What follows belongs to an exercise in optimizing a design on an open flow for small area, a short achievable clock period and few clock cycles; a production flow would make more cautious choices.
RTL that was checked went through simulation tests only; none was proved equivalent to the original.
Some runs may be left out. An edit can pass the tests and still lose a function that they never use.
Only the layout flow was run in runs 9 and 10; the RTL was not checked for function there.

Fig. 1: run 1, placement density heat map
Bar = 200 um. The die is cut into 29 by 29 equal tiles; white is low, dark blue is high, 0 to 100% covered.
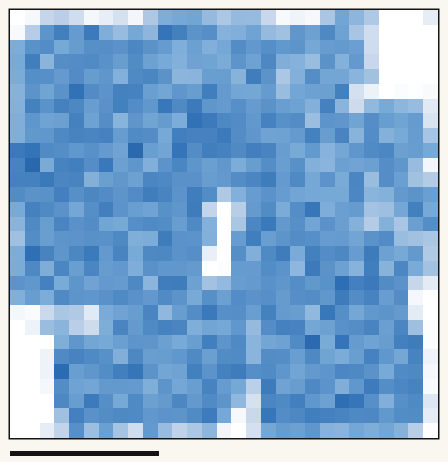
Fig. 2: run 1, wiring heat map
The die is cut into 29 by 29 equal tiles; white is low, dark blue is high, scaled to the fullest tile. Values are wire area over tile area, all layers added.
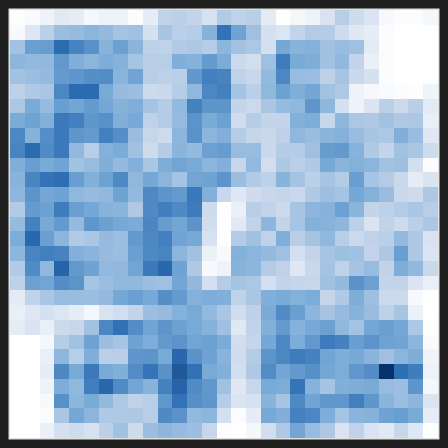
Fig. 3: run 1, register map, names as in the netlist
Bar = 200 um.
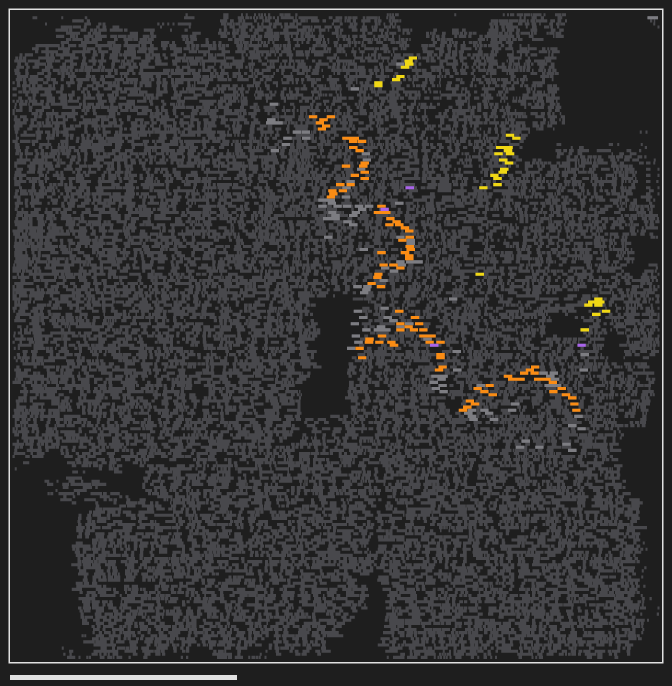
Fig. 4: run 1, close-up of the layout
Bar = 10 um. Region (274, 160) to (299, 185) um. Cells in grey, sequential cells in the stronger grey; small squares are vias.
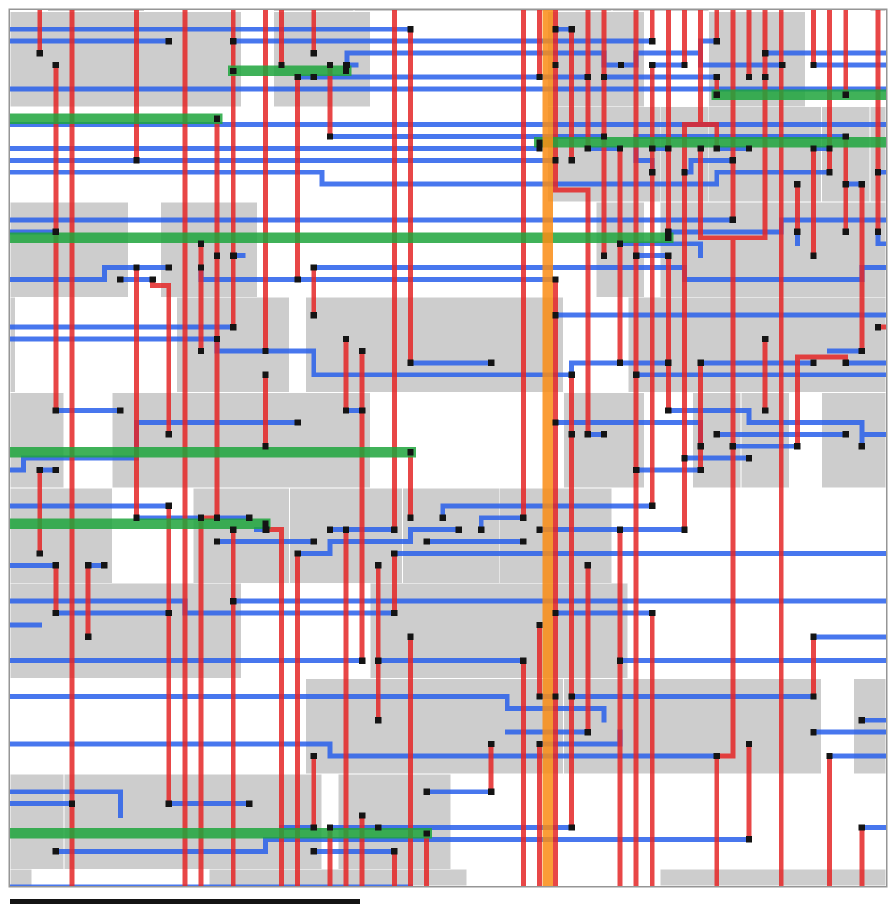
## flow/design.v in outline (module list and top-level ports)
// module fp_booth_enc: 18 lines
// module fp_cpa48: 10 lines
// module fp_mult: 22 lines
// module booth_mul: 717 lines
// module fp_fa: 4 lines
// module fp_ha: 4 lines
// module fp_add_exp: 28 lines
// module fp_add_exp_cases: 43 lines
// module fp_add_exp_cases_fast: 47 lines
// module fp_pick4: 12 lines
// module fp_norm: 7 lines
// module fp_mcmp: 33 lines
// module fp_add_order: 33 lines
// module fp_shift_coarse: 18 lines
// module fp_shift_fine: 10 lines
// module fp_add25: 12 lines
// module fp_add25cc: 12 lines
// module fp_skl: 34 lines
// module fp_add_finish: 11 lines
// module fp_add2: 45 lines
// module fp_add2_dist: 11 lines
// module fp_shift25: 19 lines
// module fp_pack: 9 lines
// module matrix_vector_mul_fp: 76 lines
module matrix_vector_mul_fp #(
    parameter int M = 2,
    parameter int N = 4
)(
    input  logic              clk,
    input  logic              rst,
    input  logic              start,
    input  logic [M*N*32-1:0] matrix,
    input  logic [N*32-1:0]   vector,
    output logic [M*32-1:0]   result,
    output logic              done
);
  // ...
==> flow/flow/run.sh <==
#!/bin/bash
# The standard layout with two changes to synthesis and to timing repair:
# synthesis runs flow/synth.tcl (the standard flow's script, with ABC mapping by
# flow/abc_map.script, which does no buffering or sizing), and timing repair
# aims for 15.25 ns of setup slack, with buf_2 cells as the port buffers.
# make's output goes to synth.log and layout.log, each step's tool output
# to the ORFS logs under orfs/logs.
set -e
export FLOW_ABC_SCRIPT=$PWD/flow/abc_map.script
bash standard.sh SYNTH_SCRIPT=$PWD/flow/synth.tcl synth > synth.log 2>&1
bash standard.sh SETUP_SLACK_MARGIN=15.25 BUFFER_PORTS_ARGS="-buffer_cell sky130_fd_sc_hd__buf_2" finish > layout.log 2>&1
==> flow/flow/abc_map.script <==
&get -n
&st
&dch
&nf
&st
&syn2
&if -g -K 6
&synch2
&nf
&st
&syn2
&if -g -K 6
&synch2
&nf
&st
&syn2
&if -g -K 6
&synch2
&nf
&st
&syn2
&if -g -K 6
&synch2
&nf
&st
&syn2
&if -g -K 6
&synch2
&nf
&put
topo
stime -c
==> flow/flow/synth.tcl <==
# The standard flow's synthesis script (synth_recipe.tcl) with one change: ABC maps with
# flow/abc_map.script, which leaves out the buffering and sizing steps of
# the standard ABC script (the resizer does those after placement).
proc synth {args} { yosys synth -nofsm -noshare {*}$args }
proc abc {args} {
  set i [lsearch -exact $args -script]
  if { $i >= 0 } {
    lset args [expr {$i + 1}] $::env(FLOW_ABC_SCRIPT)
  }
  yosys abc {*}$args
}
source $::env(SCRIPTS_DIR)/synth.tcl
# left out here: clear keep_hierarchy, flatten, clean up, hide names made inside functions, write 1_2_yosys.v
==> flow/standard.sh <==
#!/bin/bash
# synth_recipe.tcl (not shown) runs the flow's synth.tcl, then flattens the netlist and writes it again
# the make line also repeats each setting of config.mk as NAME=value (left out here)
make -C /OpenROAD-flow-scripts/flow DESIGN_CONFIG=/design/flow/config.mk WORK_HOME=/design/flow/orfs CLKGATE_MAP_FILE= SYNTH_SCRIPT=/design/flow/synth_recipe.tcl "${@:-finish}"
==> flow/config.mk <==
export PLATFORM = sky130hd
export DESIGN_NAME = matrix_vector_mul_fp
export DESIGN_NICKNAME = matrix_vector_mul_fp
export VERILOG_FILES = /design/flow/design.v
export SDC_FILE = /design/flow/constraint.sdc
export NUM_CORES = 8
export LEC_CHECK = 0
export CAP_MARGIN = 20
export CORE_MARGIN = 2
export CORE_UTILIZATION = 50
export SLEW_MARGIN = 20
export SYNTH_HIERARCHICAL = 1
==> flow/constraint.sdc <==
create_clock -name core_clock -period 30.0 [get_ports {clk}]
set_input_delay 6.0000 -clock core_clock [delete_from_list [all_inputs] [get_ports {clk}]]
set_output_delay 6.0000 -clock core_clock [all_outputs]
set_load 0.01 [all_outputs]
==> results.yml, run 1 <==
final_layout:
  fin_util_pct: 53.1
  seq_share_pct: 2.76
  clkCellAreaFrac_pct: 0.602
  layout_common_cells: "2739 x xnor2_1, 2159 x a22oi_1, 2065 x fa_1"
  nFillCells: 29968
  multiInputGateArea_mm2: 0.150
  drive_gt1_share_pct: 10.3
  buffers: 942
  multi_input_cells: 14801
  n_all_inverters: 675
  final_common_cell: "xnor2_1"
  finalNetCount: 20364
global_route:
  antenna_found_initial: 54
  grt_max_degree: 56
  grt_pass1_vias: 140526
  grt_pass1_wl_um: 882000
  track_usage_pct: 34.1
  grt.overflow.total: 0
drt:
  route.met3.wl_um: 62500
  ant_nets: 0
  routed_wl_um: 583000
  vias: 138947
  first_pass_iters: 7
  wl_met2_um: 260000
critical_path:
  cp-start-kind: "primary input"
  worstPathRequired_ns: 30.50
  crit_arrival_ns: 15.06
  end_kind: "register"
placed_design:
  place_ws_ns: 12.79
  placed_cells: 20794
  hpwl_um: 389000
  io_buffers: 451
die:
  fp-row-count: 209
  start_util_pct: 50.2
  tap_cells: 4325
job:
  drv_cap: 0
clock_network:
  cts_buffers: 30
  clockBufferDepth: 3
  cts_resized: 277
  ctsHoldBuffers: 0
sta:
  worst_slack_ns: 15.44
  min_period_over_period_pct: 48.5
  fmax_ghz: 0.0687
  hold_viol: 0
  min_period_ns: 14.56
  rsz0062_at_grt: "false"
  fin_tns_setup_ns: 0
yosys:
  postSynthAreaPerCell_um2: 9.56
  netlist_instances: 16984
  syn_nets: 20661
  synth_warnings: 63
min_path:
  worst_hold_path_type: "primary input to async pin"
status:
  status: "timing/DRC/antenna clean"
Testbench counts for the RTL of run 1, summed over its fixed seeds: cycles 32,000.
About Fig. 1:
tiles over 75% full: 0.60%
mean over tiles: 51%
nearly empty tiles: 6.2%
emptiest ninth of the die: north-east

About Fig. 2:
fullest tile: 0.79
emptiest ninth of the die: north-east
nearly empty tiles: 5.6%
tiles over half the peak: 28%

About Fig. 3:
[ROW.q_sub] purple | placed flops: 4
[ROW.q_sh] orange | placed flops: 96
[ROW.q_em] yellow | placed flops: 32

About Fig. 4:
[M2] red
[M3] green
[M1] blue
[M4] orange
most frequent: fa_1 (10), xnor2_1 (7), a22oi_1 (6)
cells with their middle in the window: 29
sequential cells in the window: 0

## run 1: worst max-delay path: stages
cell	delay, ns
buf_12	0.27
xor2_4	0.18
buf_8	0.46
a22oi_1	0.19
xnor2_1	0.20
fa_1	0.48
fa_1	0.45
fa_1	0.43
fa_1	0.51
fa_1	0.42
ha_1	0.29
ha_1	0.32
and4_1	0.24
a221oi_4	0.40
o22ai_1	0.19
a311oi_4	0.42
o31a_1	0.31
o211a_1	0.20
a21oi_2	0.07
xor2_4	0.33
mux4_4	0.80
mux2_1	0.39
xor2_1	0.15
a211o_1	0.32
a221o_1	0.37
mux2_1	0.32
a221o_1	0.29
## run 1: stage by stage
stage	area [um2]
after floorplan	165000
after global placement	166000
after detailed placement	166000
after CTS	169000
after global routing	172000
final	172000
## Run 2: what changed since run 1
==> flow/flow/run.sh (replaced) <==
#!/bin/bash
# The standard layout with two changes to synthesis and to timing repair:
# synthesis runs flow/synth.tcl (the standard flow's script, with ABC mapping by
# flow/abc_map.script, which does no buffering or sizing), and timing repair
# aims for 15 ns of setup slack, with buf_2 cells as the port buffers.
# make's output goes to synth.log and layout.log, each step's tool output
# to the ORFS logs under orfs/logs.
set -e
export FLOW_ABC_SCRIPT=$PWD/flow/abc_map.script
bash standard.sh SYNTH_SCRIPT=$PWD/flow/synth.tcl synth > synth.log 2>&1
bash standard.sh SETUP_SLACK_MARGIN=15 BUFFER_PORTS_ARGS="-buffer_cell sky130_fd_sc_hd__buf_2" finish > layout.log 2>&1
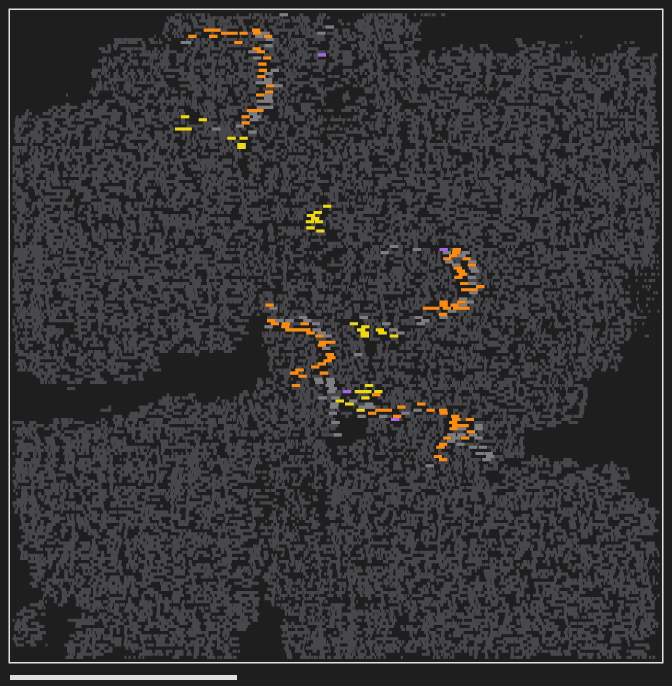
Fig. 5. Register map, names as in the netlist (run 2).
Bar = 200 um.
[ROW.q_sub] purple | placed flops: 4
[ROW.q_sh] orange | placed flops: 96
[ROW.q_em] yellow | placed flops: 32

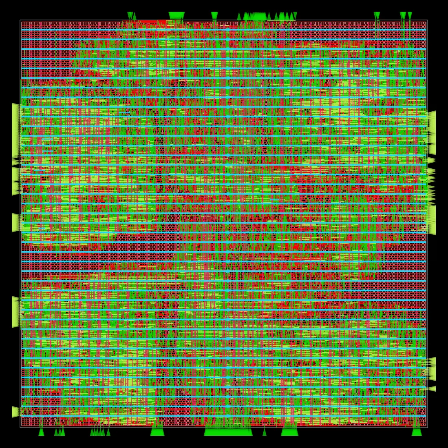
Fig. 6. Top view of the die (run 2).
Die H: 574 um
I/O pin cnt: 452

==> results.yml, run 2 <==
placed_design:
  placed_cells: 20755
  io_buffers: 451
  hpwl_um: 391000
die:
  start_util_pct: 50.2
  fp-row-count: 209
global_route:
  grt.overflow.total: 0
  grt_pass1_vias: 139019
  track_usage_pct: 33.8
  grt_pass1_wl_um: 875000
critical_path:
  max_stage_delay_ns: 0.59
  worstPathRequired_ns: 30.47
  cpMostUsedCell: "fa_1"
  cp.depth: 32
  cp-start-kind: "primary input"
  end_kind: "register"
final_layout:
  layout_common_cells: "2734 x xnor2_1, 2162 x a22oi_1, 2066 x fa_1"
  final_area_mm2: 0.171
  fin_util_pct: 52.9
  finalNetCount: 20283
clock_network:
  ctsHoldBuffers: 0
sta:
  fin_tns_setup_ns: 0
  fmax_ghz: 0.0675
  hold_viol: 0
  min_period_ns: 14.81
job:
  drv_cap: 0
drt:
  ant_nets: 0
  vias: 138326
  first_pass_iters: 9
yosys:
  synth_warnings: 63
  syn_nets: 20661
status:
  status: "timing/DRC/antenna clean"
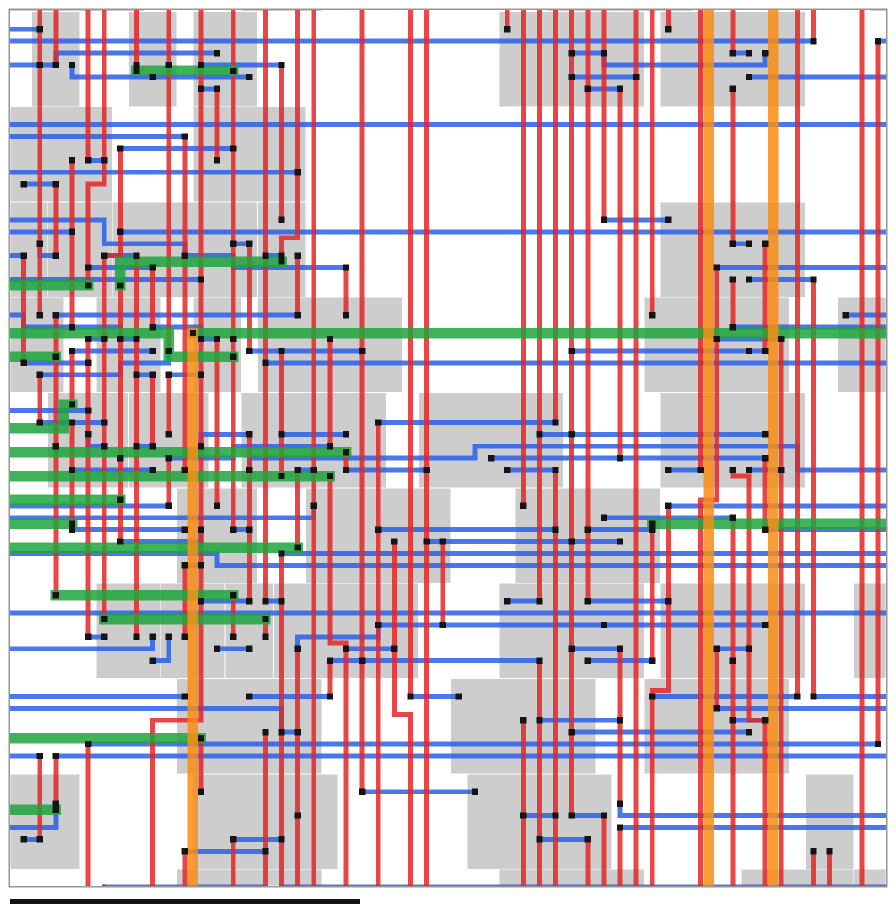
Fig. 7. Close-up of the layout (run 2).
Bar = 10 um. Region (274, 160) to (299, 185) um. Cells in grey, sequential cells in the stronger grey; small squares are vias.
[M1] blue
[M2] red
[M4] orange
[M3] green
sequential cells in the window: 0
cells with their middle in the window: 35
most frequent: mux2_1 (19), nand2_1 (3), nor3_1 (3)

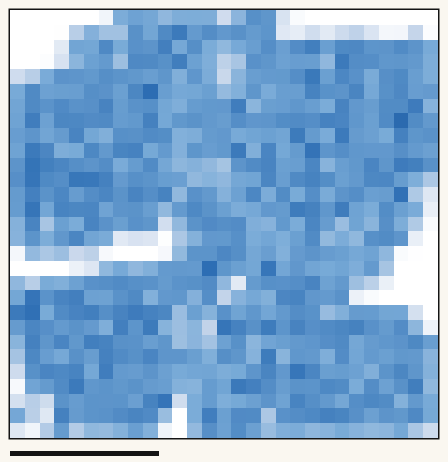
Fig. 8. Placement density heat map (run 2).
Bar = 200 um. The die is cut into 29 by 29 equal tiles; white is low, dark blue is high, 0 to 100% covered.
tiles over 75% full: 0.40%
nearly empty tiles: 5.9%
mean over tiles: 50%

[run 2: area by class of cell]
cell class                 instances  area, um2
multi-input combinational      14805     150000
fill                           30148     153000
antenna                           29       72.6
tap                             4325       5410
inverter                         675       2530
clock inverter                    18        196
timing repair buffer             859       7680
sequential                       237       4750
clock buffer                      34        743
[run 2: routing by layer]
layer,vias to the layer above,share of wire (%)
met1,69296,42
li1,59854,-
met3,1232,11
met2,7932,44
met5,-,0.012
met4,12,3.9
[run 2: stage by stage]
| step | setup WS [ns] |
|---|---|
| final | 15.19 |
| after CTS | 15.00 |
| after detailed placement | 12.80 |
| after global placement | 12.79 |
| after global routing | 14.99 |
| after floorplan | 14.65 |
[run 2: repair_timing]
action / 4_1_cts / 5_1_grt
setup endpoints to repair: 245 / 160
setup buffers: 46 / 44
pin swaps: 24 / 34
endpoints found under the hold margin: 0 / 0
gates cloned: 20 / 36
gates resized for setup: 284 / 249
## Run 3: what changed since run 2
==> flow/flow/run.sh (replaced) <==
#!/bin/bash
# The standard layout with two changes to synthesis and to timing repair:
# synthesis runs flow/synth.tcl (the standard flow's script, with ABC mapping by
# flow/abc_map.script, which does no buffering or sizing), and timing repair
# aims for 15.5 ns of setup slack, with buf_2 cells as the port buffers.
# make's output goes to synth.log and layout.log, each step's tool output
# to the ORFS logs under orfs/logs.
set -e
export FLOW_ABC_SCRIPT=$PWD/flow/abc_map.script
bash standard.sh SYNTH_SCRIPT=$PWD/flow/synth.tcl synth > synth.log 2>&1
bash standard.sh SETUP_SLACK_MARGIN=15.5 BUFFER_PORTS_ARGS="-buffer_cell sky130_fd_sc_hd__buf_2" finish > layout.log 2>&1
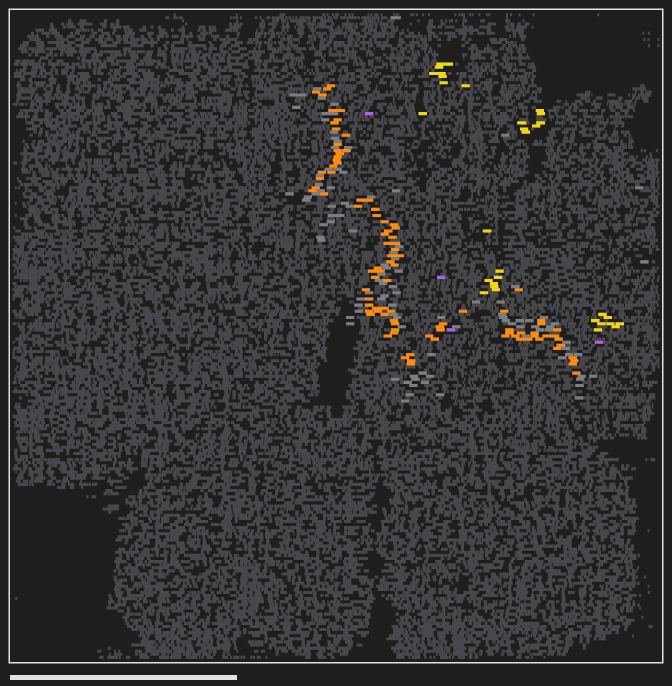
Fig. 9. Register map, names as in the netlist (run 3).
Bar = 200 um.
[ROW.q_sub] purple | placed flops: 4
[ROW.q_em] yellow | placed flops: 32
[ROW.q_sh] orange | placed flops: 96

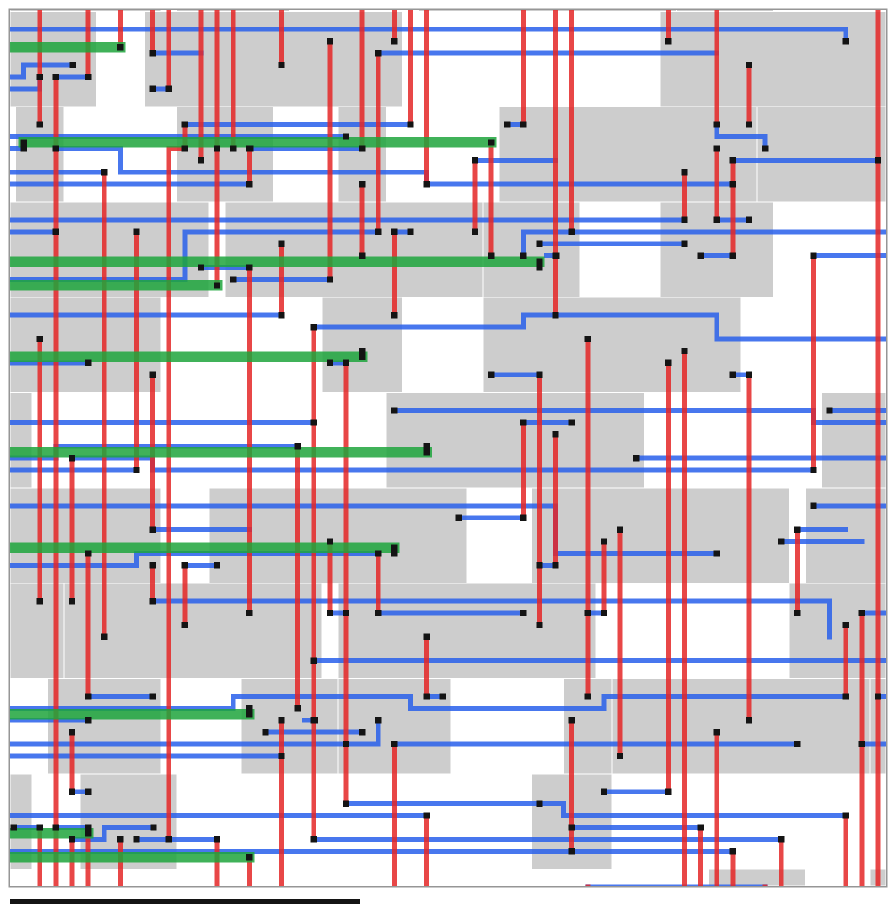
Fig. 10. Close-up of the layout (run 3).
Bar = 10 um. Region (274, 160) to (299, 185) um. Cells in grey, sequential cells in the stronger grey; small squares are vias.
[M1] blue
[M2] red
[M3] green
sequential cells in the window: 0
cells with their middle in the window: 27
most frequent: fa_1 (14), a22oi_1 (5), xnor2_1 (3)

==> results.yml, run 3 <==
yosys:
  syn_nets: 20661
  synth_warnings: 63
final_layout:
  nFillCells: 29755
  finalNetCount: 20482
  layout_common_cells: "2730 x xnor2_1, 2161 x a22oi_1, 2056 x fa_1"
  final_area_mm2: 0.175
global_route:
  track_usage_pct: 35.0
  grt_pass1_vias: 140668
  grt.overflow.total: 0
critical_path:
  cpMostUsedCell: "fa_1"
  max_stage_delay_ns: 0.79
  worstPathRequired_ns: 30.48
  cp-start-kind: "primary input"
  cp.depth: 28
die:
  fp-row-count: 209
  io_pins: 452
placed_design:
  placed_cells: 20767
  place_ws_ns: 12.73
  hpwl_um: 393000
sta:
  fin_tns_setup_ns: 0
  worst_slack_ns: 15.62
  min_period_ns: 14.38
  hold_viol: 0
clock_network:
  ctsHoldBuffers: 0
drt:
  first_pass_iters: 8
status:
  status: "timing/DRC/antenna clean"
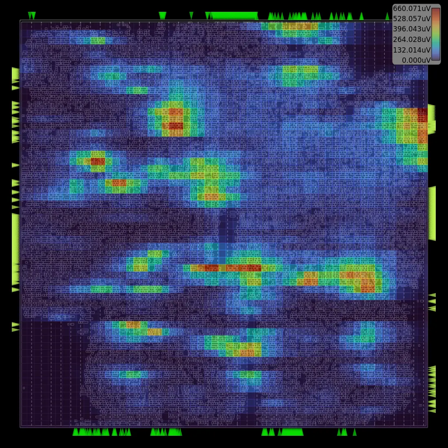
Fig. 11. IR drop map (run 3).

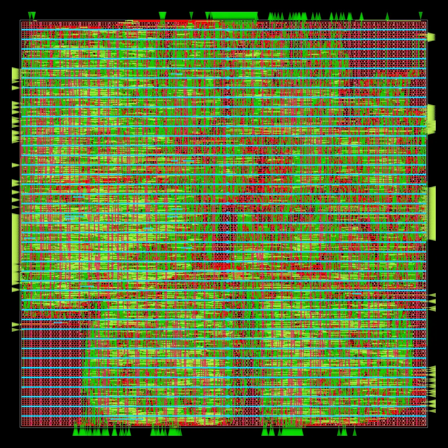
Fig. 12. Top view of the die (run 3).
die area: 0.329 mm2
non-filler cells, final: 21189

## run 3: repair_timing
action                     CTS  global route
pin swaps                   55           122
setup endpoints to repair  294           161
cloned                      54            50
resized for setup          430           389
setup buffers               98           129
## run 3: per-layer routing
metal  part of all wire (%)  up-vias
met5                  0.038        -
met4                    4.0       32
met3                     11     1491
met2                     45     8664
met1                     40    70374
li1                       -    60349
## run 3: cell type report
type	count	area [um2]	area share, %
inverter	675	2540	1.45
clock inverter	21	228	0.130
sequential	237	4750	2.71
clock buffer	30	739	0.422
antenna	39	97.6	0.0557
multi-input combinational	14810	151000	86.0
timing repair buffer	1052	10800	6.15
tap	4325	5410	3.09
## Run 4: what changed since run 3
==> flow/flow/run.sh (replaced) <==
#!/bin/bash
# The standard layout with two changes to synthesis and to timing repair:
# synthesis runs flow/synth.tcl (the standard flow's script, with ABC mapping by
# flow/abc_map.script, which does no buffering or sizing), and timing repair
# aims for 15.35 ns of setup slack, with buf_2 cells as the port buffers.
# make's output goes to synth.log and layout.log, each step's tool output
# to the ORFS logs under orfs/logs.
set -e
export FLOW_ABC_SCRIPT=$PWD/flow/abc_map.script
bash standard.sh SYNTH_SCRIPT=$PWD/flow/synth.tcl synth > synth.log 2>&1
bash standard.sh SETUP_SLACK_MARGIN=15.35 BUFFER_PORTS_ARGS="-buffer_cell sky130_fd_sc_hd__buf_2" finish > layout.log 2>&1
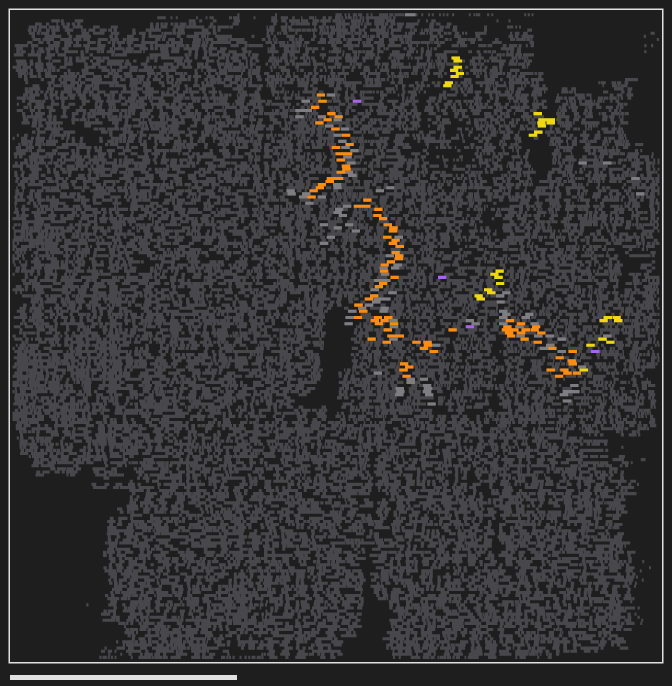
Fig. 13. Register map, names as in the netlist (run 4).
Bar = 200 um.
[ROW.q_sh] orange | placed flops: 96
[ROW.q_em] yellow | placed flops: 32
[ROW.q_sub] purple | placed flops: 4
not coloured: 105

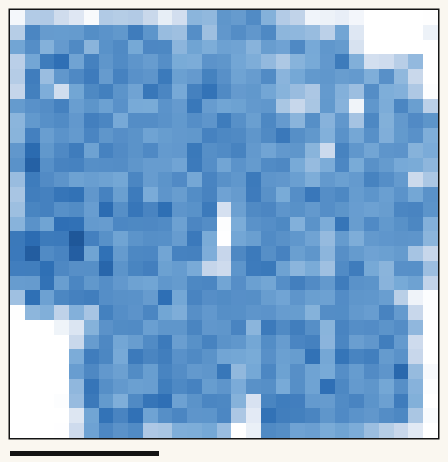
Fig. 14. Placement density heat map (run 4).
Bar = 200 um. The die is cut into 29 by 29 equal tiles; white is low, dark blue is high, 0 to 100% covered.
mean over tiles: 51%
fullest tile: 84%
nearly empty tiles: 7.1%
tiles over 75% full: 1.1%
densest ninth of the die: west

==> results.yml, run 4 <==
status:
  status: "timing/DRC/antenna clean"
yosys:
  postSynthAreaPerCell_um2: 9.56
  syn_nets: 20661
  synth_warnings: 63
global_route:
  grt_pass1_vias: 140730
  grt.overflow.total: 0
  track_usage_pct: 34.8
critical_path:
  cpMostUsedCell: "fa_1"
  worstPathRequired_ns: 30.46
  cp.depth: 29
final_layout:
  finalNetCount: 20425
  finalNonFillerCells: 21143
  layout_common_cells: "2732 x xnor2_1, 2161 x a22oi_1, 2063 x fa_1"
  final_area_mm2: 0.174
sta:
  hold_viol: 0
  worst_slack_ns: 15.54
  min_period_ns: 14.46
die:
  die_area_mm2: 0.329
  fp-row-count: 209
  io_pins: 452
clock_network:
  clkSinkCount: 237
  ctsHoldBuffers: 0
drt:
  route.met3.wl_um: 70800
  topRoutingLayerUsed: "met5"
  wl_met2_um: 265000
  wl_met1_um: 242000
  routedWlPerCell_um: 28.7
placed_design:
  hpwl_um: 388000
  placed_cells: 20766
  place_ws_ns: 12.77
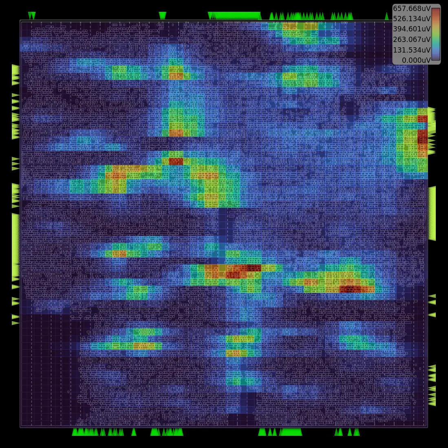
Fig. 15. IR drop map (run 4).

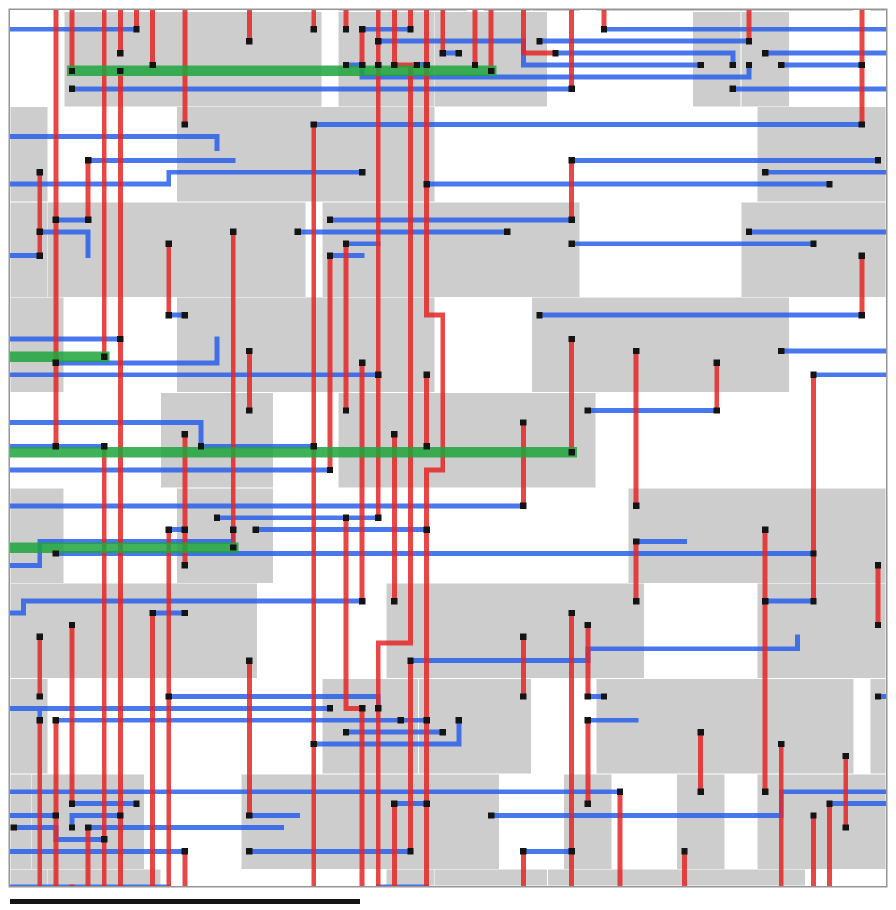
Fig. 16. Close-up of the layout (run 4).
Bar = 10 um. Region (274, 160) to (299, 185) um. Cells in grey, sequential cells in the stronger grey; small squares are vias.
[M1] blue
[M3] green
[M2] red
sequential cells in the window: 0
most frequent: fa_1 (12), xnor2_1 (4), a22oi_1 (3)
cells with their middle in the window: 25

-- run 4: layout make-up --
| type | instances | area (um2) |
|---|---|---|
| antenna | 50 | 125 |
| clock buffer | 35 | 788 |
| clock inverter | 16 | 221 |
| fill | 29734 | 150000 |
| inverter | 675 | 2540 |
| multi-input combinational | 14808 | 150000 |
| sequential | 237 | 4750 |
| tap | 4325 | 5410 |
| timing repair buffer | 997 | 10100 |
-- run 4: repair_timing --
| action | in CTS | in global routing |
|---|---|---|
| pin swaps | 37 | 80 |
| buffers inserted | 83 | 88 |
| hold endpoints to repair | 0 | 0 |
| endpoints found under the setup margin | 294 | 161 |
| resized for setup | 392 | 290 |
| gates cloned | 48 | 57 |
-- run 4: metal layers --
layer	up-vias	track usage [%]
li1	60259	-
met3	1689	7.44
met2	8977	53.8
met1	69913	47.4
met5	-	0.115
met4	40	13.8
## Run 5: what changed since run 4
==> flow/flow/run.sh (replaced) <==
#!/bin/bash
# The standard layout with changes to synthesis and to timing repair:
# synthesis runs flow/synth.tcl (the standard flow's script, with ABC mapping by
# flow/abc_map.script, which does no buffering or sizing), and timing repair
# aims for 15.25 ns of setup slack, with buf_2 cells as the port buffers.
# make's output goes to synth.log and layout.log, each step's tool output
# to the ORFS logs under orfs/logs.
set -e
export FLOW_ABC_SCRIPT=$PWD/flow/abc_map.script
bash standard.sh SYNTH_SCRIPT=$PWD/flow/synth.tcl synth > synth.log 2>&1
bash standard.sh SETUP_SLACK_MARGIN=15.25 BUFFER_PORTS_ARGS="-buffer_cell sky130_fd_sc_hd__buf_2" finish > layout.log 2>&1
==> flow/flow/synth.tcl (replaced) <==
# The standard flow's synthesis script (synth_recipe.tcl) with two changes: ABC maps with
# flow/abc_map.script, which leaves out the buffering and sizing steps of
# the standard ABC script (the resizer does those after placement), and
# adder cells are extracted only in the fp_fa and fp_ha modules and the
# carry-propagate adders (elsewhere ABC maps the logic smaller without them).
proc synth {args} { yosys synth -nofsm -noshare {*}$args }
proc abc {args} {
  set i [lsearch -exact $args -script]
  if { $i >= 0 } {
    lset args [expr {$i + 1}] $::env(FLOW_ABC_SCRIPT)
  }
  yosys abc {*}$args
}
# Full and half adder cells only in the adders.
proc extract_fa {args} {
  yosys extract_fa {*}$args fp_fa fp_ha fp_add25 fp_add25cc fp_cpa48
}
source $::env(SCRIPTS_DIR)/synth.tcl
# left out here: clear keep_hierarchy, flatten, clean up, hide names made inside functions, write 1_2_yosys.v
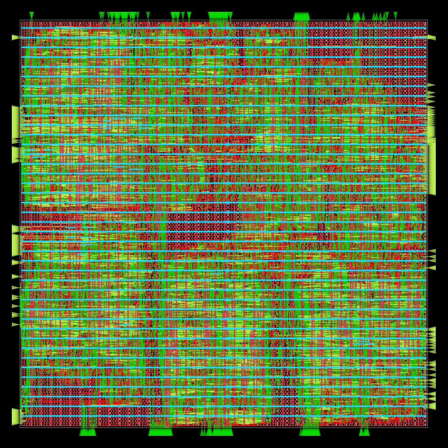
Fig. 17. Top view of the die (run 5).
post-layout util: 53.6%
Die H: 571 um

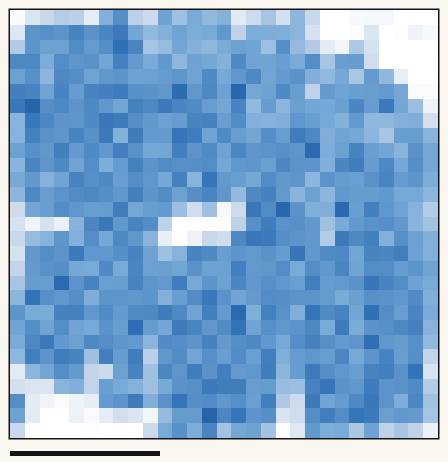
Fig. 18. Placement density heat map (run 5).
Bar = 200 um. The die is cut into 29 by 29 equal tiles; white is low, dark blue is high, 0 to 100% covered.
mean over tiles: 51%
fullest tile: 79%
emptiest ninth of the die: north-east
nearly empty tiles: 4.3%
tiles over 75% full: 1.2%

==> results.yml, run 5 <==
status:
  status: "timing/DRC/antenna clean"
global_route:
  track_usage_pct: 34.3
  grt_pass1_vias: 140987
  grt.overflow.total: 0
clock_network:
  clkSinkCount: 237
  ctsHoldBuffers: 0
drt:
  routedWlPerCell_um: 27.7
final_layout:
  finalNetCount: 19976
  final_area_mm2: 0.172
  layout_common_cells: "2854 x xnor2_1, 2185 x a22oi_1, 2043 x fa_1"
placed_design:
  hpwl_um: 377000
  placed_cells: 20813
  place_ws_ns: 12.74
critical_path:
  worstPathRequired_ns: 30.48
  cp.depth: 31
sta:
  worst_slack_ns: 15.46
  hold_viol: 0
  min_period_ns: 14.54
die:
  io_pins: 452
  fp-row-count: 208
  die_area_mm2: 0.327
yosys:
  postSynthAreaPerCell_um2: 9.46
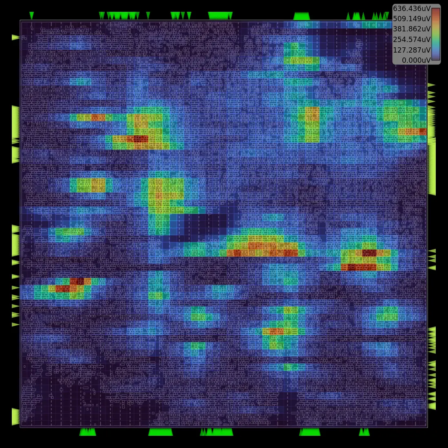
Fig. 19. IR drop map (run 5).

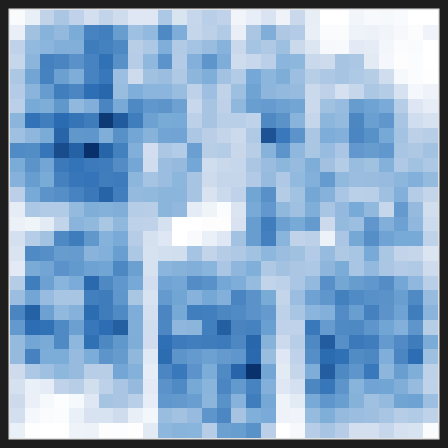
Fig. 20. Wiring heat map (run 5).
The die is cut into 29 by 29 equal tiles; white is low, dark blue is high, scaled to the fullest tile. Values are wire area over tile area, all layers added.
emptiest ninth of the die: north-east
nearly empty tiles: 2.9%
mean over tiles: 0.31
tiles over half the peak: 34%
fullest tile: 0.74

run 5: cell type report:
type	count	area, um2
multi-input cells	15049	149000
fillers	29725	149000
repair buffers	975	9360
well taps	4305	5390
flip-flops and latches	237	4750
inverters	473	1780
clock buffers	37	828
clock inverters	20	278
diodes	30	75.1
run 5: timing repair:
item / in CTS / in global routing
resized for setup: 344 / 337
pin swaps: 26 / 61
endpoints found under the setup margin: 294 / 162
setup buffers: 64 / 85
gates cloned: 28 / 49
run 5: metal layers:
metal | up-vias | global-route usage (%) | routed length (um)
li1 | 60490 | - | -
met1 | 69823 | 45.7 | 232000
met2 | 8100 | 55.4 | 266000
met3 | 1713 | 6.11 | 59900
met4 | 42 | 13.0 | 27200
met5 | - | 0.0147 | 264
## Run 6: what changed since run 5
==> flow/flow/run.sh (replaced) <==
#!/bin/bash
# The standard layout with two changes to synthesis and to timing repair:
# synthesis runs flow/synth.tcl (the standard flow's script, with ABC mapping by
# flow/abc_map.script, which does no buffering or sizing), and timing repair
# aims for 15.25 ns of setup slack, with buf_2 cells as the port buffers.
# make's output goes to synth.log and layout.log, each step's tool output
# to the ORFS logs under orfs/logs.
set -e
export FLOW_ABC_SCRIPT=$PWD/flow/abc_map.script
export FLOW_ABC_AREA_SCRIPT=$PWD/flow/abc_area.script
bash standard.sh SYNTH_SCRIPT=$PWD/flow/synth.tcl synth > synth.log 2>&1
bash standard.sh SETUP_SLACK_MARGIN=15.25 BUFFER_PORTS_ARGS="-buffer_cell sky130_fd_sc_hd__buf_2" finish > layout.log 2>&1
==> flow/flow/abc_area.script (new file) <==
strash
dch
amap
topo
==> flow/flow/synth.tcl (replaced) <==
# The standard flow's synthesis script (synth_recipe.tcl) with one change: ABC maps with
# flow/abc_map.script, which leaves out the buffering and sizing steps of
# the standard ABC script (the resizer does those after placement), except
# for the exponent-compare modules fp_add_exp_cases, fp_add_exp_cases_fast
# and fp_add2_dist, whose inputs come early: those it maps for area with
# flow/abc_area.script, and without adder cells.
proc synth {args} { yosys synth -nofsm -noshare {*}$args }
proc abc {args} {
  set i [lsearch -exact $args -script]
  set speed $args
  set area $args
  if { $i >= 0 } {
    lset speed [expr {$i + 1}] $::env(FLOW_ABC_SCRIPT)
    lset area [expr {$i + 1}] $::env(FLOW_ABC_AREA_SCRIPT)
  }
  # the exponent compares have time to spare: map them for area
  yosys abc {*}$area fp_add_exp_cases fp_add_exp_cases_fast fp_add2_dist
  yosys abc {*}$speed * fp_add_exp_cases fp_add_exp_cases_fast fp_add2_dist %u %u %d
}
proc extract_fa {args} {
  yosys extract_fa {*}$args * fp_add_exp_cases fp_add_exp_cases_fast fp_add2_dist %u %u %d
}
source $::env(SCRIPTS_DIR)/synth.tcl
# left out here: clear keep_hierarchy, flatten, clean up, hide names made inside functions, write 1_2_yosys.v
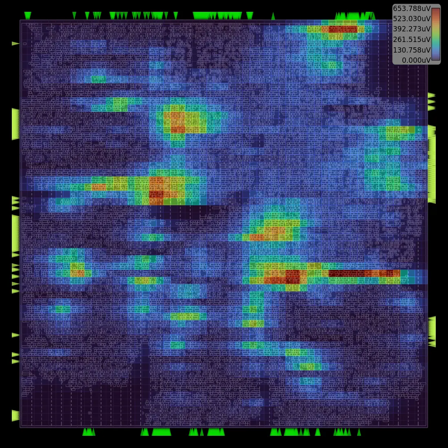
Fig. 21. IR drop map (run 6).

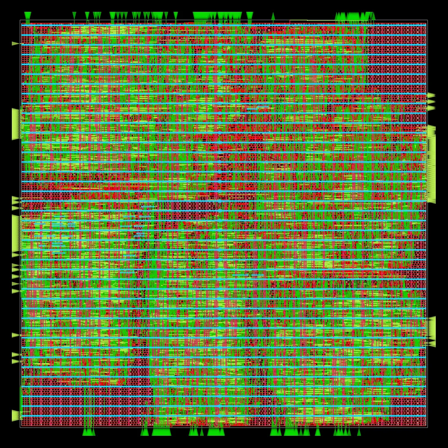
Fig. 22. Top view of the die (run 6).
die width: 568 um
die area: 0.322 mm2

==> results.yml, run 6 <==
global_route:
  busiest_layer: "met2"
  track_usage_pct: 33.7
  grt_util_met2_pct: 53.8
  grt_pass1_vias: 136348
  grt.overflow.total: 0
  met3_usage_pct: 6.40
die:
  io_pins: 452
  fp-row-count: 206
critical_path:
  worstPathRequired_ns: 30.48
  end_kind: "register"
  cp-start-kind: "primary input"
final_layout:
  layout_common_cells: "2655 x xnor2_1, 2160 x a22oi_1, 2051 x fa_1"
  final_area_mm2: 0.168
  nFillCells: 29295
  finalNetCount: 19975
  seq_area_mm2: 0.00475
  multiInputGateArea_mm2: 0.146
  fin_util_pct: 53.3
yosys:
  postSynthAreaPerCell_um2: 9.43
sta:
  min_period_ns: 14.59
  hold_viol: 0
placed_design:
  hpwl_um: 380000
clock_network:
  clkSinkCount: 237
status:
  status: "timing/DRC/antenna clean"
drt:
  routedWlPerCell_um: 27.5
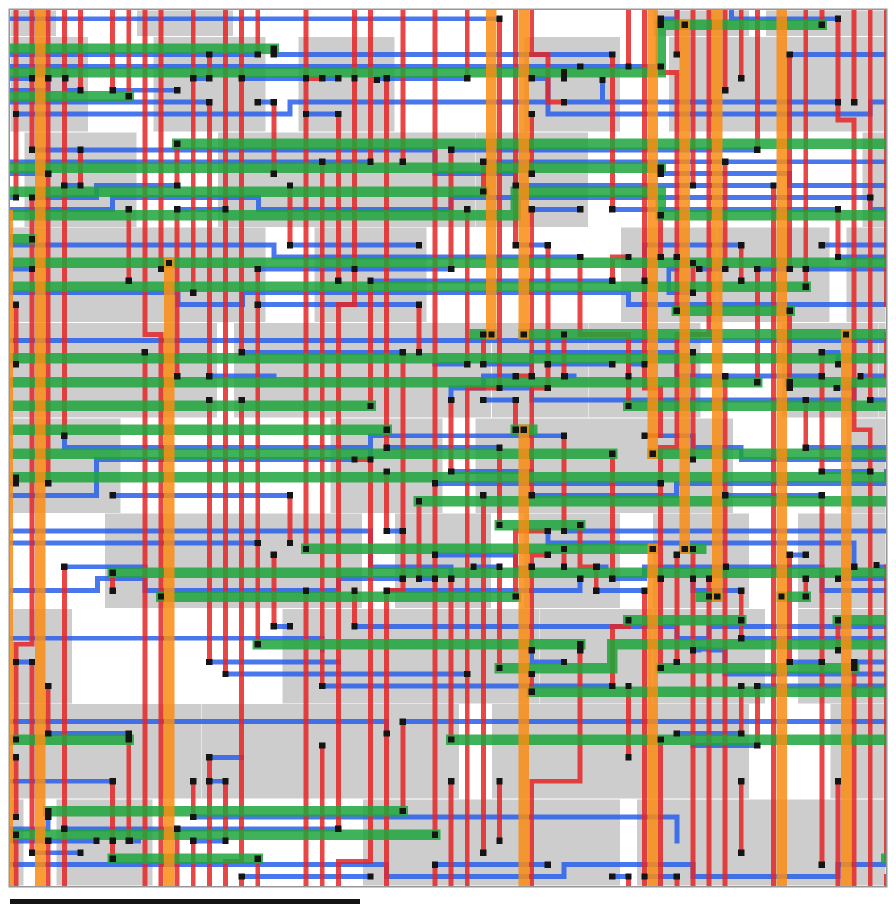
Fig. 23. Close-up of the layout (run 6).
Bar = 10 um. Region (271, 158) to (296, 183) um. Cells in grey, sequential cells in the stronger grey; small squares are vias.
[M1] blue
[M3] green
[M2] red
[M4] orange
cells with their middle in the window: 35
most frequent: fa_1 (13), a22oi_1 (11), xnor2_1 (11)
sequential cells in the window: 0

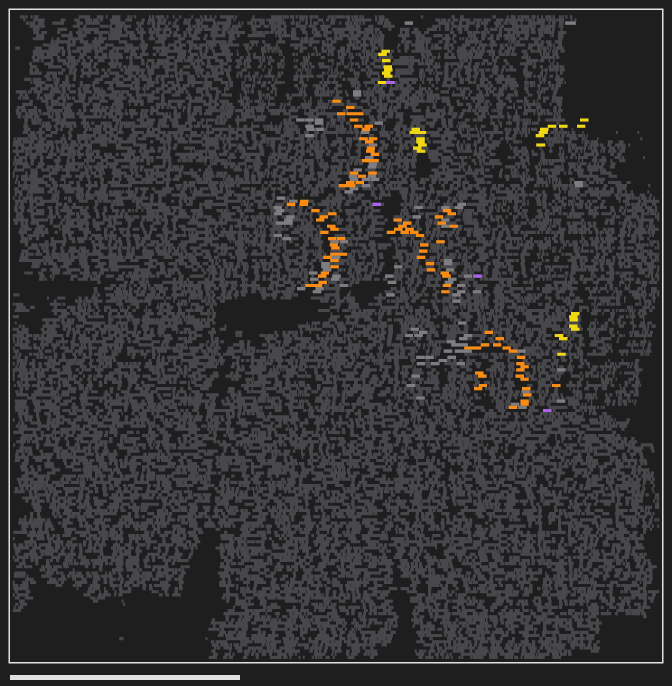
Fig. 24. Register map, names as in the netlist (run 6).
Bar = 200 um.
[ROW.q_sh] orange | placed flops: 96
[ROW.q_em] yellow | placed flops: 32
[ROW.q_sub] purple | placed flops: 4

-- run 6: what timing repair did --
| action | in CTS | in global routing |
|---|---|---|
| hold buffers | 0 | 0 |
| gates cloned | 28 | 38 |
| endpoints found under the setup margin | 288 | 161 |
| gates resized for setup | 304 | 297 |
| hold endpoints to repair | 0 | 0 |
| pin swaps | 31 | 35 |
| buffers inserted | 54 | 56 |
-- run 6: cell type report --
cell class	count	share of cell area [%]
inverters	743	1.66
repair buffers	893	4.92
clock buffers	30	0.446
flip-flops and latches	237	2.83
clock inverters	26	0.197
well taps	4160	3.09
diodes	20	0.0298
multi-input cells	14585	86.8
-- run 6: layer usage --
metal,wire [um],vias up
met5,350,-
li1,-,59277
met1,231000,67652
met2,258000,7782
met4,23600,52
met3,57400,1528
-- run 6: worst max-delay path, delay by kind of cell --
| family | cells | cell delay, ns |
|---|---|---|
| xor+xnor | 2 | 0.30 |
| buf+inv | 6 | 1.16 |
| compound gates | 12 | 2.99 |
| simple gates | 6 | 1.10 |
| fa+ha+maj | 7 | 3.00 |
| mux | 1 | 0.46 |
## Run 7: what changed since run 6
--- a/flow/design.v
+++ b/flow/design.v
@@ -45,9 +45,16 @@
         .s0(s0), .s1(s1)
     );
     fp_cpa48 u_cpa (.s0(s0), .s1(s1), .p(p));
-    assign ebase = a[30:23] + eb - 8'd127;
+    fp_ebase u_eb (.ea(a[30:23]), .eb(eb), .e(ebase));
     assign sign  = a[31] ^ sb;
 endmodule
+module fp_ebase (
+    input  logic [7:0] ea,
+    input  logic [7:0] eb,
+    output logic [7:0] e
+);
+    assign e = ea + eb - 8'd127;
+endmodule
 module booth_mul (
   input  logic [23:0] a,
   input  logic [12:0] bo,    
@@ -796,6 +803,16 @@
     endgenerate
     fp_pick4 #(.W(8)) u_pick (.v0(v[0]), .v1(v[1]), .v2(v[2]), .v3(v[3]), .s({ca, cb}),
                               .y({gt, eq, d, dz}));
+    fp_add_emax u_emax (.ba(ba), .ca(ca), .bb(bb), .cb(cb), .gt(gt), .emax(emax));
+endmodule
+module fp_add_emax (
+    input  logic [7:0] ba,
+    input  logic       ca,
+    input  logic [7:0] bb,
+    input  logic       cb,
+    input  logic       gt,
+    output logic [7:0] emax
+);
     logic [7:0] ea, eb;
     assign ea   = ba + {7'd0, ca};
     assign eb   = bb + {7'd0, cb};
==> flow/flow/synth.tcl (replaced) <==
# The standard flow's synthesis script (synth_recipe.tcl) with one change: ABC maps with
# flow/abc_map.script, which leaves out the buffering and sizing steps of
# the standard ABC script (the resizer does those after placement), except
# for the exponent modules fp_add_exp_cases, fp_add_exp_cases_fast,
# fp_add2_dist, fp_ebase and fp_add_emax, which have time to spare: those it
# maps for area with flow/abc_area.script, and without adder cells.
proc synth {args} { yosys synth -nofsm -noshare {*}$args }
proc abc {args} {
  set i [lsearch -exact $args -script]
  set speed $args
  set area $args
  if { $i >= 0 } {
    lset speed [expr {$i + 1}] $::env(FLOW_ABC_SCRIPT)
    lset area [expr {$i + 1}] $::env(FLOW_ABC_AREA_SCRIPT)
  }
  # the exponent modules have time to spare: map them for area
  yosys abc {*}$area fp_add_exp_cases fp_add_exp_cases_fast fp_add2_dist fp_ebase fp_add_emax
  yosys abc {*}$speed * fp_add_exp_cases fp_add_exp_cases_fast fp_add2_dist fp_ebase fp_add_emax %u %u %u %u %d
}
proc extract_fa {args} {
  yosys extract_fa {*}$args * fp_add_exp_cases fp_add_exp_cases_fast fp_add2_dist fp_ebase fp_add_emax %u %u %u %u %d
}
source $::env(SCRIPTS_DIR)/synth.tcl
# left out here: clear keep_hierarchy, flatten, clean up, hide names made inside functions, write 1_2_yosys.v
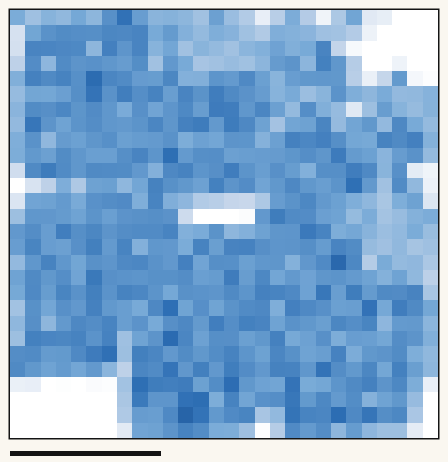
Fig. 25. Placement density heat map (run 7).
Bar = 200 um. The die is cut into 28 by 28 equal tiles; white is low, dark blue is high, 0 to 100% covered.
mean over tiles: 51%
tiles over 75% full: 0.90%
fullest tile: 79%

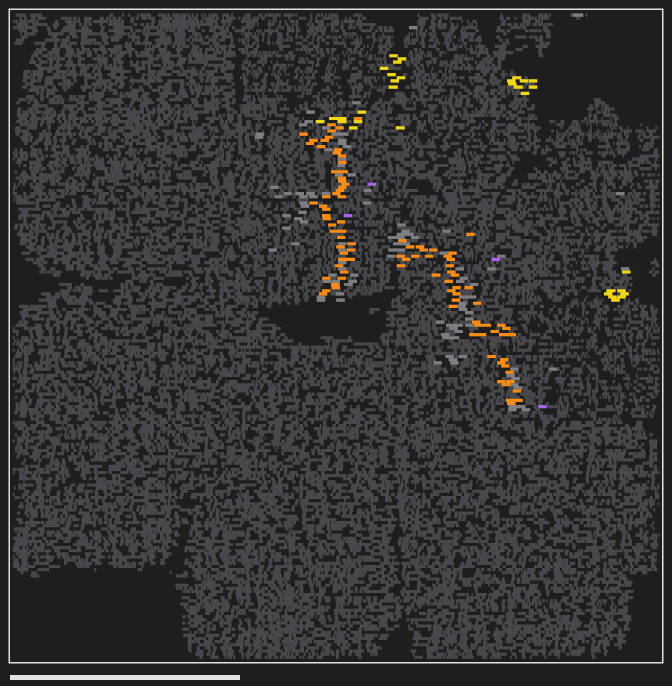
Fig. 26. Register map, names as in the netlist (run 7).
Bar = 200 um.
[ROW.q_em] yellow | placed flops: 32
[ROW.q_sh] orange | placed flops: 96
[ROW.q_sub] purple | placed flops: 4
not coloured: 105

==> results.yml, run 7 <==
status:
  status: "timing/DRC/antenna clean"
final_layout:
  syn2layout_area_growth_pct: 6.02
  final_area_mm2: 0.167
  nFillCells: 29204
  layout_common_cells: "2575 x xnor2_1, 2158 x a22oi_1, 2042 x fa_1"
  seq_area_mm2: 0.00476
  fin_util_pct: 53.2
  multiInputGateArea_mm2: 0.145
  finalNetCount: 20021
global_route:
  met3_usage_pct: 5.41
  track_usage_pct: 33.8
  grt_pass1_vias: 136734
  grt_util_met2_pct: 53.5
  grt_max_degree: 103
  busiest_layer: "met2"
  use_met1_pct: 46.6
  grt.overflow.total: 0
die:
  die_h_um: 566
  io_pins: 452
  fp-row-count: 206
  coreArea_mm2: 0.315
  fp.dieW_um: 566
  die_area_mm2: 0.320
sta:
  hold_viol: 0
  min_period_ns: 14.62
  drv_slew: 0
critical_path:
  cp-start-kind: "primary input"
  end_kind: "register"
  worstPathRequired_ns: 30.51
  critical_path.max_fanout: 47
drt:
  wl_met2_um: 255000
  routedWlPerCell_um: 27.2
  route.met3.wl_um: 56200
  viasPerCell: 6.59
  routed_wl_um: 568000
  topRoutingLayerUsed: "met5"
  wl_met1_um: 233000
clock_network:
  cts_tree: "built"
  path_clk_slew_ns: 0.07
  ctsHoldBuffers: 0
  clkSinkCount: 237
yosys:
  netlist_instances: 17014
  synth_warnings: 63
  postSynthAreaPerCell_um2: 9.28
job:
  drv_cap: 0
placed_design:
  place_congestion: 0.948
  hpwl_um: 378000
Testbench counts for the RTL of run 7, summed over its fixed seeds: cycles 32,000.
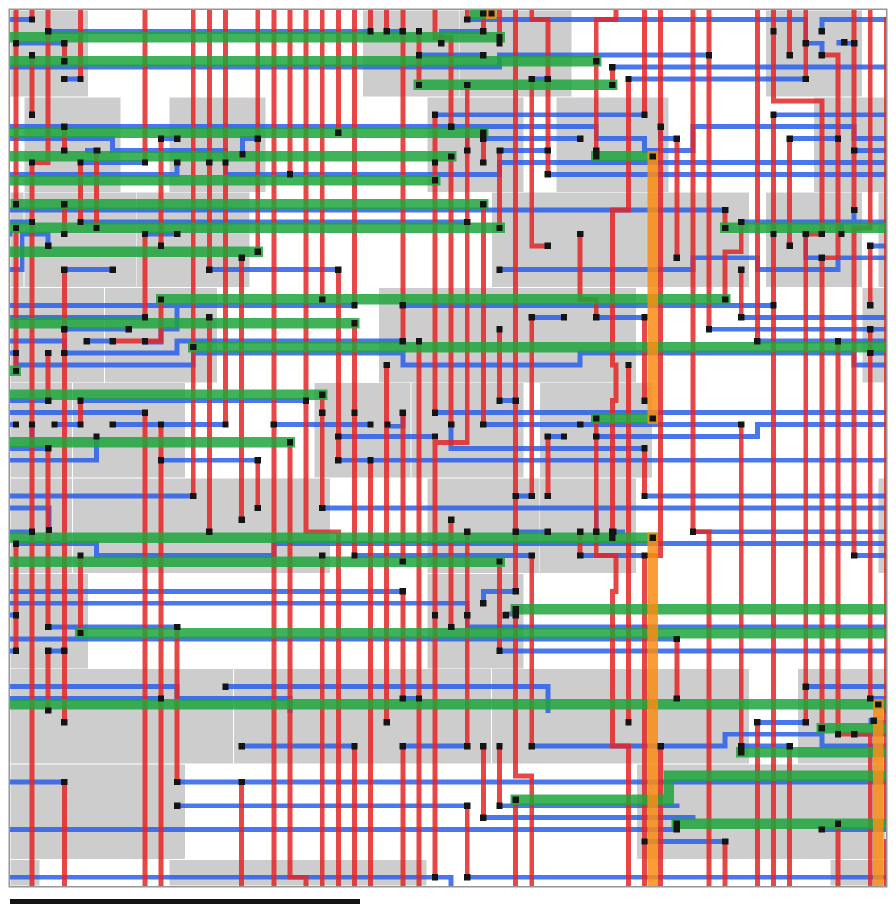
Fig. 27. Close-up of the layout (run 7).
Bar = 10 um. Region (271, 157) to (296, 182) um. Cells in grey, sequential cells in the stronger grey; small squares are vias.
[M3] green
[M4] orange
[M1] blue
[M2] red
sequential cells in the window: 0
cells with their middle in the window: 32
most frequent: a22oi_1 (13), xnor2_1 (12), fa_1 (7)

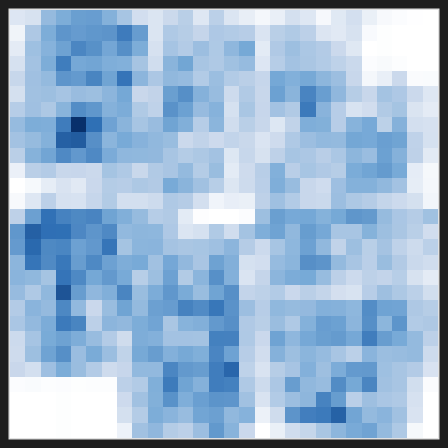
Fig. 28. Wiring heat map (run 7).
The die is cut into 28 by 28 equal tiles; white is low, dark blue is high, scaled to the fullest tile. Values are wire area over tile area, all layers added.
fullest tile: 0.83
nearly empty tiles: 6.6%
mean over tiles: 0.30
tiles over half the peak: 23%

-- run 7: what timing repair did --
item / in CTS / in global routing
endpoints found under the setup margin: 290 / 160
pin swaps: 44 / 47
setup buffers: 80 / 60
resized for setup: 330 / 270
gates cloned: 33 / 37
-- run 7: layout make-up --
class                   count  share of cell area [%]
diodes                     15                  0.0224
clock buffers              35                   0.477
clock inverters            18                   0.140
inverters                 763                    1.71
multi-input cells       14735                    86.6
flip-flops and latches    237                    2.84
well taps                4160                    3.11
repair buffers            906                    5.05
-- run 7: worst max-delay path, delay by kind of cell --
kind / cells / cell delay [ns]
buffers and inverters: 4 / 1.26
xor gates and xnor gates: 2 / 0.43
AOI/OAI and AO/OA: 10 / 2.31
and+or+nand+nor: 4 / 0.90
adders and majority gates: 8 / 3.41
muxes: 2 / 0.75
## Run 8: what changed since run 7
==> flow/flow/run.sh (replaced) <==
#!/bin/bash
# The standard layout with changes to synthesis and to timing repair:
# synthesis runs flow/synth.tcl (the standard flow's script, with ABC mapping by
# flow/abc_map.script, which does no buffering or sizing, and by
# flow/abc_area.script for a few exponent modules that have time to spare),
# and timing repair aims for 15.25 ns of setup slack, with buf_2 cells as
# the port buffers.
# make's output goes to synth.log and layout.log, each step's tool output
# to the ORFS logs under orfs/logs.
set -e
export FLOW_ABC_SCRIPT=$PWD/flow/abc_map.script
export FLOW_ABC_AREA_SCRIPT=$PWD/flow/abc_area.script
bash standard.sh SYNTH_SCRIPT=$PWD/flow/synth.tcl synth > synth.log 2>&1
bash standard.sh SETUP_SLACK_MARGIN=15.25 BUFFER_PORTS_ARGS="-buffer_cell sky130_fd_sc_hd__buf_2" finish > layout.log 2>&1
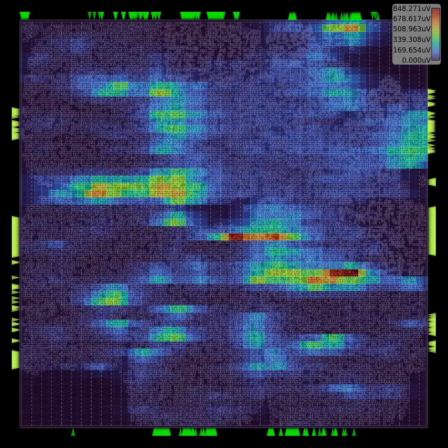
Fig. 29. IR drop map (run 8).

==> results.yml, run 8 <==
status:
  status: "timing/DRC/antenna clean"
clock_network:
  cts_tree: "built"
  clkSinkCount: 237
  ctsHoldBuffers: 0
  path_clk_slew_ns: 0.07
die:
  die_area_mm2: 0.320
  coreArea_mm2: 0.315
  fp-row-count: 206
  io_pins: 452
placed_design:
  place_congestion: 0.948
  hpwl_um: 378000
job:
  drv_cap: 0
global_route:
  track_usage_pct: 33.8
  use_met1_pct: 46.6
  met3_usage_pct: 5.41
  busiest_layer: "met2"
  grt_util_met2_pct: 53.5
  grt_pass1_vias: 136734
  grt.overflow.total: 0
  grt_max_degree: 103
sta:
  min_period_ns: 14.62
  drv_slew: 0
  hold_viol: 0
drt:
  routedWlPerCell_um: 27.2
  vias: 137495
  routed_wl_um: 568000
  ant_nets: 0
  drc: 0
  viasPerCell: 6.59
yosys:
  netlist_instances: 17014
  postSynthAreaPerCell_um2: 9.28
  synth_warnings: 63
final_layout:
  drive_gt1_share_pct: 10.1
  layout_common_cells: "2575 x xnor2_1, 2158 x a22oi_1, 2042 x fa_1"
  syn2layout_area_growth_pct: 6.02
  finalNetCount: 20021
  nFillCells: 29204
critical_path:
  worstPathRequired_ns: 30.51
  path_buf_inv: 4
  end_kind: "register"
  critical_path.max_fanout: 47
  critPathTopFamily: "adder cells"
  cp.depth: 30
  cp-start-kind: "primary input"
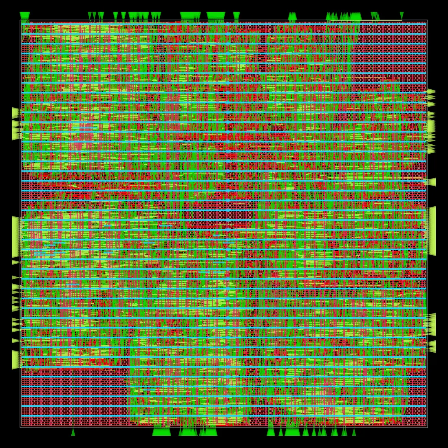
Fig. 30. Top view of the die (run 8).
die width: 566 um
Design Area, Final: 0.167 mm2
post-layout util: 53.2%

run 8: what timing repair did:
action | in CTS | in global routing
setup buffers | 80 | 60
gates resized for setup | 330 | 270
cloned | 33 | 37
pin swaps | 44 | 47
setup endpoints to repair | 290 | 160
run 8: final cells by class:
cell class | instances | area (um2) | share of cell area (%)
diodes | 15 | 37.5 | 0.0224
clock buffers | 35 | 798 | 0.477
clock inverters | 18 | 235 | 0.140
inverters | 763 | 2860 | 1.71
multi-input cells | 14735 | 145000 | 86.6
flip-flops and latches | 237 | 4760 | 2.84
well taps | 4160 | 5200 | 3.11
repair buffers | 906 | 8460 | 5.05
run 8: layer usage:
metal  wire (um)  up-vias
met1      233000    67968
met3       56200     1501
met5         254        -
met4       24000       36
met2      255000     8028
li1            -    59962
--- run 9: outline of the changes from run 8 ---
flow/design.v: 1252 -> 1268 lines; modules unchanged: 17
  fp_mult: edited, 22 -> 22 lines
  booth_mul: edited, 717 -> 717 lines
  fp_add_exp: edited, 25 -> 28 lines
  fp_add_exp_ser: new, 14 lines
  fp_add_order: edited, 33 -> 31 lines
  fp_shift_fill: new, 11 lines
  fp_skl: edited, 34 -> 34 lines
  fp_add_finish: edited, 11 -> 18 lines
  matrix_vector_mul_fp: edited, 76 -> 79 lines
  removed: fp_ebase, fp_add_emax
==> module fp_mult as of run 9 <==
module fp_mult (
    input  logic [31:0] a,
    input  logic [7:0]  eb,
    input  logic        sb,
    input  logic [12:0] bo,
    input  logic [12:0] bt,
    input  logic [12:0] bn,
    input  logic        bz,
    output logic        sign,
    output logic [7:0]  ebase,
    output logic [24:0] p
);
    logic [47:0] s0, s1;
    booth_mul u_mul (
        .a({a[30:23] != 8'd0, a[22:0]}),
        .bo(bo), .bt(bt), .bn(bn), .bz(bz),
        .s0(s0), .s1(s1)
    );
    fp_cpa48 u_cpa (.s0(s0), .s1(s1), .p(p));
    assign ebase = a[30:23] + eb - 8'd127;
    assign sign  = a[31] ^ sb;
endmodule
==> module fp_add_finish as of run 9 <==
module fp_add_finish (
    input  logic [23:0] big,
    input  logic [23:0] sh,
    input  logic        sub,
    input  logic        eqsub,
    input  logic        sa,
    input  logic        sbig,
    output logic        sign,
    output logic [24:0] s
);
    logic [24:0] s0, s1;
    logic        mgt, neg;
    fp_add25cc u_add (.a({1'b0, big}), .b({sub, sh}), .s0(s0), .s1(s1));
    fp_mcmp u_cmp (.ma(~sh), .mb(big), .gt(mgt));
    assign neg  = eqsub & mgt;
    assign s    = neg ? ~s0 : (sub ? s1 : s0);
    assign sign = neg ? sa : sbig;
endmodule
==> module matrix_vector_mul_fp as of run 9 <==
module matrix_vector_mul_fp #(
    parameter int M = 2,
    parameter int N = 4
)(
    input  logic              clk,
    input  logic              rst,
    input  logic              start,
    input  logic [M*N*32-1:0] matrix,
    input  logic [N*32-1:0]   vector,
    output logic [M*32-1:0]   result,
    output logic              done
);
    genvar i, j;
    logic [12:0] bo [N], bt [N], bn [N];
    logic        bz [N];
    generate
        for (j = 0; j < N; j++) begin: ENC
            fp_booth_enc u_enc (
                .b({vector[j*32+23 +: 8] != 8'd0, vector[j*32 +: 23]}),
                .bo(bo[j]), .bt(bt[j]), .bn(bn[j]), .bz(bz[j])
            );
        end
    endgenerate
    generate
        for (i = 0; i < M; i++) begin: ROW
            logic        ps [N];
            logic [7:0]  pe [N];      
            logic [24:0] pp [N];      
            for (j = 0; j < N; j++) begin: COL
                fp_mult u_mul (
                    .a(matrix[(i*N+j)*32 +: 32]),
                    .eb(vector[j*32+23 +: 8]), .sb(vector[j*32+31]),
                    .bo(bo[j]), .bt(bt[j]), .bn(bn[j]), .bz(bz[j]),
                    .sign(ps[j]), .ebase(pe[j]), .p(pp[j])
                );
            end
            logic        o_sbig [2], o_sub [2], o_eqs [2];
            logic [23:0] o_big [2], o_sh [2];
            logic [7:0]  o_em [2];
            logic        q_sbig [2], q_sub [2], q_eqs [2], q_sa [2];
            logic [23:0] q_big [2], q_sh [2];
            logic [7:0]  q_em [2];
            for (j = 0; j < 2; j++) begin: A1
                fp_add_order u_ord (
                    .sa(ps[2*j]), .ea(pe[2*j]), .pa(pp[2*j]),
                    .sb(ps[2*j+1]), .eb(pe[2*j+1]), .pb(pp[2*j+1]),
                    .sbig(o_sbig[j]), .sub(o_sub[j]), .eqsub(o_eqs[j]), .big(o_big[j]), .sh(o_sh[j]),
                    .emax(o_em[j])
                );
                always_ff @(posedge clk) begin
                    q_sbig[j] <= o_sbig[j];
                    q_sub[j]  <= o_sub[j];
                    q_eqs[j]  <= o_eqs[j];
                    q_sa[j]   <= ps[2*j];
                    q_big[j]  <= o_big[j];
                    q_sh[j]   <= o_sh[j];
                    q_em[j]   <= o_em[j];
                end
            end
            logic        s1s [2];
            logic [24:0] s1 [2];
            for (j = 0; j < 2; j++) begin: F1
                fp_add_finish u_fin (
                    .big(q_big[j]), .sh(q_sh[j]), .sub(q_sub[j]), .eqsub(q_eqs[j]),
                    .sa(q_sa[j]), .sbig(q_sbig[j]), .sign(s1s[j]), .s(s1[j])
                );
            end
            fp_add2 u_add2 (
                .sa(s1s[0]), .ea(q_em[0]), .pa(s1[0]),
                .sb(s1s[1]), .eb(q_em[1]), .pb(s1[1]),
                .y(result[i*32 +: 32])
            );
        end
    endgenerate
    always_ff @(posedge clk or posedge rst) begin
        if (rst) done <= 1'b0;
        else     done <= start;
    end
endmodule
==> module fp_add_exp_ser as of run 9 <==
module fp_add_exp_ser (
    input  logic [7:0] ba, input logic ca, input logic [7:0] bb, input logic cb,
    output logic gt, output logic eq, output logic [4:0] d, output logic dz, output logic [7:0] emax);
    logic [7:0] ea, eb; logic [8:0] dab, dba;
    assign ea = ba + {7'd0, ca};
    assign eb = bb + {7'd0, cb};
    assign dab = {1'b0, ea} - {1'b0, eb};
    assign dba = {1'b0, eb} - {1'b0, ea};
    assign gt = dba[8];
    assign eq = (ea == eb);
    assign d  = dba[8] ? dab[4:0] : dba[4:0];
    assign dz = dba[8] ? (dab[7:0] >= 8'd24) : (dba[7:0] >= 8'd24);
    assign emax = dba[8] ? ea : eb;
endmodule
==> module fp_shift_fill as of run 9 <==
module fp_shift_fill (
    input  logic [23:0] m,
    input  logic        f,
    input  logic [4:0]  d,
    input  logic        dz,
    output logic [23:0] y
);
    logic [47:0] x;
    assign x = {{24{f}}, m} >> d;
    assign y = dz ? {24{f}} : x[23:0];
endmodule
==> module fp_add_exp as of run 9 <==
module fp_add_exp #(
    parameter bit FAST = 0      
)(
    input  logic [7:0] ba,
    input  logic       ca,
    input  logic [7:0] bb,
    input  logic       cb,
    output logic       gt,      
    output logic       eq,      
    output logic [4:0] d,       
    output logic       dz,      
    output logic [7:0] emax
);
    logic [7:0] v [4];
    generate
        if (FAST) begin: F
            fp_add_exp_cases_fast u_cases (.ba(ba), .bb(bb), .v00(v[0]), .v01(v[1]), .v10(v[2]), .v11(v[3]));
        end else begin: S
            fp_add_exp_cases u_cases (.ba(ba), .bb(bb), .v00(v[0]), .v01(v[1]), .v10(v[2]), .v11(v[3]));
        end
    endgenerate
    fp_pick4 #(.W(8)) u_pick (.v0(v[0]), .v1(v[1]), .v2(v[2]), .v3(v[3]), .s({ca, cb}),
                              .y({gt, eq, d, dz}));
    logic [7:0] ea, eb;
    assign ea   = ba + {7'd0, ca};
    assign eb   = bb + {7'd0, cb};
    assign emax = gt ? ea : eb;
endmodule
==> module fp_add_order as of run 9 <==
module fp_add_order (
    input  logic        sa,
    input  logic [7:0]  ea,
    input  logic [24:0] pa,
    input  logic        sb,
    input  logic [7:0]  eb,
    input  logic [24:0] pb,
    output logic        sbig,
    output logic        sub,
    output logic        eqsub,
    output logic [23:0] big,
    output logic [23:0] sh,
    output logic [7:0]  emax
);
    logic [23:0] ma, mb, sml, shc;
    logic        gt, eq, dz;
    logic [4:0]  d;
    fp_norm u_na (.e(ea), .p(pa), .m(ma));
    fp_norm u_nb (.e(eb), .p(pb), .m(mb));
    fp_add_exp u_exp (
        .ba(ea), .ca(pa[24]), .bb(eb), .cb(pb[24]),
        .gt(gt), .eq(eq), .d(d), .dz(dz), .emax(emax)
    );
    assign sub   = sa ^ sb;
    assign eqsub = eq & sub;
    assign big   = gt ? ma : mb;
    assign sml   = gt ? mb : ma;
    assign sbig  = gt ? sa : sb;
    fp_shift_coarse u_shc (.m(sml), .sub(sub), .d(d[4:3]), .dz(dz), .y(shc));
    fp_shift_fine   u_shf (.m(shc), .sub(sub), .d(d[2:0]), .y(sh));
endmodule
==> module fp_skl as of run 9 <==
module fp_skl #(
    parameter int W = 8
)(
    input  logic [W-1:0] g,
    input  logic [W-1:0] p,
    output logic [W-1:0] G,
    output logic [W-1:0] P
);
    localparam int L = $clog2(W);
    wire gl [(L+1)*W];
    wire pl [(L+1)*W];
    genvar l, i;
    generate
        for (i = 0; i < W; i++) begin: IN
            assign gl[i] = g[i];
            assign pl[i] = p[i];
        end
        for (l = 0; l < L; l++) begin: LV
            for (i = 0; i < W; i++) begin: B
                if (((i >> l) & 1) == 1) begin: C
                    assign gl[(l+1)*W+i] = gl[l*W+i] | (pl[l*W+i] & gl[l*W+((i >> l) << l)-1]);
                    assign pl[(l+1)*W+i] = pl[l*W+i] & pl[l*W+((i >> l) << l)-1];
                end else begin: T
                    assign gl[(l+1)*W+i] = gl[l*W+i];
                    assign pl[(l+1)*W+i] = pl[l*W+i];
                end
            end
        end
        for (i = 0; i < W; i++) begin: OUT
            assign G[i] = gl[L*W+i];
            assign P[i] = pl[L*W+i];
        end
    endgenerate
endmodule
==> flow/flow/run.sh (replaced) <==
#!/bin/bash
# The standard layout with two changes to synthesis and to timing repair:
# synthesis runs flow/synth.tcl (the standard flow's script, with ABC mapping by
# flow/abc_map.script, which does no buffering or sizing), and timing repair
# aims for 15 ns of setup slack, with buf_4 cells as the port buffers.
# make's output goes to synth.log and layout.log, each step's tool output
# to the ORFS logs under orfs/logs.
set -e
export FLOW_ABC_SCRIPT=$PWD/flow/abc_map.script
bash standard.sh SYNTH_SCRIPT=$PWD/flow/synth.tcl synth > synth.log 2>&1
bash standard.sh SETUP_SLACK_MARGIN=15 BUFFER_PORTS_ARGS="-buffer_cell sky130_fd_sc_hd__buf_4" finish > layout.log 2>&1
==> flow/flow/synth.tcl (replaced) <==
# The standard flow's synthesis script (synth_recipe.tcl) with one change: ABC maps with
# flow/abc_map.script, which leaves out the buffering and sizing steps of
# the standard ABC script (the resizer does those after placement).
proc synth {args} { yosys synth -nofsm -noshare {*}$args }
proc abc {args} {
  set i [lsearch -exact $args -script]
  if { $i >= 0 } {
    lset args [expr {$i + 1}] $::env(FLOW_ABC_SCRIPT)
  }
  yosys abc {*}$args
}
source $::env(SCRIPTS_DIR)/synth.tcl
# left out here: clear keep_hierarchy, flatten, clean up, hide names made inside functions, write 1_2_yosys.v
--- a/flow/config.mk
+++ b/flow/config.mk
@@ -8,5 +8,5 @@
 export CAP_MARGIN = 20
 export CORE_MARGIN = 2
-export CORE_UTILIZATION = 50
+export CORE_UTILIZATION = 40
 export SLEW_MARGIN = 20
 export SYNTH_HIERARCHICAL = 1
removed: flow/flow/abc_area.script
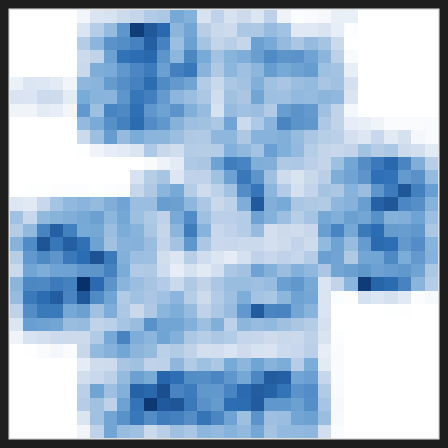
Fig. 31. Wiring heat map (run 9).
The die is cut into 32 by 32 equal tiles; white is low, dark blue is high, scaled to the fullest tile. Values are wire area over tile area, all layers added.
mean over tiles: 0.25
nearly empty tiles: 22%
emptiest ninth of the die: south-east
tiles over half the peak: 26%

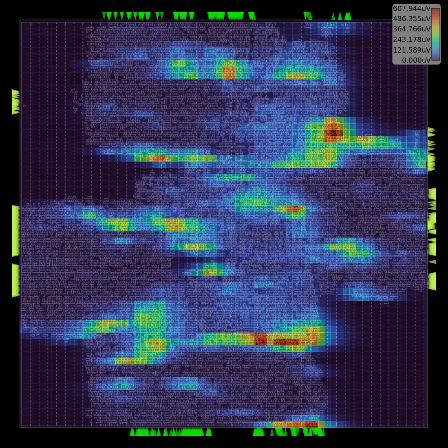
Fig. 32. IR drop map (run 9).

==> results.yml, run 9 <==
yosys:
  netlist_instances: 17188
  synth_warnings: 69
  postSynthAreaPerCell_um2: 9.51
final_layout:
  drive_gt1_share_pct: 9.54
  finalNetCount: 20509
  fin_util_pct: 43.0
  final_area_mm2: 0.175
  multiInputGateArea_mm2: 0.150
  nFillCells: 39748
  layout_common_cells: "2823 x xnor2_1, 2202 x a22oi_1, 2075 x fa_1"
  seq_area_mm2: 0.00483
  syn2layout_area_growth_pct: 6.96
clock_network:
  path_clk_slew_ns: 0.07
  clockBufferDepth: 3
  clkSinkCount: 241
  ctsHoldBuffers: 0
  cts_tree: "built"
critical_path:
  crit_slowest_cell: "mux4_4"
  critical_path.max_fanout: 48
  cp-start-kind: "primary input"
  critPathTopFamily: "adder cells"
  path_buf_inv: 5
  cp.depth: 30
placed_design:
  place_congestion: 0.946
  hpwl_um: 401000
global_route:
  grt_pass1_vias: 141750
  grt.overflow.total: 0
  track_usage_pct: 27.3
  grt_max_degree: 63
sta:
  fin_tns_setup_ns: 0
  min_period_over_period_pct: 49.3
  min_period_ns: 14.78
  worst_slew_pin_slew_ns: 1.24
  drv_slew: 0
  hold_viol: 0
die:
  fp.dieW_um: 643
  die_area_mm2: 0.414
  fp-row-count: 234
  io_pins: 452
  coreArea_mm2: 0.406
job:
  drv_cap: 0
drt:
  vias: 140783
  routed_wl_um: 595000
  viasPerCell: 6.31
  drc: 0
  routedWlPerCell_um: 26.7
status:
  status: "timing/DRC/antenna clean"
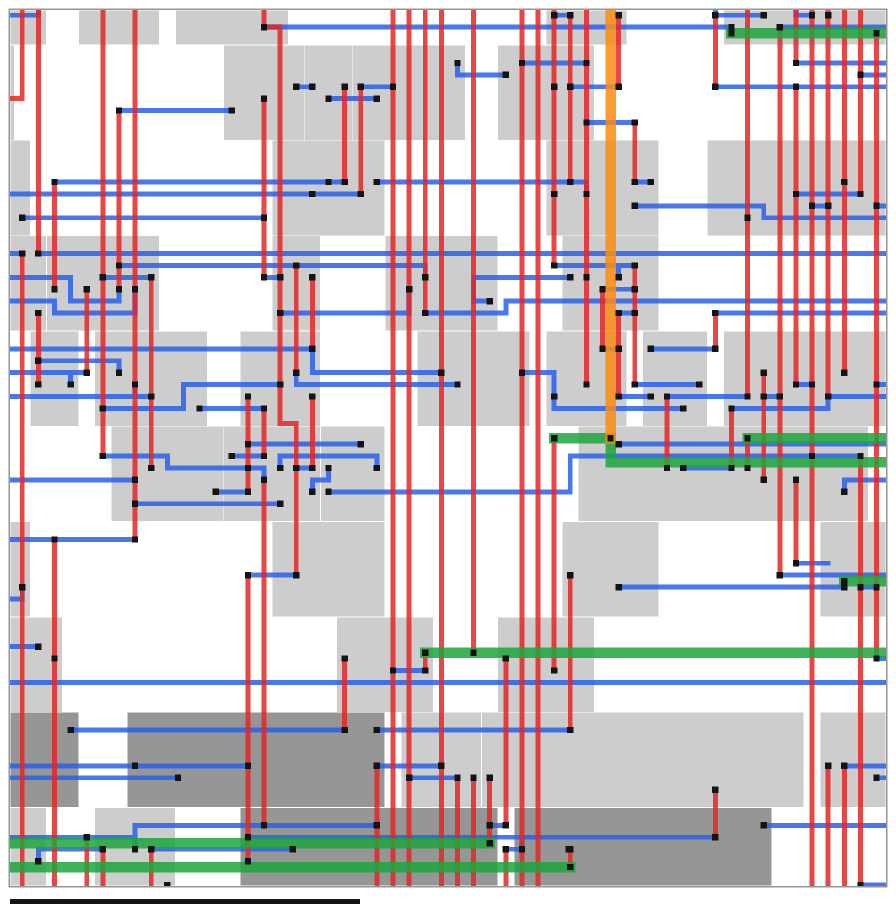
Fig. 33. Close-up of the layout (run 9).
Bar = 10 um. Region (309, 180) to (334, 205) um. Cells in grey, sequential cells in the stronger grey; small squares are vias.
[M3] green
[M4] orange
[M1] blue
[M2] red
cells with their middle in the window: 34
sequential cells in the window: 3
most frequent: nor2b_1 (4), buf_4 (4)

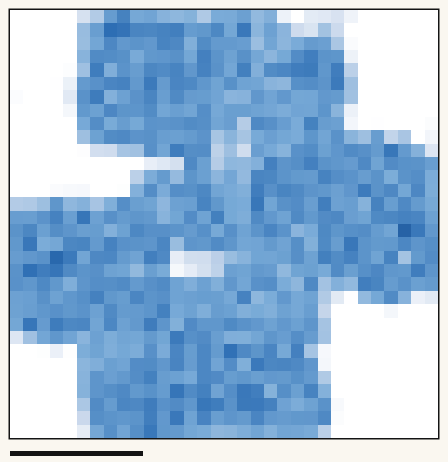
Fig. 34. Placement density heat map (run 9).
Bar = 200 um. The die is cut into 32 by 32 equal tiles; white is low, dark blue is high, 0 to 100% covered.
fullest tile: 80%
mean over tiles: 41%
nearly empty tiles: 24%
tiles over 75% full: 0.20%
emptiest ninth of the die: south-east

-- run 9: routing by layer --
layer  vias to the layer above  GRT usage [%]  share of wire (%)
met5                         -              0              0.046
met1                     70289           36.5                 40
met3                      1606           5.27                 11
met4                        44           11.2                4.8
li1                      60676              -                  -
met2                      8168           43.0                 45
-- run 9: layout make-up --
type                    instances  share of cell area, %
repair buffers                877                   5.19
well taps                    5428                   3.89
inverters                     707                   1.52
flip-flops and latches        241                   2.77
clock inverters                18                  0.112
diodes                         24                 0.0344
multi-input cells           14979                   86.1
clock buffers                  29                  0.379
-- run 9: repair_timing --
item                       4_1_cts  5_1_grt
setup endpoints to repair      284      157
cloned                          32       40
gates resized for setup        274      323
pin swaps                       30       42
buffers inserted                52       42
## Run 10: what changed since run 9
--- a/flow/design.v
+++ b/flow/design.v
@@ -903,20 +903,6 @@
 );
     assign y = s[1] ? (s[0] ? v3 : v2) : (s[0] ? v1 : v0);
 endmodule
-module fp_add_exp_ser (
-    input  logic [7:0] ba, input logic ca, input logic [7:0] bb, input logic cb,
-    output logic gt, output logic eq, output logic [4:0] d, output logic dz, output logic [7:0] emax);
-    logic [7:0] ea, eb; logic [8:0] dab, dba;
-    assign ea = ba + {7'd0, ca};
-    assign eb = bb + {7'd0, cb};
-    assign dab = {1'b0, ea} - {1'b0, eb};
-    assign dba = {1'b0, eb} - {1'b0, ea};
-    assign gt = dba[8];
-    assign eq = (ea == eb);
-    assign d  = dba[8] ? dab[4:0] : dba[4:0];
-    assign dz = dba[8] ? (dab[7:0] >= 8'd24) : (dba[7:0] >= 8'd24);
-    assign emax = dba[8] ? ea : eb;
-endmodule
 module fp_norm (
     input  logic [7:0]  e,
     input  logic [24:0] p,
@@ -964,9 +950,9 @@
     input  logic        sb,
     input  logic [7:0]  eb,
     input  logic [24:0] pb,
-    output logic        sbig,
+    output logic        sign,
     output logic        sub,
-    output logic        eqsub,
+    output logic        neg,
     output logic [23:0] big,
     output logic [23:0] sh,
     output logic [7:0]  emax
@@ -980,11 +966,13 @@
         .ba(ea), .ca(pa[24]), .bb(eb), .cb(pb[24]),
         .gt(gt), .eq(eq), .d(d), .dz(dz), .emax(emax)
     );
+    logic mgt;
+    fp_mcmp u_cmp (.ma(ma), .mb(mb), .gt(mgt));
     assign sub   = sa ^ sb;
-    assign eqsub = eq & sub;
+    assign neg   = eq & sub & mgt;
     assign big   = gt ? ma : mb;
     assign sml   = gt ? mb : ma;
-    assign sbig  = gt ? sa : sb;
+    assign sign  = (gt | neg) ? sa : sb;
     fp_shift_coarse u_shc (.m(sml), .sub(sub), .d(d[4:3]), .dz(dz), .y(shc));
     fp_shift_fine   u_shf (.m(shc), .sub(sub), .d(d[2:0]), .y(sh));
 endmodule
@@ -1006,17 +994,6 @@
         if (dz) y = {24{sub}};
     end
 endmodule
-module fp_shift_fill (
-    input  logic [23:0] m,
-    input  logic        f,
-    input  logic [4:0]  d,
-    input  logic        dz,
-    output logic [23:0] y
-);
-    logic [47:0] x;
-    assign x = {{24{f}}, m} >> d;
-    assign y = dz ? {24{f}} : x[23:0];
-endmodule
 module fp_shift_fine (
     input  logic [23:0] m,
     input  logic        sub,
@@ -1059,7 +1036,7 @@
     output logic [W-1:0] G,
     output logic [W-1:0] P
 );
-    localparam int L = $clog2(W);
+    localparam int L = (W > 32) ? 6 : (W > 16) ? 5 : (W > 8) ? 4 : (W > 4) ? 3 : (W > 2) ? 2 : 1;
     wire gl [(L+1)*W];
     wire pl [(L+1)*W];
     genvar l, i;
@@ -1089,19 +1066,12 @@
     input  logic [23:0] big,
     input  logic [23:0] sh,
     input  logic        sub,
-    input  logic        eqsub,
-    input  logic        sa,
-    input  logic        sbig,
-    output logic        sign,
+    input  logic        neg,
     output logic [24:0] s
 );
     logic [24:0] s0, s1;
-    logic        mgt, neg;
     fp_add25cc u_add (.a({1'b0, big}), .b({sub, sh}), .s0(s0), .s1(s1));
-    fp_mcmp u_cmp (.ma(~sh), .mb(big), .gt(mgt));
-    assign neg  = eqsub & mgt;
-    assign s    = neg ? ~s0 : (sub ? s1 : s0);
-    assign sign = neg ? sa : sbig;
+    assign s = neg ? ~s0 : (sub ? s1 : s0);
 endmodule
 module fp_add2 (
     input  logic        sa,
@@ -1223,40 +1193,37 @@
                     .sign(ps[j]), .ebase(pe[j]), .p(pp[j])
                 );
             end
-            logic        o_sbig [2], o_sub [2], o_eqs [2];
+            logic        o_sign [2], o_sub [2], o_neg [2];
             logic [23:0] o_big [2], o_sh [2];
             logic [7:0]  o_em [2];
-            logic        q_sbig [2], q_sub [2], q_eqs [2], q_sa [2];
+            logic        q_sign [2], q_sub [2], q_neg [2];
             logic [23:0] q_big [2], q_sh [2];
             logic [7:0]  q_em [2];
             for (j = 0; j < 2; j++) begin: A1
                 fp_add_order u_ord (
                     .sa(ps[2*j]), .ea(pe[2*j]), .pa(pp[2*j]),
                     .sb(ps[2*j+1]), .eb(pe[2*j+1]), .pb(pp[2*j+1]),
-                    .sbig(o_sbig[j]), .sub(o_sub[j]), .eqsub(o_eqs[j]), .big(o_big[j]), .sh(o_sh[j]),
+                    .sign(o_sign[j]), .sub(o_sub[j]), .neg(o_neg[j]), .big(o_big[j]), .sh(o_sh[j]),
                     .emax(o_em[j])
                 );
                 always_ff @(posedge clk) begin
-                    q_sbig[j] <= o_sbig[j];
+                    q_sign[j] <= o_sign[j];
                     q_sub[j]  <= o_sub[j];
-                    q_eqs[j]  <= o_eqs[j];
-                    q_sa[j]   <= ps[2*j];
+                    q_neg[j]  <= o_neg[j];
                     q_big[j]  <= o_big[j];
                     q_sh[j]   <= o_sh[j];
                     q_em[j]   <= o_em[j];
                 end
             end
-            logic        s1s [2];
             logic [24:0] s1 [2];
             for (j = 0; j < 2; j++) begin: F1
                 fp_add_finish u_fin (
-                    .big(q_big[j]), .sh(q_sh[j]), .sub(q_sub[j]), .eqsub(q_eqs[j]),
-                    .sa(q_sa[j]), .sbig(q_sbig[j]), .sign(s1s[j]), .s(s1[j])
+                    .big(q_big[j]), .sh(q_sh[j]), .sub(q_sub[j]), .neg(q_neg[j]), .s(s1[j])
                 );
             end
             fp_add2 u_add2 (
-                .sa(s1s[0]), .ea(q_em[0]), .pa(s1[0]),
-                .sb(s1s[1]), .eb(q_em[1]), .pb(s1[1]),
+                .sa(q_sign[0]), .ea(q_em[0]), .pa(s1[0]),
+                .sb(q_sign[1]), .eb(q_em[1]), .pb(s1[1]),
                 .y(result[i*32 +: 32])
             );
         end
==> flow/flow/run.sh (replaced) <==
#!/bin/bash
# The standard layout with two changes to synthesis and to timing repair:
# synthesis runs flow/synth.tcl (the standard flow's script, with ABC mapping by
# flow/abc_map.script, which does no buffering or sizing), and timing repair
# aims for 15.25 ns of setup slack, with buf_2 cells as the port buffers.
# make's output goes to synth.log and layout.log, each step's tool output
# to the ORFS logs under orfs/logs.
set -e
export FLOW_ABC_SCRIPT=$PWD/flow/abc_map.script
bash standard.sh SYNTH_SCRIPT=$PWD/flow/synth.tcl synth > synth.log 2>&1
bash standard.sh SETUP_SLACK_MARGIN=15.25 BUFFER_PORTS_ARGS="-buffer_cell sky130_fd_sc_hd__buf_2" finish > layout.log 2>&1
--- a/flow/config.mk
+++ b/flow/config.mk
@@ -7,6 +7,6 @@
 export LEC_CHECK = 0
 export CAP_MARGIN = 20
 export CORE_MARGIN = 2
-export CORE_UTILIZATION = 40
+export CORE_UTILIZATION = 50
 export SLEW_MARGIN = 20
 export SYNTH_HIERARCHICAL = 1
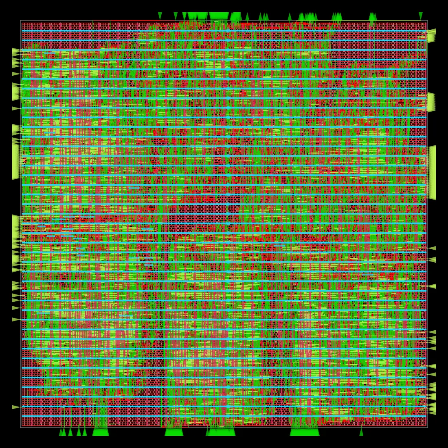
Fig. 35. Top view of the die (run 10).
post-layout util: 53.8%
Design Area, Final: 0.174 mm2
Die H: 575 um

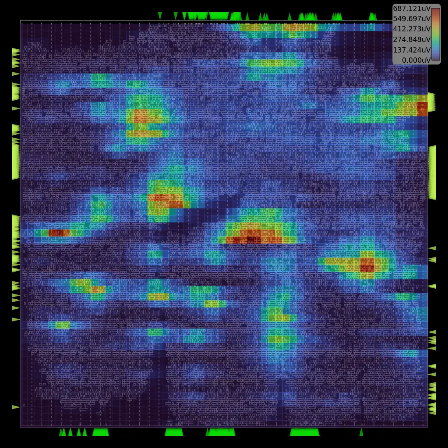
Fig. 36. IR drop map (run 10).

==> results.yml, run 10 <==
sta:
  worst_slew_pin_slew_ns: 1.26
  drv_slew: 0
  hold_viol: 0
  fin_tns_setup_ns: 0
  min_period_over_period_pct: 48.6
die:
  fp-row-count: 209
  fp.dieW_um: 575
clock_network:
  cts_setup_buffers: 79
  ctsHoldBuffers: 0
  clkSinkCount: 237
  clockBufferDepth: 3
placed_design:
  hpwl_um: 381000
  place_congestion: 0.937
critical_path:
  crit_slowest_cell: "xor2_1"
  path_buf_inv: 5
  critical_path.max_fanout: 25
drt:
  drc: 0
  viasPerCell: 6.61
  routedWlPerCell_um: 28.0
  routed_wl_um: 590000
global_route:
  grt.overflow.total: 0
  track_usage_pct: 34.0
final_layout:
  finalNetCount: 20414
  layout_common_cells: "2814 x xnor2_1, 2202 x a22oi_1, 2070 x fa_1"
job:
  drv_cap: 0
yosys:
  netlist_instances: 16984
  postSynthAreaPerCell_um2: 9.60
  synth_warnings: 63
status:
  status: "timing/DRC/antenna clean"
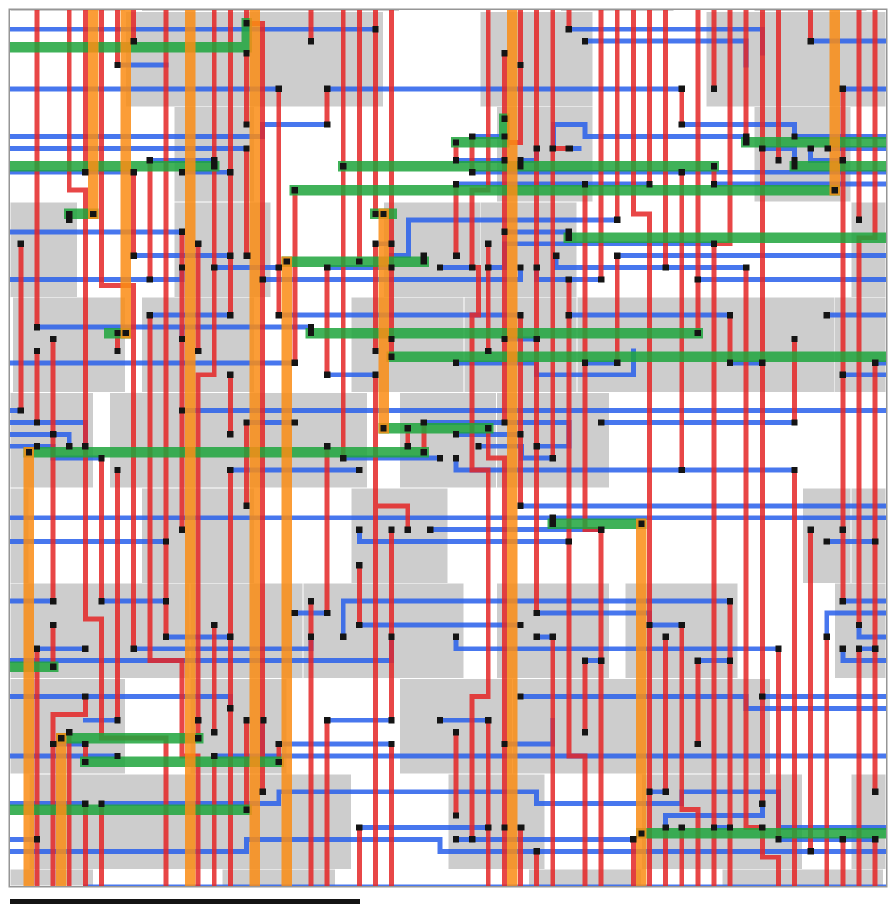
Fig. 37. Close-up of the layout (run 10).
Bar = 10 um. Region (275, 160) to (300, 185) um. Cells in grey, sequential cells in the stronger grey; small squares are vias.
[M2] red
[M3] green
[M4] orange
[M1] blue
most frequent: a22oi_1 (10), xnor2_1 (10), fa_1 (5)
cells with their middle in the window: 34
sequential cells in the window: 0

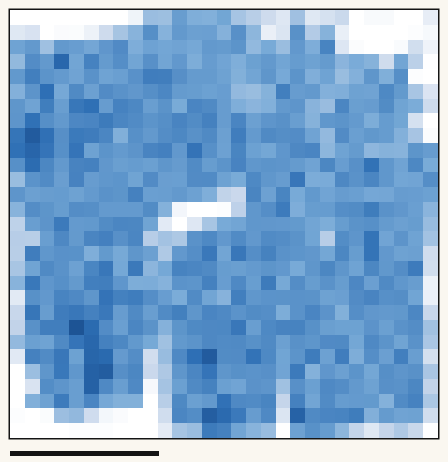
Fig. 38. Placement density heat map (run 10).
Bar = 200 um. The die is cut into 29 by 29 equal tiles; white is low, dark blue is high, 0 to 100% covered.
emptiest ninth of the die: north-east
tiles over 75% full: 1.9%
fullest tile: 86%
nearly empty tiles: 5.8%
mean over tiles: 51%

==> run 10: routing by layer <==
| metal | vias up | GRT usage (%) | wire length, um |
|---|---|---|---|
| li1 | 60285 | - | - |
| met1 | 69351 | 44.9 | 233000 |
| met2 | 8182 | 54.9 | 267000 |
| met3 | 1739 | 6.05 | 60200 |
| met4 | 42 | 13.7 | 29300 |
| met5 | - | 0.0287 | 273 |
==> run 10: layout make-up <==
type / instances / area [um2]
Multi-Input combinational cell: 14881 / 151000
Fill cell: 29924 / 150000
Timing Repair Buffer: 985 / 10200
Tap cell: 4325 / 5410
Sequential cell: 237 / 4750
Inverter: 603 / 2270
Clock buffer: 34 / 785
Clock inverter: 19 / 204
Antenna cell: 23 / 57.6
==> run 10: metrics by stage <==
| step | cells | utilization, % | instance area, um2 |
|---|---|---|---|
| after floorplan | 16984 | - | 166000 |
| after global placement | 20759 | 51.2 | 166000 |
| after detailed placement | 20759 | 51.2 | 166000 |
| after CTS | 20944 | 52.7 | 171000 |
| after global routing | 21100 | 53.8 | 174000 |
| final | 21107 | 53.8 | 174000 |

==> gallery <==
Register map, names as in the netlist.
Bar = 200 um.
image #1
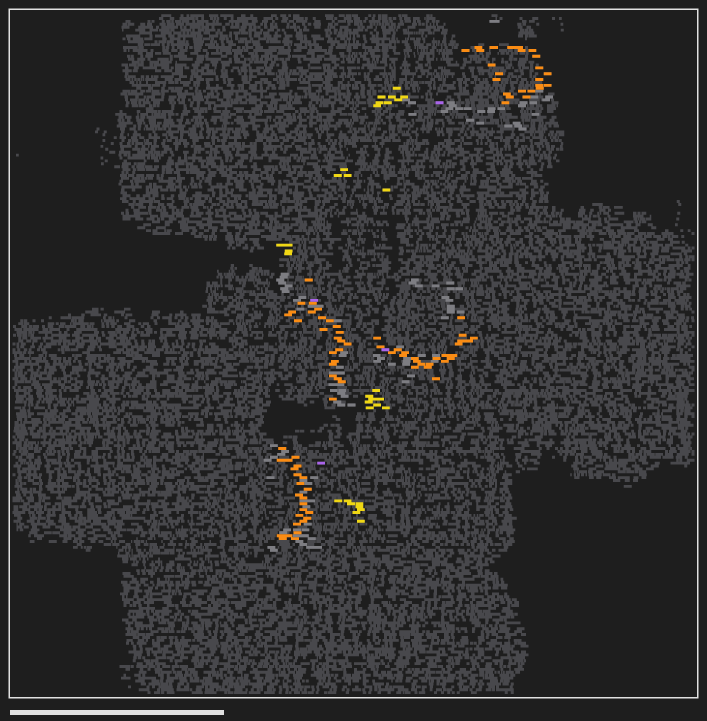
image #2
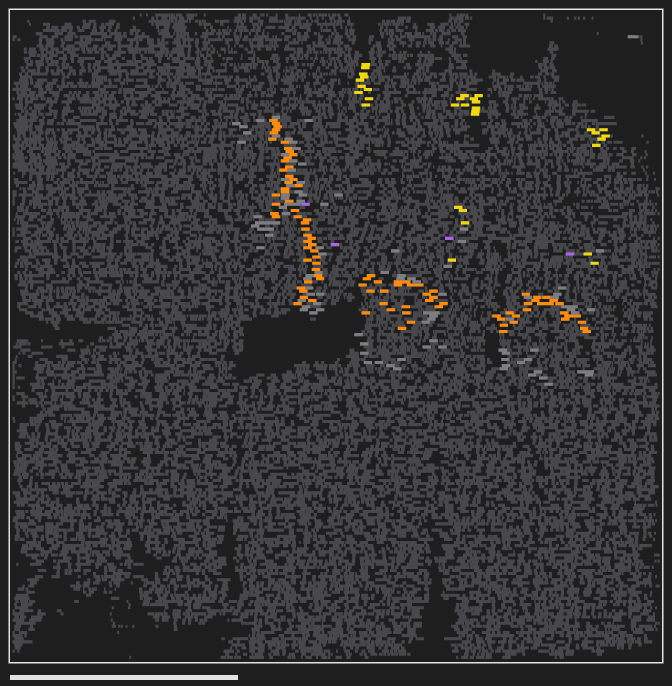
| from | picture |
|---|---|
| run 5 | image #2 |
| run 9 | image #1 |

Key to image #1:
[ROW.q_sh] orange | placed flops: 96
[ROW.q_sub] purple | placed flops: 4 | where: centre
[ROW.q_em] yellow | placed flops: 32
not coloured: 109


==> layout pictures side by side <==
Top view of the die.
panel A
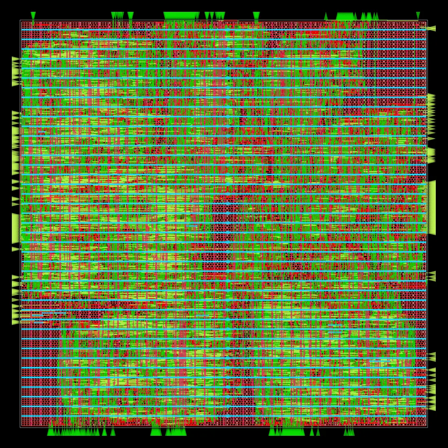
panel B
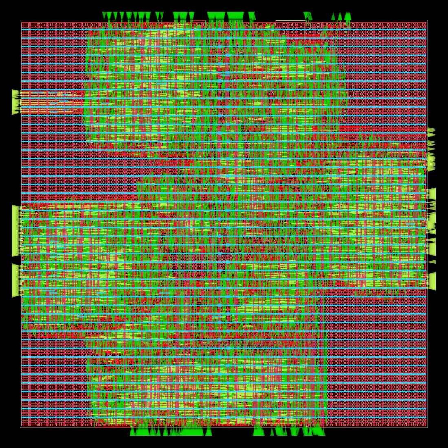
For run 1, see panel A.
For run 9, see panel B.
- largest die: panel B

## separate check: timing with driven ports
Ports are ideal in the flow. The routed layouts listed here were re-timed in OpenROAD. Step 1 (the two cells are an assumption about what drives the block):
set clk [get_ports {clk}]
set_driving_cell -lib_cell sky130_fd_sc_hd__clkbuf_16 $clk
set_driving_cell -lib_cell sky130_fd_sc_hd__buf_2 [delete_from_list [all_inputs] $clk]
Step 2 moves the port delays by t, midway between the first and last clock arrival at a register: inputs arrive t later, outputs are due t later. That takes back most of the time a late clock gives input paths. Three values: ideal ports, drivers, drivers and shift; two values: the first two.
run	t (ns)	setup slack, ns	hold WS [ns]	worst data-port slew with drivers (ns)	pins driven straight from the clock port
run 1	0.698	15.439 / 15.417 / 14.719	5.173 / 5.115 / 5.813	0.25	1
run 2	0.669	15.194 / 15.190 / 14.564	5.235 / 5.181 / 5.851	0.19	1
run 3	0.667	15.625 / 15.525 / 14.858	5.224 / 5.176 / 5.843	0.37	1
run 4	0.665	15.541 / 15.358 / 14.693	5.210 / 5.158 / 5.823	0.39	1
run 5	0.694	15.464 / 15.442 / 14.748	5.169 / 5.122 / 5.816	0.26	1
run 6	0.689	15.406 / 15.296 / 14.607	5.183 / 5.126 / 5.815	0.28	1
run 7	0.692	15.378 / 15.403 / 14.711	5.178 / 5.121 / 5.813	0.21	1
run 8	0.692	15.378 / 15.403 / 14.711	5.178 / 5.121 / 5.813	0.21	1
run 9	0.700	15.219 / 15.166 / 14.466	5.206 / 5.143 / 5.842	0.26	1
run 10	0.686	15.422 / 15.290 / 14.603	5.195 / 5.138 / 5.824	0.39	1
After both steps every run listed still meets setup and hold. For run 4, which loses most, drivers alone change the setup slack by -0.183 ns; drivers and shift together by -0.848 ns.
